Context: an optimization exercise on an open-source flow, tuned for small area, a short achievable clock period and few clock cycles per item. The choices shown serve that exercise and are no tape-out recipe. At most, simulation tests tie the RTL to the original design; equivalence was not proved. Some runs may be left out. An edit can pass the tests and still lose a function that they never use. Function not checked in run 2: the RTL went through the layout flow alone.

===== run.sh =====
#!/bin/bash
# synth_recipe.tcl (not shown) runs the flow's synth.tcl, then flattens the netlist and writes it again
# the make line also repeats each setting of config.mk as NAME=value (left out here)
make -C /OpenROAD-flow-scripts/flow DESIGN_CONFIG=/design/flow/config.mk WORK_HOME=/design/flow/orfs CLKGATE_MAP_FILE= SYNTH_SCRIPT=/design/flow/synth_recipe.tcl finish

===== design.v =====
`timescale 1ns/10ps
module IOTDF( clk, rst, in_en, iot_in, fn_sel, busy, valid, iot_out);
input          clk;
input          rst;
input          in_en;
input  [7:0]   iot_in;
input  [2:0]   fn_sel;
output         busy;
output         valid;
output [127:0] iot_out;
localparam ENCRYPT = 1, DECRYPT = 2, CRC_GEN = 3, TOP2MAX = 4, LAST2MIN = 5;
localparam FUNC_LEFT_1 = 0, FUNC_LEFT_2 = 1, FUNC_RIGHT_1 = 2, FUNC_RIGHT_2 = 3, FUNC_KEEP = 4;
reg [3:0]cnt_read_r, cnt_read_w;  
reg [2:0]cnt_round_r, cnt_round_w;  
reg [1:0]start_output_flag_r, start_output_flag_w;  
reg [2:0] fn_sel_r;
wire [2:0]fn_sel_w = fn_sel;
reg [127:0]iot_in_r, iot_in_w;
reg valid_r;
reg [127:0]iot_out1_r, iot_out1_w;
reg [127:0]iot_out2_r, iot_out2_w;
wire [63:0]IP_out;
wire [31:0]IP_out_L, IP_out_R;
wire [63:0]FP_in, FP_out;
wire [31:0]XOR_out, XOR_in1, XOR_in2;
reg [31:0]MUX_out1_63_32, MUX_out1_31_0;
wire [63:0]MUX_out1_127_64;
wire [55:0]MUX_sub_key_gen_in;
reg [2:0]sub_key_gen_func;
wire [55:0]PC1_out;
wire [47:0]KEY;
wire [55:0]KEY_before_PC2_w, KEY_before_PC2_r;  
wire [2:0]CRC_remainder;
reg [10:0]crc_dividend_in;
reg [127:0]crc_iot_out1_w;
reg Is_in_biggerthan_out1_r, Is_in_biggerthan_out1_w;  
reg Is_in_biggerthan_out2_r, Is_in_biggerthan_out2_w;  
wire Is_in_biggerthan_out1_8b, Is_in_biggerthan_out2_8b;  
wire Is_in_equal_out1_8b, Is_in_equal_out2_8b;  
reg [7:0]cmp_in_in, cmp_in_out1, cmp_in_out2;  
assign busy = 0;
assign valid = valid_r; 
assign iot_out = ((fn_sel_r==TOP2MAX || fn_sel_r==LAST2MIN) && cnt_read_r==1)? iot_out1_r:iot_out2_r;  
always@(*)begin
	cnt_read_w = (in_en)?cnt_read_r + 1'b1:cnt_read_r;
end
always@(posedge clk or posedge rst)begin
	if(rst) cnt_read_r <= 0;
	else cnt_read_r <= cnt_read_w;
end
always@(*)begin
	cnt_round_w = (cnt_read_r==15)? cnt_round_r + 1'b1:cnt_round_r;
end
always@(posedge clk or posedge rst)begin
	if(rst) cnt_round_r <= 0;
	else cnt_round_r <= cnt_round_w;
end
always@(*)begin
	if(start_output_flag_r==0 && cnt_read_r==15)start_output_flag_w = 1;
	else if(start_output_flag_r==1 && cnt_read_r==15)start_output_flag_w = 2;
	else start_output_flag_w = start_output_flag_r;
end
always@(posedge clk or posedge rst)begin
	if(rst) start_output_flag_r <= 0;
	else start_output_flag_r <= start_output_flag_w;
end
always@(posedge clk)begin  
	if(rst)begin end
	else fn_sel_r <= fn_sel_w;
end
always@(posedge clk or posedge rst)begin
	if(rst) valid_r <= 1'b0;
	else if((fn_sel_r==TOP2MAX || fn_sel_r==LAST2MIN))begin
		valid_r <= ((cnt_read_r==0 || cnt_read_r==1) && cnt_round_r==0 && start_output_flag_r == 2);
	end
	else begin
		valid_r <= (cnt_read_r==0 && start_output_flag_r == 2);
	end 
end
always@(posedge clk)begin
	if(rst)begin end
	else iot_in_r <= iot_in_w;
end
always@(*)begin
	iot_out1_w = iot_out1_r;
	if(fn_sel_r==ENCRYPT || fn_sel_r==DECRYPT)begin
		iot_out1_w[63:0] = {MUX_out1_63_32, MUX_out1_31_0};
		iot_out1_w[119:64] = KEY_before_PC2_w;
	end
	else if(fn_sel_r==CRC_GEN)begin
		if(cnt_read_r==0)iot_out1_w = iot_in_r;
		else iot_out1_w = crc_iot_out1_w;
	end
	else begin  
		if(cnt_round_r==1 && cnt_read_r==0)begin  
			iot_out1_w = iot_in_r; 
		end
		else if(cnt_read_r==0)begin  
			if((fn_sel_r==TOP2MAX  &&   Is_in_biggerthan_out1_w &&  Is_in_biggerthan_out2_w)||
			   (fn_sel_r==LAST2MIN && (!Is_in_biggerthan_out1_w)&&(!Is_in_biggerthan_out2_w))) iot_out1_w = iot_in_r;
		end
	end
end
always@(posedge clk)begin
	if(rst)begin end
	else iot_out1_r <= iot_out1_w;
end
always@(*)begin
	iot_out2_w = iot_out2_r;
	if(fn_sel_r==ENCRYPT || fn_sel_r==DECRYPT)begin
		if(cnt_read_r==0)iot_out2_w[63:0] = FP_out;  
		if(cnt_read_r==1)iot_out2_w[127:64] = iot_in_r[127:64];  
	end
	else if(fn_sel_r==CRC_GEN)begin
		if(cnt_read_r==0)iot_out2_w = CRC_remainder; 
	end
	else begin  
		if(cnt_round_r==1 && cnt_read_r==0)begin  
			iot_out2_w = (fn_sel_r==TOP2MAX)? 0:{128{1'b1}};  
		end
		else if(cnt_read_r==0)begin  
			if(fn_sel_r==TOP2MAX && Is_in_biggerthan_out2_w)begin
				if(Is_in_biggerthan_out1_w) iot_out2_w = iot_out1_r;
				else iot_out2_w = iot_in_r;
			end
			if(fn_sel_r==LAST2MIN && !Is_in_biggerthan_out2_w)begin
				if(!Is_in_biggerthan_out1_w) iot_out2_w = iot_out1_r;
				else iot_out2_w = iot_in_r;
			end
		end
	end
end
always@(posedge clk)begin
	if(rst)begin end
	else iot_out2_r <= iot_out2_w;
end
assign IP_out = {iot_in_r[ 6],iot_in_r[14],iot_in_r[22],iot_in_r[30]
			    ,iot_in_r[38],iot_in_r[46],iot_in_r[54],iot_in_r[62]
			    ,iot_in_r[ 4],iot_in_r[12],iot_in_r[20],iot_in_r[28]
			    ,iot_in_r[36],iot_in_r[44],iot_in_r[52],iot_in_r[60]
			    ,iot_in_r[ 2],iot_in_r[10],iot_in_r[18],iot_in_r[26]
			    ,iot_in_r[34],iot_in_r[42],iot_in_r[50],iot_in_r[58]
			    ,iot_in_r[ 0],iot_in_r[ 8],iot_in_r[16],iot_in_r[24]
			    ,iot_in_r[32],iot_in_r[40],iot_in_r[48],iot_in_r[56]
			    ,iot_in_r[ 7],iot_in_r[15],iot_in_r[23],iot_in_r[31]
			    ,iot_in_r[39],iot_in_r[47],iot_in_r[55],iot_in_r[63]
			    ,iot_in_r[ 5],iot_in_r[13],iot_in_r[21],iot_in_r[29]
			    ,iot_in_r[37],iot_in_r[45],iot_in_r[53],iot_in_r[61]
			    ,iot_in_r[ 3],iot_in_r[11],iot_in_r[19],iot_in_r[27]
			    ,iot_in_r[35],iot_in_r[43],iot_in_r[51],iot_in_r[59]
			    ,iot_in_r[ 1],iot_in_r[ 9],iot_in_r[17],iot_in_r[25]
			    ,iot_in_r[33],iot_in_r[41],iot_in_r[49],iot_in_r[57]};
assign 	{IP_out_L, IP_out_R} = IP_out;
assign FP_in = {XOR_out, iot_out1_r[31:0]};
assign FP_out = {FP_in[24],FP_in[56],FP_in[16],FP_in[48]
			    ,FP_in[ 8],FP_in[40],FP_in[ 0],FP_in[32]
			    ,FP_in[25],FP_in[57],FP_in[17],FP_in[49]
			    ,FP_in[ 9],FP_in[41],FP_in[ 1],FP_in[33]
			    ,FP_in[26],FP_in[58],FP_in[18],FP_in[50]
			    ,FP_in[10],FP_in[42],FP_in[ 2],FP_in[34]
			    ,FP_in[27],FP_in[59],FP_in[19],FP_in[51]
			    ,FP_in[11],FP_in[43],FP_in[ 3],FP_in[35]
			    ,FP_in[28],FP_in[60],FP_in[20],FP_in[52]
			    ,FP_in[12],FP_in[44],FP_in[ 4],FP_in[36]
			    ,FP_in[29],FP_in[61],FP_in[21],FP_in[53]
			    ,FP_in[13],FP_in[45],FP_in[ 5],FP_in[37]
			    ,FP_in[30],FP_in[62],FP_in[22],FP_in[54]
			    ,FP_in[14],FP_in[46],FP_in[ 6],FP_in[38]
			    ,FP_in[31],FP_in[63],FP_in[23],FP_in[55]
			    ,FP_in[15],FP_in[47],FP_in[ 7],FP_in[39]};
assign PC1_out = {iot_in_r[ 71],iot_in_r[ 79],iot_in_r[ 87],iot_in_r[95]
				 ,iot_in_r[103],iot_in_r[111],iot_in_r[119],iot_in_r[127]
				 ,iot_in_r[ 70],iot_in_r[ 78],iot_in_r[ 86],iot_in_r[94]
				 ,iot_in_r[102],iot_in_r[110],iot_in_r[118],iot_in_r[126]
				 ,iot_in_r[ 69],iot_in_r[ 77],iot_in_r[ 85],iot_in_r[93]
				 ,iot_in_r[101],iot_in_r[109],iot_in_r[117],iot_in_r[125]
				 ,iot_in_r[ 68],iot_in_r[ 76],iot_in_r[ 84],iot_in_r[92]
				 ,iot_in_r[ 65],iot_in_r[ 73],iot_in_r[ 81],iot_in_r[89]
				 ,iot_in_r[ 97],iot_in_r[105],iot_in_r[113],iot_in_r[121]
				 ,iot_in_r[ 66],iot_in_r[ 74],iot_in_r[ 82],iot_in_r[90]
				 ,iot_in_r[ 98],iot_in_r[106],iot_in_r[114],iot_in_r[122]
				 ,iot_in_r[ 67],iot_in_r[ 75],iot_in_r[ 83],iot_in_r[91]
				 ,iot_in_r[ 99],iot_in_r[107],iot_in_r[115],iot_in_r[123]
				 ,iot_in_r[100],iot_in_r[108],iot_in_r[116],iot_in_r[124]};
assign KEY_before_PC2_r = iot_out1_r[119:64];
assign KEY = {KEY_before_PC2_r[42],KEY_before_PC2_r[39],KEY_before_PC2_r[45],KEY_before_PC2_r[32]			     
			 ,KEY_before_PC2_r[55],KEY_before_PC2_r[51],KEY_before_PC2_r[53],KEY_before_PC2_r[28]			     
			 ,KEY_before_PC2_r[41],KEY_before_PC2_r[50],KEY_before_PC2_r[35],KEY_before_PC2_r[46]			     
			 ,KEY_before_PC2_r[33],KEY_before_PC2_r[37],KEY_before_PC2_r[44],KEY_before_PC2_r[52]			     
			 ,KEY_before_PC2_r[30],KEY_before_PC2_r[48],KEY_before_PC2_r[40],KEY_before_PC2_r[49]			     
			 ,KEY_before_PC2_r[29],KEY_before_PC2_r[36],KEY_before_PC2_r[43],KEY_before_PC2_r[54]			     
			 ,KEY_before_PC2_r[15],KEY_before_PC2_r[ 4],KEY_before_PC2_r[25],KEY_before_PC2_r[19]			     
			 ,KEY_before_PC2_r[ 9],KEY_before_PC2_r[ 1],KEY_before_PC2_r[26],KEY_before_PC2_r[16]			     
			 ,KEY_before_PC2_r[ 5],KEY_before_PC2_r[11],KEY_before_PC2_r[23],KEY_before_PC2_r[ 8]			     
			 ,KEY_before_PC2_r[12],KEY_before_PC2_r[ 7],KEY_before_PC2_r[17],KEY_before_PC2_r[ 0]			     
			 ,KEY_before_PC2_r[22],KEY_before_PC2_r[ 3],KEY_before_PC2_r[10],KEY_before_PC2_r[14]			
			 ,KEY_before_PC2_r[ 6],KEY_before_PC2_r[20],KEY_before_PC2_r[27],KEY_before_PC2_r[24]};
always@(*)begin
	if(fn_sel_r==1)begin  
		if(cnt_read_r==0||cnt_read_r==1||cnt_read_r==8||cnt_read_r==15) sub_key_gen_func = FUNC_LEFT_1;  
		else sub_key_gen_func = FUNC_LEFT_2;  
	end
	else begin  
		if(cnt_read_r==0||cnt_read_r==1||cnt_read_r==8||cnt_read_r==15) sub_key_gen_func = (cnt_read_r==0)? FUNC_KEEP:FUNC_RIGHT_1;  
		else sub_key_gen_func = FUNC_RIGHT_2;  
	end
end
Sub_Key Sub_Key_u(
	.sub_key_in(MUX_sub_key_gen_in),
	.func_in(sub_key_gen_func),
	.sub_key_out(KEY_before_PC2_w));	
F_Function F_Function_u(
.key_in(KEY),
.R_in(iot_out1_r[31:0]),
.F_out(XOR_in2));
assign XOR_in1 = iot_out1_r[63:32];
assign XOR_out = XOR_in1 ^ XOR_in2;
assign MUX_sub_key_gen_in = (cnt_read_r==0)? PC1_out:KEY_before_PC2_r;
always@(*)begin
	if(cnt_read_r==0)MUX_out1_63_32 = IP_out_L;
	else MUX_out1_63_32 = iot_out1_r[31:0];
end
always@(*)begin
	if(cnt_read_r==0)MUX_out1_31_0 = IP_out_R;
	else MUX_out1_31_0 = XOR_out;
end
CRC_Gen CRC_Gen_u(
.crc_dividend_in(crc_dividend_in),  
.crc_remainder_out(CRC_remainder));
always@(*)begin
	Is_in_biggerthan_out1_w = (Is_in_equal_out1_8b)? Is_in_biggerthan_out1_r:Is_in_biggerthan_out1_8b;
	Is_in_biggerthan_out2_w = (Is_in_equal_out2_8b)? Is_in_biggerthan_out2_r:Is_in_biggerthan_out2_8b;
end
always@(posedge clk)begin
	if(rst)begin end
	else begin
		Is_in_biggerthan_out1_r <= Is_in_biggerthan_out1_w;
		Is_in_biggerthan_out2_r <= Is_in_biggerthan_out2_w;
	end
end
always@(*)begin
	iot_in_w = iot_in_r;
	crc_iot_out1_w = iot_out1_r;
	case(cnt_read_r)
	1:begin
		cmp_in_in   =   iot_in_r[7:0];
		cmp_in_out1 = iot_out1_r[7:0];
		cmp_in_out2 = iot_out2_r[7:0];
		iot_in_w[15:8] = iot_in;
		crc_dividend_in = iot_out1_r[127:117];
		crc_iot_out1_w[119:117] = CRC_remainder;
	end
	2:begin
		cmp_in_in   =   iot_in_r[15:8];
		cmp_in_out1 = iot_out1_r[15:8];
		cmp_in_out2 = iot_out2_r[15:8];
		iot_in_w[23:16] = iot_in;
		crc_dividend_in = iot_out1_r[119:109];
		crc_iot_out1_w[111:109] = CRC_remainder;
	end
	3:begin
		cmp_in_in   =   iot_in_r[23:16];
		cmp_in_out1 = iot_out1_r[23:16];
		cmp_in_out2 = iot_out2_r[23:16];
		iot_in_w[31:24] = iot_in;
		crc_dividend_in = iot_out1_r[111:101];
		crc_iot_out1_w[103:101] = CRC_remainder;
	end
	4:begin
		cmp_in_in   =   iot_in_r[31:24];
		cmp_in_out1 = iot_out1_r[31:24];
		cmp_in_out2 = iot_out2_r[31:24];
		iot_in_w[39:32] = iot_in;
		crc_dividend_in = iot_out1_r[103:93];
		crc_iot_out1_w[95:93] = CRC_remainder;
	end
	5:begin
		cmp_in_in   =   iot_in_r[39:32];
		cmp_in_out1 = iot_out1_r[39:32];
		cmp_in_out2 = iot_out2_r[39:32];
		iot_in_w[47:40] = iot_in;
		crc_dividend_in = iot_out1_r[95:85];
		crc_iot_out1_w[87:85] = CRC_remainder;
	end
	6:begin
		cmp_in_in   =   iot_in_r[47:40];
		cmp_in_out1 = iot_out1_r[47:40];
		cmp_in_out2 = iot_out2_r[47:40];
		iot_in_w[55:48] = iot_in;
		crc_dividend_in = iot_out1_r[87:77];
		crc_iot_out1_w[79:77] = CRC_remainder;
	end
	7:begin
		cmp_in_in   =   iot_in_r[55:48];
		cmp_in_out1 = iot_out1_r[55:48];
		cmp_in_out2 = iot_out2_r[55:48];
		iot_in_w[63:56] = iot_in;
		crc_dividend_in = iot_out1_r[79:69];
		crc_iot_out1_w[71:69] = CRC_remainder;
	end
	8:begin
		cmp_in_in   =   iot_in_r[63:56];
		cmp_in_out1 = iot_out1_r[63:56];
		cmp_in_out2 = iot_out2_r[63:56];
		iot_in_w[71:64] = iot_in;
		crc_dividend_in = iot_out1_r[71:61];
		crc_iot_out1_w[63:61] = CRC_remainder;
	end
	9:begin
		cmp_in_in   =   iot_in_r[71:64];
		cmp_in_out1 = iot_out1_r[71:64];
		cmp_in_out2 = iot_out2_r[71:64];
		iot_in_w[79:72] = iot_in;
		crc_dividend_in = iot_out1_r[63:53];
		crc_iot_out1_w[55:53] = CRC_remainder;
	end
	10:begin
		cmp_in_in   =   iot_in_r[79:72];
		cmp_in_out1 = iot_out1_r[79:72];
		cmp_in_out2 = iot_out2_r[79:72];
		iot_in_w[87:80] = iot_in;
		crc_dividend_in = iot_out1_r[55:45];
		crc_iot_out1_w[47:45] = CRC_remainder;
	end
	11:begin
		cmp_in_in   =   iot_in_r[87:80];
		cmp_in_out1 = iot_out1_r[87:80];
		cmp_in_out2 = iot_out2_r[87:80];
		iot_in_w[95:88] = iot_in;
		crc_dividend_in = iot_out1_r[47:37];
		crc_iot_out1_w[39:37] = CRC_remainder;
	end
	12:begin
		cmp_in_in   =   iot_in_r[95:88];
		cmp_in_out1 = iot_out1_r[95:88];
		cmp_in_out2 = iot_out2_r[95:88];
		iot_in_w[103:96] = iot_in;
		crc_dividend_in = iot_out1_r[39:29];
		crc_iot_out1_w[31:29] = CRC_remainder;
	end
	13:begin
		cmp_in_in   =   iot_in_r[103:96];
		cmp_in_out1 = iot_out1_r[103:96];
		cmp_in_out2 = iot_out2_r[103:96];
		iot_in_w[111:104] = iot_in;
		crc_dividend_in = iot_out1_r[31:21];
		crc_iot_out1_w[23:21] = CRC_remainder;
	end
	14:begin
		cmp_in_in   =   iot_in_r[111:104];
		cmp_in_out1 = iot_out1_r[111:104];
		cmp_in_out2 = iot_out2_r[111:104];
		iot_in_w[119:112] = iot_in;
		crc_dividend_in = iot_out1_r[23:13];
		crc_iot_out1_w[15:13] = CRC_remainder;
	end
	15:begin
		cmp_in_in   =   iot_in_r[119:112];
		cmp_in_out1 = iot_out1_r[119:112];
		cmp_in_out2 = iot_out2_r[119:112];
		iot_in_w[127:120] = iot_in;
		crc_dividend_in = iot_out1_r[15:5];
		crc_iot_out1_w[7:5] = CRC_remainder;
	end
	0:begin
		cmp_in_in   =   iot_in_r[127:120];
		cmp_in_out1 = iot_out1_r[127:120];
		cmp_in_out2 = iot_out2_r[127:120];
		iot_in_w[7:0] = iot_in;
		crc_dividend_in = {iot_out1_r[7:0], 3'b0};
	end
	endcase
end
assign Is_in_biggerthan_out1_8b = (cmp_in_in > cmp_in_out1);
assign Is_in_biggerthan_out2_8b = (cmp_in_in > cmp_in_out2);
assign Is_in_equal_out1_8b = (cmp_in_in == cmp_in_out1);
assign Is_in_equal_out2_8b = (cmp_in_in == cmp_in_out2);
endmodule
module F_Function(
input   [47:0] key_in,
input   [31:0] R_in,
output  [31:0] F_out);
wire [47:0]expansion_out = {R_in[ 0],R_in[31],R_in[30],R_in[29]
						   ,R_in[28],R_in[27],R_in[28],R_in[27]
						   ,R_in[26],R_in[25],R_in[24],R_in[23]
						   ,R_in[24],R_in[23],R_in[22],R_in[21]
						   ,R_in[20],R_in[19],R_in[20],R_in[19]
						   ,R_in[18],R_in[17],R_in[16],R_in[15]
						   ,R_in[16],R_in[15],R_in[14],R_in[13]
						   ,R_in[12],R_in[11],R_in[12],R_in[11]
						   ,R_in[10],R_in[ 9],R_in[ 8],R_in[ 7]
						   ,R_in[ 8],R_in[ 7],R_in[ 6],R_in[ 5]
						   ,R_in[ 4],R_in[ 3],R_in[ 4],R_in[ 3]
						   ,R_in[ 2],R_in[ 1],R_in[ 0],R_in[31]};
wire [47:0]xor_out = key_in ^ expansion_out;
wire [5:0]S1_in = xor_out[47:42];
wire [5:0]S2_in = xor_out[41:36];
wire [5:0]S3_in = xor_out[35:30];
wire [5:0]S4_in = xor_out[29:24];
wire [5:0]S5_in = xor_out[23:18];
wire [5:0]S6_in = xor_out[17:12];
wire [5:0]S7_in = xor_out[11: 6];
wire [5:0]S8_in = xor_out[ 5: 0];
reg [3:0]S1_out;
reg [3:0]S2_out;
reg [3:0]S3_out;
reg [3:0]S4_out;
reg [3:0]S5_out;
reg [3:0]S6_out;
reg [3:0]S7_out;
reg [3:0]S8_out;
always@(*)begin
	case({S1_in[5], S1_in[0]})
		2'b00:begin
			case(S1_in[4:1])
				4'b0000: S1_out = 14;
				4'b0001: S1_out = 4;
				4'b0010: S1_out = 13;
				4'b0011: S1_out = 1;
				4'b0100: S1_out = 2;
				4'b0101: S1_out = 15;
				4'b0110: S1_out = 11;
				4'b0111: S1_out = 8;
				4'b1000: S1_out = 3;
				4'b1001: S1_out = 10;
				4'b1010: S1_out = 6;
				4'b1011: S1_out = 12;
				4'b1100: S1_out = 5;
				4'b1101: S1_out = 9;
				4'b1110: S1_out = 0;
				4'b1111: S1_out = 7;
			endcase
		end
		2'b01:begin
			case(S1_in[4:1])
				4'b0000: S1_out = 0;
				4'b0001: S1_out = 15;
				4'b0010: S1_out = 7;
				4'b0011: S1_out = 4;
				4'b0100: S1_out = 14;
				4'b0101: S1_out = 2;
				4'b0110: S1_out = 13;
				4'b0111: S1_out = 1;
				4'b1000: S1_out = 10;
				4'b1001: S1_out = 6;
				4'b1010: S1_out = 12;
				4'b1011: S1_out = 11;
				4'b1100: S1_out = 9;
				4'b1101: S1_out = 5;
				4'b1110: S1_out = 3;
				4'b1111: S1_out = 8;
			endcase
		end
		2'b10:begin
			case(S1_in[4:1])
				4'b0000: S1_out = 4;
				4'b0001: S1_out = 1;
				4'b0010: S1_out = 14;
				4'b0011: S1_out = 8;
				4'b0100: S1_out = 13;
				4'b0101: S1_out = 6;
				4'b0110: S1_out = 2;
				4'b0111: S1_out = 11;
				4'b1000: S1_out = 15;
				4'b1001: S1_out = 12;
				4'b1010: S1_out = 9;
				4'b1011: S1_out = 7;
				4'b1100: S1_out = 3;
				4'b1101: S1_out = 10;
				4'b1110: S1_out = 5;
				4'b1111: S1_out = 0;
			endcase
		end
		2'b11:begin
			case(S1_in[4:1])
				4'b0000: S1_out = 15;
				4'b0001: S1_out = 12;
				4'b0010: S1_out = 8;
				4'b0011: S1_out = 2;
				4'b0100: S1_out = 4;
				4'b0101: S1_out = 9;
				4'b0110: S1_out = 1;
				4'b0111: S1_out = 7;
				4'b1000: S1_out = 5;
				4'b1001: S1_out = 11;
				4'b1010: S1_out = 3;
				4'b1011: S1_out = 14;
				4'b1100: S1_out = 10;
				4'b1101: S1_out = 0;
				4'b1110: S1_out = 6;
				4'b1111: S1_out = 13;
			endcase
		end
	endcase
end
always@(*)begin
	case({S2_in[5], S2_in[0]})
		2'b00:begin
			case(S2_in[4:1])
				4'b0000: S2_out = 15;
				4'b0001: S2_out = 1;
				4'b0010: S2_out = 8;
				4'b0011: S2_out = 14;
				4'b0100: S2_out = 6;
				4'b0101: S2_out = 11;
				4'b0110: S2_out = 3;
				4'b0111: S2_out = 4;
				4'b1000: S2_out = 9;
				4'b1001: S2_out = 7;
				4'b1010: S2_out = 2;
				4'b1011: S2_out = 13;
				4'b1100: S2_out = 12;
				4'b1101: S2_out = 0;
				4'b1110: S2_out = 5;
				4'b1111: S2_out = 10;
			endcase
		end
		2'b01:begin
			case(S2_in[4:1])
				4'b0000: S2_out = 3;
				4'b0001: S2_out = 13;
				4'b0010: S2_out = 4;
				4'b0011: S2_out = 7;
				4'b0100: S2_out = 15;
				4'b0101: S2_out = 2;
				4'b0110: S2_out = 8;
				4'b0111: S2_out = 14;
				4'b1000: S2_out = 12;
				4'b1001: S2_out = 0;
				4'b1010: S2_out = 1;
				4'b1011: S2_out = 10;
				4'b1100: S2_out = 6;
				4'b1101: S2_out = 9;
				4'b1110: S2_out = 11;
				4'b1111: S2_out = 5;
			endcase
		end
		2'b10:begin
			case(S2_in[4:1])
				4'b0000: S2_out = 0;
				4'b0001: S2_out = 14;
				4'b0010: S2_out = 7;
				4'b0011: S2_out = 11;
				4'b0100: S2_out = 10;
				4'b0101: S2_out = 4;
				4'b0110: S2_out = 13;
				4'b0111: S2_out = 1;
				4'b1000: S2_out = 5;
				4'b1001: S2_out = 8;
				4'b1010: S2_out = 12;
				4'b1011: S2_out = 6;
				4'b1100: S2_out = 9;
				4'b1101: S2_out = 3;
				4'b1110: S2_out = 2;
				4'b1111: S2_out = 15;
			endcase
		end
		2'b11:begin
			case(S2_in[4:1])
				4'b0000: S2_out = 13;
				4'b0001: S2_out = 8;
				4'b0010: S2_out = 10;
				4'b0011: S2_out = 1;
				4'b0100: S2_out = 3;
				4'b0101: S2_out = 15;
				4'b0110: S2_out = 4;
				4'b0111: S2_out = 2;
				4'b1000: S2_out = 11;
				4'b1001: S2_out = 6;
				4'b1010: S2_out = 7;
				4'b1011: S2_out = 12;
				4'b1100: S2_out = 0;
				4'b1101: S2_out = 5;
				4'b1110: S2_out = 14;
				4'b1111: S2_out = 9;
			endcase
		end
	endcase
end
always@(*)begin
	case({S3_in[5], S3_in[0]})
		2'b00:begin
			case(S3_in[4:1])
				4'b0000: S3_out = 10;
				4'b0001: S3_out = 0;
				4'b0010: S3_out = 9;
				4'b0011: S3_out = 14;
				4'b0100: S3_out = 6;
				4'b0101: S3_out = 3;
				4'b0110: S3_out = 15;
				4'b0111: S3_out = 5;
				4'b1000: S3_out = 1;
				4'b1001: S3_out = 13;
				4'b1010: S3_out = 12;
				4'b1011: S3_out = 7;
				4'b1100: S3_out = 11;
				4'b1101: S3_out = 4;
				4'b1110: S3_out = 2;
				4'b1111: S3_out = 8;
			endcase
		end
		2'b01:begin
			case(S3_in[4:1])
				4'b0000: S3_out = 13;
				4'b0001: S3_out = 7;
				4'b0010: S3_out = 0;
				4'b0011: S3_out = 9;
				4'b0100: S3_out = 3;
				4'b0101: S3_out = 4;
				4'b0110: S3_out = 6;
				4'b0111: S3_out = 10;
				4'b1000: S3_out = 2;
				4'b1001: S3_out = 8;
				4'b1010: S3_out = 5;
				4'b1011: S3_out = 14;
				4'b1100: S3_out = 12;
				4'b1101: S3_out = 11;
				4'b1110: S3_out = 15;
				4'b1111: S3_out = 1;
			endcase
		end
		2'b10:begin
			case(S3_in[4:1])
				4'b0000: S3_out = 13;
				4'b0001: S3_out = 6;
				4'b0010: S3_out = 4;
				4'b0011: S3_out = 9;
				4'b0100: S3_out = 8;
				4'b0101: S3_out = 15;
				4'b0110: S3_out = 3;
				4'b0111: S3_out = 0;
				4'b1000: S3_out = 11;
				4'b1001: S3_out = 1;
				4'b1010: S3_out = 2;
				4'b1011: S3_out = 12;
				4'b1100: S3_out = 5;
				4'b1101: S3_out = 10;
				4'b1110: S3_out = 14;
				4'b1111: S3_out = 7;
			endcase
		end
		2'b11:begin
			case(S3_in[4:1])
				4'b0000: S3_out = 1;
				4'b0001: S3_out = 10;
				4'b0010: S3_out = 13;
				4'b0011: S3_out = 0;
				4'b0100: S3_out = 6;
				4'b0101: S3_out = 9;
				4'b0110: S3_out = 8;
				4'b0111: S3_out = 7;
				4'b1000: S3_out = 4;
				4'b1001: S3_out = 15;
				4'b1010: S3_out = 14;
				4'b1011: S3_out = 3;
				4'b1100: S3_out = 11;
				4'b1101: S3_out = 5;
				4'b1110: S3_out = 2;
				4'b1111: S3_out = 12;
			endcase
		end
	endcase
end
always@(*)begin
	case({S4_in[5], S4_in[0]})
		2'b00:begin
			case(S4_in[4:1])
				4'b0000: S4_out = 7;
				4'b0001: S4_out = 13;
				4'b0010: S4_out = 14;
				4'b0011: S4_out = 3;
				4'b0100: S4_out = 0;
				4'b0101: S4_out = 6;
				4'b0110: S4_out = 9;
				4'b0111: S4_out = 10;
				4'b1000: S4_out = 1;
				4'b1001: S4_out = 2;
				4'b1010: S4_out = 8;
				4'b1011: S4_out = 5;
				4'b1100: S4_out = 11;
				4'b1101: S4_out = 12;
				4'b1110: S4_out = 4;
				4'b1111: S4_out = 15;
			endcase
		end
		2'b01:begin
			case(S4_in[4:1])
				4'b0000: S4_out = 13;
				4'b0001: S4_out = 8;
				4'b0010: S4_out = 11;
				4'b0011: S4_out = 5;
				4'b0100: S4_out = 6;
				4'b0101: S4_out = 15;
				4'b0110: S4_out = 0;
				4'b0111: S4_out = 3;
				4'b1000: S4_out = 4;
				4'b1001: S4_out = 7;
				4'b1010: S4_out = 2;
				4'b1011: S4_out = 12;
				4'b1100: S4_out = 1;
				4'b1101: S4_out = 10;
				4'b1110: S4_out = 14;
				4'b1111: S4_out = 9;
			endcase
		end
		2'b10:begin
			case(S4_in[4:1])
				4'b0000: S4_out = 10;
				4'b0001: S4_out = 6;
				4'b0010: S4_out = 9;
				4'b0011: S4_out = 0;
				4'b0100: S4_out = 12;
				4'b0101: S4_out = 11;
				4'b0110: S4_out = 7;
				4'b0111: S4_out = 13;
				4'b1000: S4_out = 15;
				4'b1001: S4_out = 1;
				4'b1010: S4_out = 3;
				4'b1011: S4_out = 14;
				4'b1100: S4_out = 5;
				4'b1101: S4_out = 2;
				4'b1110: S4_out = 8;
				4'b1111: S4_out = 4;
			endcase
		end
		2'b11:begin
			case(S4_in[4:1])
				4'b0000: S4_out = 3;
				4'b0001: S4_out = 15;
				4'b0010: S4_out = 0;
				4'b0011: S4_out = 6;
				4'b0100: S4_out = 10;
				4'b0101: S4_out = 1;
				4'b0110: S4_out = 13;
				4'b0111: S4_out = 8;
				4'b1000: S4_out = 9;
				4'b1001: S4_out = 4;
				4'b1010: S4_out = 5;
				4'b1011: S4_out = 11;
				4'b1100: S4_out = 12;
				4'b1101: S4_out = 7;
				4'b1110: S4_out = 2;
				4'b1111: S4_out = 14;
			endcase
		end
	endcase
end
always@(*)begin
	case({S5_in[5], S5_in[0]})
		2'b00:begin
			case(S5_in[4:1])
				4'b0000: S5_out = 2;
				4'b0001: S5_out = 12;
				4'b0010: S5_out = 4;
				4'b0011: S5_out = 1;
				4'b0100: S5_out = 7;
				4'b0101: S5_out = 10;
				4'b0110: S5_out = 11;
				4'b0111: S5_out = 6;
				4'b1000: S5_out = 8;
				4'b1001: S5_out = 5;
				4'b1010: S5_out = 3;
				4'b1011: S5_out = 15;
				4'b1100: S5_out = 13;
				4'b1101: S5_out = 0;
				4'b1110: S5_out = 14;
				4'b1111: S5_out = 9;
			endcase
		end
		2'b01:begin
			case(S5_in[4:1])
				4'b0000: S5_out = 14;
				4'b0001: S5_out = 11;
				4'b0010: S5_out = 2;
				4'b0011: S5_out = 12;
				4'b0100: S5_out = 4;
				4'b0101: S5_out = 7;
				4'b0110: S5_out = 13;
				4'b0111: S5_out = 1;
				4'b1000: S5_out = 5;
				4'b1001: S5_out = 0;
				4'b1010: S5_out = 15;
				4'b1011: S5_out = 10;
				4'b1100: S5_out = 3;
				4'b1101: S5_out = 9;
				4'b1110: S5_out = 8;
				4'b1111: S5_out = 6;
			endcase
		end
		2'b10:begin
			case(S5_in[4:1])
				4'b0000: S5_out = 4;
				4'b0001: S5_out = 2;
				4'b0010: S5_out = 1;
				4'b0011: S5_out = 11;
				4'b0100: S5_out = 10;
				4'b0101: S5_out = 13;
				4'b0110: S5_out = 7;
				4'b0111: S5_out = 8;
				4'b1000: S5_out = 15;
				4'b1001: S5_out = 9;
				4'b1010: S5_out = 12;
				4'b1011: S5_out = 5;
				4'b1100: S5_out = 6;
				4'b1101: S5_out = 3;
				4'b1110: S5_out = 0;
				4'b1111: S5_out = 14;
			endcase
		end
		2'b11:begin
			case(S5_in[4:1])
				4'b0000: S5_out = 11;
				4'b0001: S5_out = 8;
				4'b0010: S5_out = 12;
				4'b0011: S5_out = 7;
				4'b0100: S5_out = 1;
				4'b0101: S5_out = 14;
				4'b0110: S5_out = 2;
				4'b0111: S5_out = 13;
				4'b1000: S5_out = 6;
				4'b1001: S5_out = 15;
				4'b1010: S5_out = 0;
				4'b1011: S5_out = 9;
				4'b1100: S5_out = 10;
				4'b1101: S5_out = 4;
				4'b1110: S5_out = 5;
				4'b1111: S5_out = 3;
			endcase
		end
	endcase
end
always@(*)begin
	case({S6_in[5], S6_in[0]})
		2'b00:begin
			case(S6_in[4:1])
				4'b0000: S6_out = 12;
				4'b0001: S6_out = 1;
				4'b0010: S6_out = 10;
				4'b0011: S6_out = 15;
				4'b0100: S6_out = 9;
				4'b0101: S6_out = 2;
				4'b0110: S6_out = 6;
				4'b0111: S6_out = 8;
				4'b1000: S6_out = 0;
				4'b1001: S6_out = 13;
				4'b1010: S6_out = 3;
				4'b1011: S6_out = 4;
				4'b1100: S6_out = 14;
				4'b1101: S6_out = 7;
				4'b1110: S6_out = 5;
				4'b1111: S6_out = 11;
			endcase
		end
		2'b01:begin
			case(S6_in[4:1])
				4'b0000: S6_out = 10;
				4'b0001: S6_out = 15;
				4'b0010: S6_out = 4;
				4'b0011: S6_out = 2;
				4'b0100: S6_out = 7;
				4'b0101: S6_out = 12;
				4'b0110: S6_out = 9;
				4'b0111: S6_out = 5;
				4'b1000: S6_out = 6;
				4'b1001: S6_out = 1;
				4'b1010: S6_out = 13;
				4'b1011: S6_out = 14;
				4'b1100: S6_out = 0;
				4'b1101: S6_out = 11;
				4'b1110: S6_out = 3;
				4'b1111: S6_out = 8;
			endcase
		end
		2'b10:begin
			case(S6_in[4:1])
				4'b0000: S6_out = 9;
				4'b0001: S6_out = 14;
				4'b0010: S6_out = 15;
				4'b0011: S6_out = 5;
				4'b0100: S6_out = 2;
				4'b0101: S6_out = 8;
				4'b0110: S6_out = 12;
				4'b0111: S6_out = 3;
				4'b1000: S6_out = 7;
				4'b1001: S6_out = 0;
				4'b1010: S6_out = 4;
				4'b1011: S6_out = 10;
				4'b1100: S6_out = 1;
				4'b1101: S6_out = 13;
				4'b1110: S6_out = 11;
				4'b1111: S6_out = 6;
			endcase
		end
		2'b11:begin
			case(S6_in[4:1])
				4'b0000: S6_out = 4;
				4'b0001: S6_out = 3;
				4'b0010: S6_out = 2;
				4'b0011: S6_out = 12;
				4'b0100: S6_out = 9;
				4'b0101: S6_out = 5;
				4'b0110: S6_out = 15;
				4'b0111: S6_out = 10;
				4'b1000: S6_out = 11;
				4'b1001: S6_out = 14;
				4'b1010: S6_out = 1;
				4'b1011: S6_out = 7;
				4'b1100: S6_out = 6;
				4'b1101: S6_out = 0;
				4'b1110: S6_out = 8;
				4'b1111: S6_out = 13;
			endcase
		end
	endcase
end
always@(*)begin
	case({S7_in[5], S7_in[0]})
		2'b00:begin
			case(S7_in[4:1])
				4'b0000: S7_out = 4;
				4'b0001: S7_out = 11;
				4'b0010: S7_out = 2;
				4'b0011: S7_out = 14;
				4'b0100: S7_out = 15;
				4'b0101: S7_out = 0;
				4'b0110: S7_out = 8;
				4'b0111: S7_out = 13;
				4'b1000: S7_out = 3;
				4'b1001: S7_out = 12;
				4'b1010: S7_out = 9;
				4'b1011: S7_out = 7;
				4'b1100: S7_out = 5;
				4'b1101: S7_out = 10;
				4'b1110: S7_out = 6;
				4'b1111: S7_out = 1;
			endcase
		end
		2'b01:begin
			case(S7_in[4:1])
				4'b0000: S7_out = 13;
				4'b0001: S7_out = 0;
				4'b0010: S7_out = 11;
				4'b0011: S7_out = 7;
				4'b0100: S7_out = 4;
				4'b0101: S7_out = 9;
				4'b0110: S7_out = 1;
				4'b0111: S7_out = 10;
				4'b1000: S7_out = 14;
				4'b1001: S7_out = 3;
				4'b1010: S7_out = 5;
				4'b1011: S7_out = 12;
				4'b1100: S7_out = 2;
				4'b1101: S7_out = 15;
				4'b1110: S7_out = 8;
				4'b1111: S7_out = 6;
			endcase
		end
		2'b10:begin
			case(S7_in[4:1])
				4'b0000: S7_out = 1;
				4'b0001: S7_out = 4;
				4'b0010: S7_out = 11;
				4'b0011: S7_out = 13;
				4'b0100: S7_out = 12;
				4'b0101: S7_out = 3;
				4'b0110: S7_out = 7;
				4'b0111: S7_out = 14;
				4'b1000: S7_out = 10;
				4'b1001: S7_out = 15;
				4'b1010: S7_out = 6;
				4'b1011: S7_out = 8;
				4'b1100: S7_out = 0;
				4'b1101: S7_out = 5;
				4'b1110: S7_out = 9;
				4'b1111: S7_out = 2;
			endcase
		end
		2'b11:begin
			case(S7_in[4:1])
				4'b0000: S7_out = 6;
				4'b0001: S7_out = 11;
				4'b0010: S7_out = 13;
				4'b0011: S7_out = 8;
				4'b0100: S7_out = 1;
				4'b0101: S7_out = 4;
				4'b0110: S7_out = 10;
				4'b0111: S7_out = 7;
				4'b1000: S7_out = 9;
				4'b1001: S7_out = 5;
				4'b1010: S7_out = 0;
				4'b1011: S7_out = 15;
				4'b1100: S7_out = 14;
				4'b1101: S7_out = 2;
				4'b1110: S7_out = 3;
				4'b1111: S7_out = 12;
			endcase
		end
	endcase
end
always@(*)begin
	case({S8_in[5], S8_in[0]})
		2'b00:begin
			case(S8_in[4:1])
				4'b0000: S8_out = 13;
				4'b0001: S8_out = 2;
				4'b0010: S8_out = 8;
				4'b0011: S8_out = 4;
				4'b0100: S8_out = 6;
				4'b0101: S8_out = 15;
				4'b0110: S8_out = 11;
				4'b0111: S8_out = 1;
				4'b1000: S8_out = 10;
				4'b1001: S8_out = 9;
				4'b1010: S8_out = 3;
				4'b1011: S8_out = 14;
				4'b1100: S8_out = 5;
				4'b1101: S8_out = 0;
				4'b1110: S8_out = 12;
				4'b1111: S8_out = 7;
			endcase
		end
		2'b01:begin
			case(S8_in[4:1])
				4'b0000: S8_out = 1;
				4'b0001: S8_out = 15;
				4'b0010: S8_out = 13;
				4'b0011: S8_out = 8;
				4'b0100: S8_out = 10;
				4'b0101: S8_out = 3;
				4'b0110: S8_out = 7;
				4'b0111: S8_out = 4;
				4'b1000: S8_out = 12;
				4'b1001: S8_out = 5;
				4'b1010: S8_out = 6;
				4'b1011: S8_out = 11;
				4'b1100: S8_out = 0;
				4'b1101: S8_out = 14;
				4'b1110: S8_out = 9;
				4'b1111: S8_out = 2;
			endcase
		end
		2'b10:begin
			case(S8_in[4:1])
				4'b0000: S8_out = 7;
				4'b0001: S8_out = 11;
				4'b0010: S8_out = 4;
				4'b0011: S8_out = 1;
				4'b0100: S8_out = 9;
				4'b0101: S8_out = 12;
				4'b0110: S8_out = 14;
				4'b0111: S8_out = 2;
				4'b1000: S8_out = 0;
				4'b1001: S8_out = 6;
				4'b1010: S8_out = 10;
				4'b1011: S8_out = 13;
				4'b1100: S8_out = 15;
				4'b1101: S8_out = 3;
				4'b1110: S8_out = 5;
				4'b1111: S8_out = 8;
			endcase
		end
		2'b11:begin
			case(S8_in[4:1])
				4'b0000: S8_out = 2;
				4'b0001: S8_out = 1;
				4'b0010: S8_out = 14;
				4'b0011: S8_out = 7;
				4'b0100: S8_out = 4;
				4'b0101: S8_out = 10;
				4'b0110: S8_out = 8;
				4'b0111: S8_out = 13;
				4'b1000: S8_out = 15;
				4'b1001: S8_out = 12;
				4'b1010: S8_out = 9;
				4'b1011: S8_out = 0;
				4'b1100: S8_out = 3;
				4'b1101: S8_out = 5;
				4'b1110: S8_out = 6;
				4'b1111: S8_out = 11;
			endcase
		end
	endcase
end
wire [31:0]P_in = {S1_out,S2_out,S3_out,S4_out,S5_out,S6_out,S7_out,S8_out};
assign F_out = {P_in[16],P_in[25],P_in[12],P_in[11]
			   ,P_in[ 3],P_in[20],P_in[ 4],P_in[15]
			   ,P_in[31],P_in[17],P_in[ 9],P_in[ 6]
			   ,P_in[27],P_in[14],P_in[ 1],P_in[22]
			   ,P_in[30],P_in[24],P_in[ 8],P_in[18]
			   ,P_in[ 0],P_in[ 5],P_in[29],P_in[23]
			   ,P_in[13],P_in[19],P_in[ 2],P_in[26]
			   ,P_in[10],P_in[21],P_in[28],P_in[ 7]};
endmodule
module Sub_Key(
input   [55:0] sub_key_in,
input   [2:0] func_in,
output  reg[55:0] sub_key_out);
localparam FUNC_LEFT_1 = 0, FUNC_LEFT_2 = 1, FUNC_RIGHT_1 = 2, FUNC_RIGHT_2 = 3, FUNC_KEEP = 4;
wire [27:0]sub_key_in_msb = sub_key_in[55:28];
wire [27:0]sub_key_in_lsb = sub_key_in[27:0];
wire [27:0]sub_key_in_msb_left_1 = {sub_key_in_msb[26:0], sub_key_in_msb[27]};
wire [27:0]sub_key_in_lsb_left_1 = {sub_key_in_lsb[26:0], sub_key_in_lsb[27]};
wire [27:0]sub_key_in_msb_left_2 = {sub_key_in_msb[25:0], sub_key_in_msb[27:26]};
wire [27:0]sub_key_in_lsb_left_2 = {sub_key_in_lsb[25:0], sub_key_in_lsb[27:26]};
wire [27:0]sub_key_in_msb_right_1 = {sub_key_in_msb[0], sub_key_in_msb[27:1]};
wire [27:0]sub_key_in_lsb_right_1 = {sub_key_in_lsb[0], sub_key_in_lsb[27:1]};
wire [27:0]sub_key_in_msb_right_2 = {sub_key_in_msb[1:0], sub_key_in_msb[27:2]};
wire [27:0]sub_key_in_lsb_right_2 = {sub_key_in_lsb[1:0], sub_key_in_lsb[27:2]};
always@(*)begin
	case(func_in)
		FUNC_LEFT_1: sub_key_out = {sub_key_in_msb_left_1, sub_key_in_lsb_left_1};
		FUNC_LEFT_2: sub_key_out = {sub_key_in_msb_left_2, sub_key_in_lsb_left_2};
		FUNC_RIGHT_1: sub_key_out = {sub_key_in_msb_right_1, sub_key_in_lsb_right_1};
		FUNC_RIGHT_2: sub_key_out = {sub_key_in_msb_right_2, sub_key_in_lsb_right_2};
		FUNC_KEEP: sub_key_out = sub_key_in;
		default: sub_key_out = sub_key_in;
	endcase
end
endmodule
module CRC_Gen(
input   [10:0] crc_dividend_in,
output   [2:0] crc_remainder_out);
assign crc_remainder_out[2] =  crc_dividend_in[9] ^ crc_dividend_in[8] ^ crc_dividend_in[6] ^ crc_dividend_in[5] ^ crc_dividend_in[3] ^ crc_dividend_in[2];
assign crc_remainder_out[1] =  crc_dividend_in[10] ^ crc_dividend_in[9] ^ crc_dividend_in[7] ^ crc_dividend_in[6] ^ crc_dividend_in[4] ^ crc_dividend_in[3] ^ crc_dividend_in[1];
assign crc_remainder_out[0] =  crc_dividend_in[0];
endmodule

===== constraint.sdc =====
create_clock -name core_clock -period 6.0 [get_ports {clk}]
set_input_delay 1.2000 -clock core_clock [delete_from_list [all_inputs] [get_ports {clk}]]
set_output_delay 1.2000 -clock core_clock [all_outputs]
set_load 0.01 [all_outputs]

===== config.mk =====
export PLATFORM = sky130hd
export DESIGN_NAME = IOTDF
export DESIGN_NICKNAME = IOTDF
export VERILOG_FILES = /design/flow/design.v
export SDC_FILE = /design/flow/constraint.sdc
export NUM_CORES = 4
export LEC_CHECK = 0
export CAP_MARGIN = 20
export CORE_MARGIN = 2
export CORE_UTILIZATION = 30
export SETUP_SLACK_MARGIN = 0.1
export SLEW_MARGIN = 20

Figure 1. Sequential cells grouped by signal name (run 1).
(1 px per um) Other sequential cells in the stronger grey, the rest of the logic in the fainter grey.
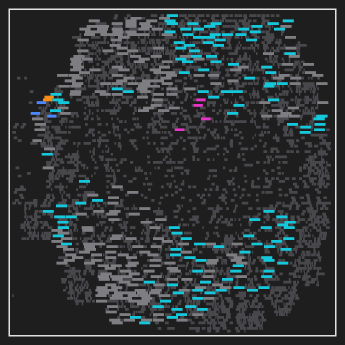
[blue] cnt_round_r | placed flops: 3
[cyan] iot_out2_r | placed flops: 128 | where: spread over the die
[magenta] cnt_read_r | placed flops: 4
[orange] start_output_flag_r | placed flops: 2

Figure 2. Routing congestion (run 1).
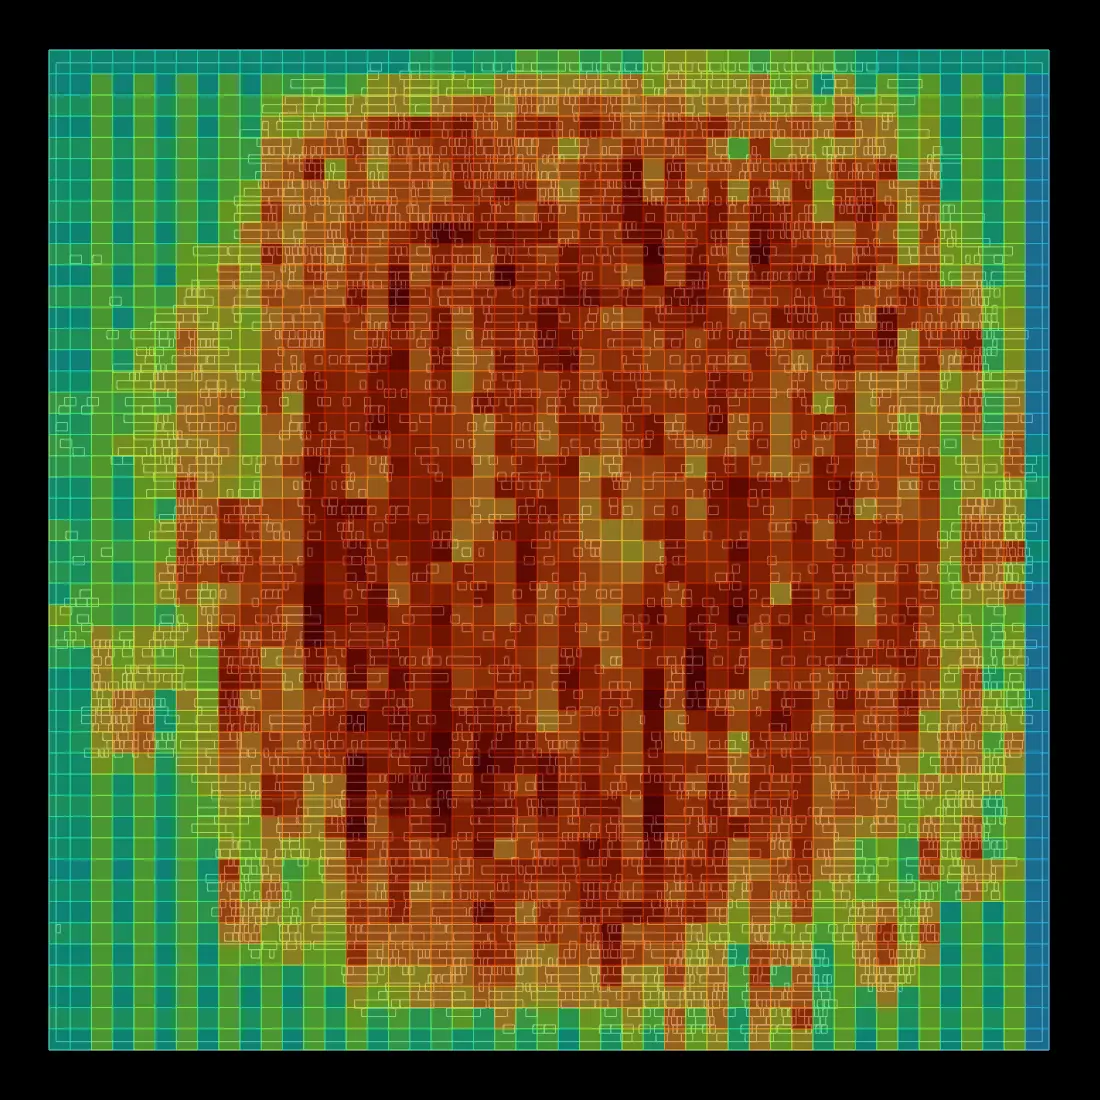
Final Core Density: 0.360
gr usage total: 0.382
grt met3 use: 0.130

Figure 3. Floorplan with the power grid (run 1).
(1.5 px per um) Pins as bars on the die edge. Tap cells in grey.
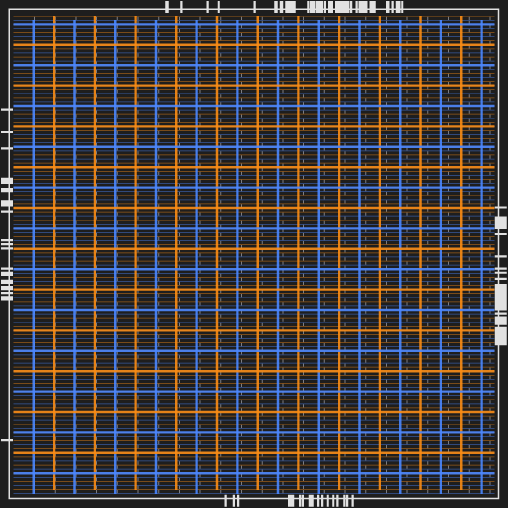
[orange] VDD
[blue] VSS
rows: 117
met5 straps: 23
met1 rails: 118

Figure 4. Signal wires on met3 (run 1).
(1.5 px per um)
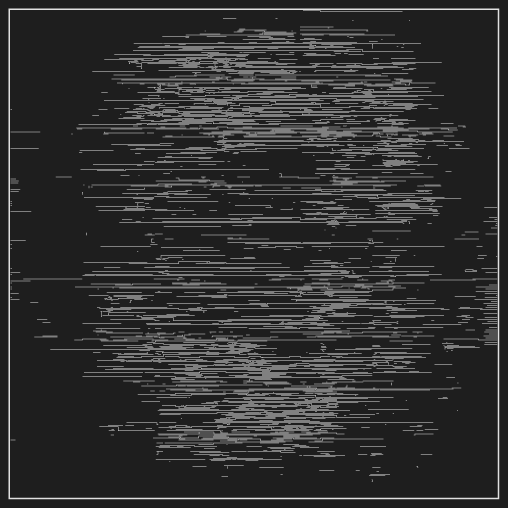
longest straight run: 199 um
wire length on this layer: 28.2 mm
share of all routed wire: 13%
nets with wire on the layer: 808
main direction: horizontal

## run 1: registers in the layout (all words and copies together), names as in the netlist
register / count
iot_in_r: 128
iot_out1_r: 128
iot_out2_r: 128
cnt_read_r: 4
cnt_round_r: 3
fn_sel_r: 3
start_output_flag_r: 2
Is_in_biggerthan_out1_r: 1
Is_in_biggerthan_out2_r: 1
valid_r: 1
## run 1: cell families (layout without fill, tap and decap cells)
| kind of cell | count (synthesis) | after routing | share of synthesized area |
|---|---|---|---|
| buffers and inverters | 421 | 504 | 0.0543 |
| DFF | 399 | 399 | 0.386 |
| muxes | 190 | 190 | 0.0786 |
| adders and majority gates | 85 | 85 | 0.0344 |
| other | 1 | 14 | 0.000121 |
| AOI/OAI and AO/OA | 1273 | 1273 | 0.268 |
| xor gates and xnor gates | 141 | 141 | 0.0408 |
| and+or+nand+nor | 984 | 984 | 0.139 |
## run 1: critical path, delay by kind of cell, from the launching register on
family                   cells  cell delay, ps
AND/OR/NAND/NOR              7            1690
XOR/XNOR                     1             300
adder cells (fa/ha/maj)      2             630
flip-flops                   1             480
AO/OA/AOI/OAI                5            1250
buffers and inverters        6            1150
## run 1: metrics by stage
stage | instances | hold slack [ps] | setup TNS, ps | area (um^2) | utilization
after global routing | 4945 | 518 | 0 | 36700 | 0.360
final | 4958 | 490 | 0 | 36800 | 0.360
after floorplan | 3494 | 450 | 0 | 31100 | -
after detailed placement | 4859 | 480 | -3070 | 34900 | 0.342
after global placement | 4859 | 471 | -19740 | 34900 | 0.342
after CTS | 4945 | 493 | 0 | 36700 | 0.359
## run 1: area by class of cell
cell class | count | area [um^2] | area share
Inverter | 43 | 161 | 0.00439
Clock inverter | 31 | 495 | 0.0135
Clock buffer | 55 | 1250 | 0.0340
Multi-Input combinational cell | 2674 | 17700 | 0.481
Sequential cell | 399 | 11900 | 0.325
Antenna cell | 13 | 32.5 | 0.000885
Timing Repair Buffer | 375 | 3510 | 0.0955
Tap cell | 1368 | 1710 | 0.0466
## run 1: repair_timing
action / 4_1_cts / 5_1_grt
resized for setup: 2 / 14
endpoints found under the setup margin: 241 / 348
pin swaps: 0 / 3
hold buffers: 0 / 0
## run 1: routing by layer
layer,track usage,wire (um)
met5,0,69
met3,0.130,28200
met1,0.490,80000
met4,0.255,17200
met2,0.541,85400
==> results.sh, run 1 <==
export IMPL_skew_ps=23.5
export IMPL_synth_top_cell_area_share=0.378
export IMPL_status="timing/DRC/antenna clean"
export IMPL_arrival_ps=6290
export IMPL_core_area_mm2=0.102
export IMPL_grt_pass1_vias=30500
export IMPL_worstReg2RegEnd="iot_out2_r[48]$_DFFE_PP_"
export IMPL_avgSynthCellArea_um2=8.85
export IMPL_numClockSinks=399
export IMPL_synth_seq_cells=399
export IMPL_ant_nets=0
export IMPL_critPathLaunchType="flop"
export IMPL_drcViolationCount=0
export IMPL_antenna_found_initial=19
export IMPL_crit_fanout=48
export IMPL_die_y_um=325
export IMPL_yosysMostFrequentCell="nand2_1"
export IMPL_die_x_um=325
export IMPL_grt_pass1_wl_um=278000
export IMPL_critPathSlowestCell="dfrtp_1"
export IMPL_syn_to_final_growth_pct=18.8
export IMPL_drt_iter0_markers=6445
export IMPL_async_flop_share=0.0251
export IMPL_hold_end="start_output_flag_r[1]$_DFFE_PP0P_"
export IMPL_synth_nets=3593
export IMPL_netlist_top_cells_count="nand2_1, edfxtp_1, o21ai_0"
export IMPL_min_period_ps=5810
export IMPL_syn_inst=3494
export IMPL_start_util=0.303
export IMPL_cts_tree="done"
export IMPL_maxSlewHeadroom=0.154
export IMPL_ios=144
export IMPL_synthTopCellsByArea="edfxtp_1, nand2_1, o21ai_0"
export IMPL_critPathMaxStageDelay_ps=480
export IMPL_critical_path_class="flop to flop"
export IMPL_rr_worst_depth=21
export IMPL_min_path_type="flop to flop"
export IMPL_clk_pin_slew_ps=70
export IMPL_rrSetupSlack_ps=190
export IMPL_routed_wl_um=211000
export IMPL_num_nets_final=3641
export IMPL_synth_seq_area_share=0.386
export IMPL_setup_ws_ps=189
export IMPL_worstPathCellList="inv_1 > ha_2 > and2_1 > buf_12 > a22oi_1 > nand4_1 > nor3_2 > buf_4 > a21oi_1 > ha_1 > nand4_1 > nor4_2 > a2111oi_2 > buf_4 > o211ai_1 > xor2_4 > buf_12 > buf_12 > nand2_1 > and3_1 > o22ai_1"
export IMPL_io_buffer_count=142
export IMPL_max_freq_mhz=172
export IMPL_numCtsBuffers=49
export IMPL_clk_root_buffer_cell="clkbuf_16"
export IMPL_overflow=0
export IMPL_finalCritPeriodShare=0.969
export IMPL_dp_hpwl_um=158000
export IMPL_ys_types=82
export IMPL_drive_gt1_frac=0.152
export IMPL_r2r_start="cnt_read_r[0]$_DFFE_PP0P_"
export IMPL_viasPerCell=6.85
export IMPL_clk_latency_ps=670
export IMPL_place_gp_congestion=1.08
export IMPL_max_cap_violations=0
export IMPL_endpoint_kind="flop"
export IMPL_crit_start="cnt_read_r[0]$_DFFE_PP0P_"
export IMPL_fill_cells=10500
export IMPL_die_area_mm2=0.106
export IMPL_hp_start="start_output_flag_r[1]$_DFFE_PP0P_"
export IMPL_rsz0062_at_grt="no"
export IMPL_final_max_slew_viol_count=0
export IMPL_worstSetupEndpoint="iot_out2_r[48]$_DFFE_PP_"
export IMPL_synth_top_area_cell="edfxtp_1"
export IMPL_cts_max_level=2
export IMPL_row_count=117
export IMPL_routedWlPerCell_um=42.5
export IMPL_hold_depth=1
export IMPL_synth_area_mm2=0.0309
export IMPL_required_ps=6480
export IMPL_clockBufferDepth=3
export IMPL_yosys_warnings=3
export IMPL_synth_main_ff_cell="edfxtp_1"
export IMPL_dr_total_vias=34000
export IMPL_pre_cts_slack_ps=-147
export IMPL_crit_path_frequent_cell="buf_12"
export IMPL_final_common_cell="nand2_1"
export IMPL_grt_max_degree=160
export IMPL_final_hold_violation_count=0
export IMPL_dr_pass1_iters=9
export IMPL_report_final_setup_viol=0
export IMPL_layout_common_cells="nand2_1, edfxtp_1, o21ai_0"
export IMPL_worstMarginPinSlew_ps=1260
export IMPL_synth_edf_count=389
export IMPL_post_cts_buffers=0
Testbench counts for the RTL of run 1, summed over its fixed seeds: cycles 41,440, items 1,792.
==> run 2: too many edits to list; what changed since run 1 <==
design.v: 1126 -> 1274 lines; modules unchanged: 3
  IOTDF: edited, 377 -> 525 lines
--- a/config.mk
+++ b/config.mk
@@ -6,7 +6,8 @@
 export NUM_CORES = 4
 export LEC_CHECK = 0
+export ABC_CLOCK_PERIOD_IN_PS = 2200
 export CAP_MARGIN = 20
 export CORE_MARGIN = 2
-export CORE_UTILIZATION = 30
-export SETUP_SLACK_MARGIN = 0.1
+export CORE_UTILIZATION = 45
+export SETUP_SLACK_MARGIN = 3.8
 export SLEW_MARGIN = 20
==> results.sh, run 2 <==
export IMPL_status="timing/DRC/antenna clean"
export IMPL_maxSlewHeadroom=0.221
export IMPL_top_layer_used="met5"
export IMPL_clk_root_buffer_cell="clkbuf_16"
export IMPL_clk_pin_slew_ps=60
export IMPL_synth_area_mm2=0.0220
export IMPL_final_hold_violation_count=0
export IMPL_numCtsBuffers=44
export IMPL_crit_fanout=5
export IMPL_antenna_found_initial=2
export IMPL_place_gp_congestion=0.932
export IMPL_wl_met3_um=15300
export IMPL_layout_common_cells="nand2_1, buf_4, a222oi_1"
export IMPL_report_final_setup_viol=0
export IMPL_cp_top_family="buffers and inverters"
export IMPL_critPathMaxStageDelay_ps=490
export IMPL_ant_nets=0
export IMPL_row_count=80
export IMPL_io_buffer_count=142
export IMPL_drt_iter0_markers=4498
export IMPL_clk_latency_ps=600
export IMPL_cts_max_level=2
export IMPL_required_ps=6460
export IMPL_final_common_cell="nand2_1"
export IMPL_antennaDiodeCount=0
export IMPL_synth_top_cell_area_share=0.354
export IMPL_dr_total_vias=24300
export IMPL_routedWlPerCell_um=31.4
export IMPL_netlist_top_cells_count="nand2_1, dfxtp_1, a222oi_1"
export IMPL_postCtsHoldBufs=0
export IMPL_critPathSlowestCell="or4_4"
export IMPL_arrival_ps=3580
export IMPL_die_area_mm2=0.0506
export IMPL_synth_seq_cells=403
export IMPL_fin_area_mm2=0.0314
export IMPL_ios=144
export IMPL_synth_top_area_cell="dfxtp_1"
export IMPL_synth_xor_area_share=0.0661
export IMPL_path_buf_inv=6
export IMPL_tns_ps=0
export IMPL_viasPerCell=6.91
export IMPL_critical_path_class="flop to flop"
export IMPL_met1_length_um=38000
export IMPL_post_cts_buffers=200
export IMPL_grt_pass1_vias=22100
export IMPL_critPathLaunchType="flop"
export IMPL_yosys_warnings=2
export IMPL_hold_ws_ps=359
export IMPL_drcViolationCount=0
export IMPL_pre_cts_slack_ps=2100
export IMPL_async_flop_share=0.0347
export IMPL_drive_gt1_frac=0.366
export IMPL_worstMarginPinSlew_ps=1170
export IMPL_synth_nets=2652
export IMPL_dpl_instance_area_mm2=0.0243
export IMPL_dr_pass1_iters=14
export IMPL_clockBufferDepth=3
export IMPL_rsz0062_at_grt="yes"
export IMPL_skew_ps=29.2
export IMPL_final_max_slew_viol_count=0
export IMPL_cts_resized=1122
export IMPL_max_cap_violations=0
export IMPL_ys_types=81
export IMPL_start_util=0.458
export IMPL_dp_hpwl_um=58700
export IMPL_overflow=0
export IMPL_routed_wl_met2_um=47200
export IMPL_core_area_mm2=0.0479
export IMPL_synthMuxAreaShare=0.0494
export IMPL_synth_simple_area_share=0.147
export IMPL_die_x_um=225
export IMPL_synth_compound_area_share=0.252
export IMPL_syn_inst=2556
export IMPL_num_nets_final=2965
export IMPL_synth_top_family_by_area="compound AO/OA/AOI/OAI gates"
export IMPL_setup_ws_ps=2880
export IMPL_numClockSinks=403
export IMPL_synth_fa_ha_area_frac=0.0471
export IMPL_fill_cells=3795
export IMPL_min_period_ps=3120
export IMPL_largestRegisters="A (128), B (128), C (128)"
export IMPL_syn_to_final_growth_pct=43.1
export IMPL_grt_pass1_wl_um=147000
export IMPL_cts_tree="done"
export IMPL_yosysMostFrequentCell="nand2_1"
export IMPL_synth_seq_area_share=0.370
export IMPL_avgSynthCellArea_um2=8.60
export IMPL_synth_edf_count=0
export IMPL_finalCritPeriodShare=0.521
export IMPL_max_freq_mhz=320
export IMPL_grt_max_degree=58
export IMPL_die_y_um=225
export IMPL_worstPathCellList="inv_2 > ha_4 > or4_4 > a21oi_4 > buf_6 > o32ai_4 > buf_4 > nand3_4 > a31oi_4 > buf_4 > clkbuf_16 > buf_6 > a222oi_1 > nand2_1"
export IMPL_synth_main_ff_cell="dfxtp_1"
export IMPL_min_path_type="flop to flop"
export IMPL_synthTopCellsByArea="dfxtp_1, nand2_1, a222oi_1"
export IMPL_endpoint_kind="flop"
export IMPL_routed_wl_um=111000
-- run 2: cell types whose count changed after synthesis, sizes merged, moves of 46 or more --
| cell | delta |
|---|---|
| edfxtp | -389 |
| clkbuf | -188 |
| buf | +58 |
| mux2 | -124 |
| a31oi | -66 |
| a21oi | -239 |
| nand2 | +115 |
| a22o | -46 |
| o21ai | -200 |
| inv | +67 |
| dfxtp | +389 |
| a222oi | +166 |
| nor2 | -151 |
| a21o | -55 |
-- run 2: path summary, 6_finish.rpt --
kind | slack [ps] | to | start | cells past startpoint
worst max-delay path | 2880 | C[117]$_DFF_P_ | C[123]$_DFF_P_ | 14
worst min-delay path | 360 | A[31]$_DFF_P_ | A[39]$_DFF_P_ | 0
worst max register to register | 2880 | C[117]$_DFF_P_ | C[123]$_DFF_P_ | 14
worst min register to register | 360 | A[31]$_DFF_P_ | A[39]$_DFF_P_ | 0
max in group asynchronous | 4650 | cnt[2]$_DFF_PP0_ | rst | 2
min in group asynchronous | 940 | grp[1]$_DFFE_PP0P_ | rst | 2
-- run 2: logic make-up after synthesis --
family          after synthesis
other cells                   1
mux                          76
simple gates                795
xor+xnor                    140
flops                       403
buf+inv                     354
compound gates              704
fa+ha+maj                    83
-- run 2: layout make-up --
class / instances / area [um^2] / area share
clock inverter: 10 / 114 / 0.00362
tap: 615 / 769 / 0.0245
timing repair buffer: 513 / 5940 / 0.189
multi-input combinational: 1801 / 14200 / 0.451
sequential: 403 / 8660 / 0.275
inverter: 106 / 429 / 0.0137
clock buffer: 69 / 1350 / 0.0429
-- run 2: metrics by stage --
step | utilization | std cells
2_1_floorplan | - | 2556
3_3_place_gp | 0.507 | 3116
3_5_place_dp | 0.508 | 3116
4_1_cts | 0.620 | 3426
5_1_grt | 0.656 | 3517
6_report | 0.656 | 3517
-- run 2: per-layer routing --
layer  up-vias  track usage
met5         -            0
met4         6        0.243
met3       600       0.0866
met2      2072        0.609
met1     11500        0.486
li1      10100            -
Figure 5. Signal wires on met3 (run 2).
(2 px per um)
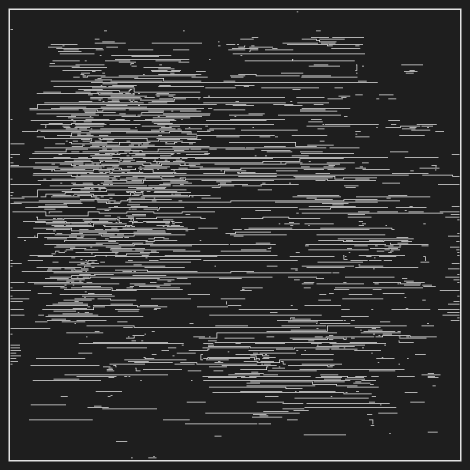
share of all routed wire: 14%
main direction: horizontal
longest straight run: 164 um

Figure 6. Floorplan with the power grid (run 2).
(2 px per um) Pins as bars on the die edge. Tap cells in grey.
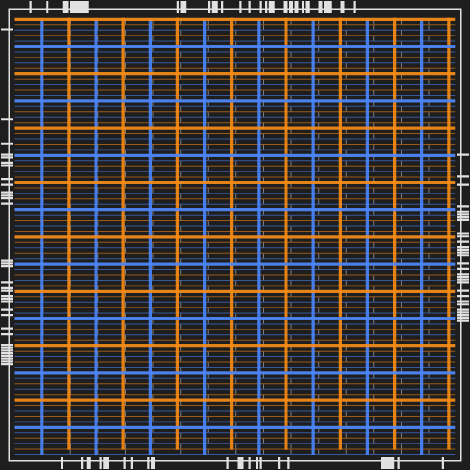
[blue] VSS
[orange] VDD
met4 straps: 16
met1 rails: 81
tap cells: 615
signal pins: 144
met5 straps: 16

Figure 7. Routing congestion (run 2).
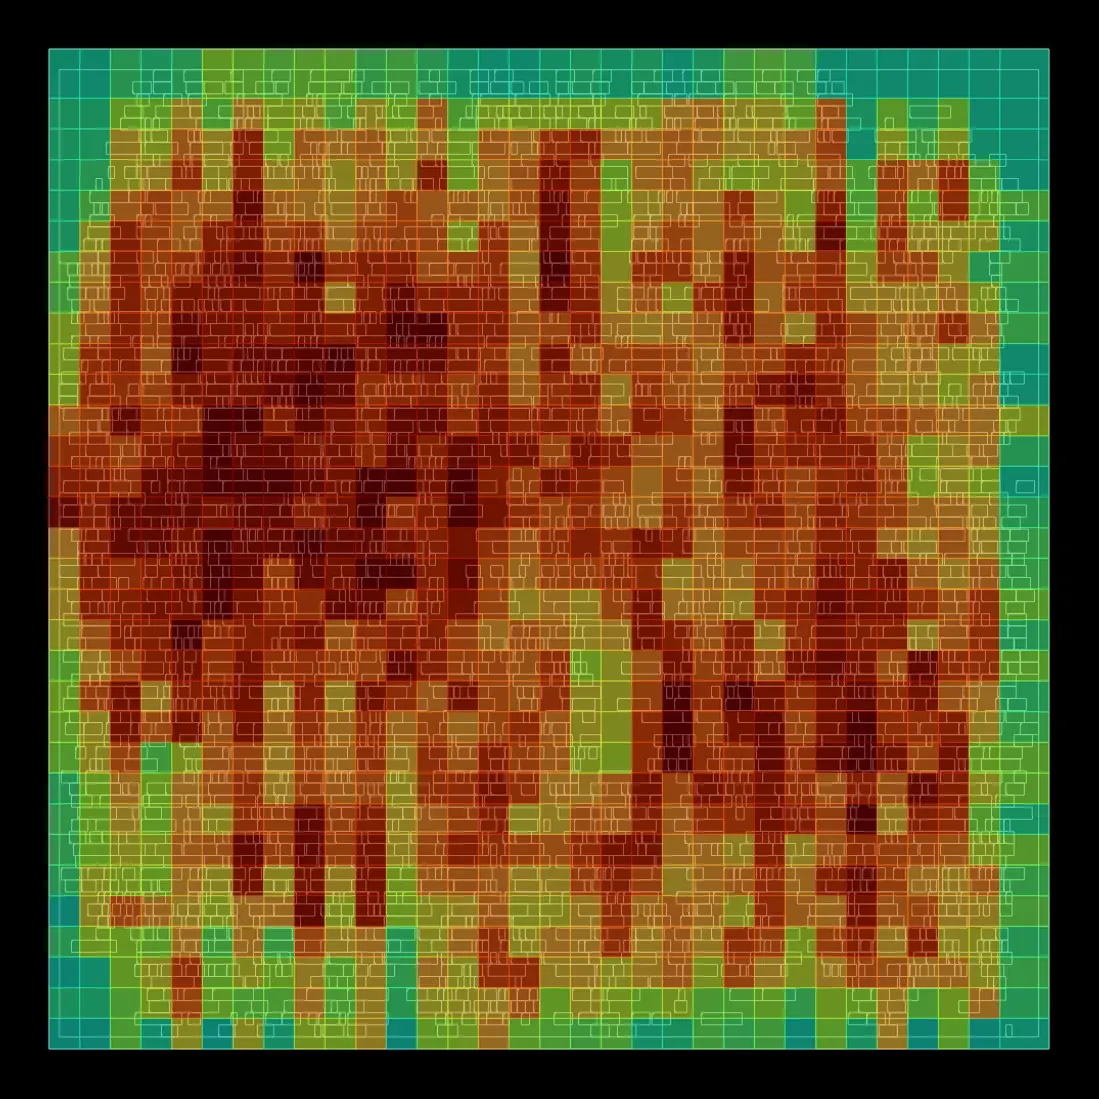
grt met3 use: 0.0866
grt met2 use: 0.609
met1 Use GR: 0.486
Final Core Density: 0.656
gr usage total: 0.388

[static timing again, ports no longer ideal]
The flow's constraints put no driver on any port. The routed layouts listed below were extracted and timed again, unchanged, in two steps. Step 1 assumes that a clkbuf_16 drives the clock port and a buf_2 every other input. Step 2 moves the port delays by t, midway between the first and last clock arrival at a register: inputs arrive t later, outputs are due t later. That takes back most of the time a late clock gives input paths. a / b / c = ideal ports / drivers / drivers and shift; a / b = the first two.
run	t (ns)	slack for setup (ns)	slew at the worst register clock pin (ns)	worst slew at a driven data input, ns
run 1	0.722	0.189 / 0.189 / 0.189	0.08 / 0.08	0.05
run 2	0.643	2.877 / 2.877 / 2.668	0.07 / 0.07	0.03
After both steps setup and hold are still met in every run listed. For run 2, which loses most, drivers alone change the setup slack by 0.000 ns; drivers and shift together by -0.209 ns.
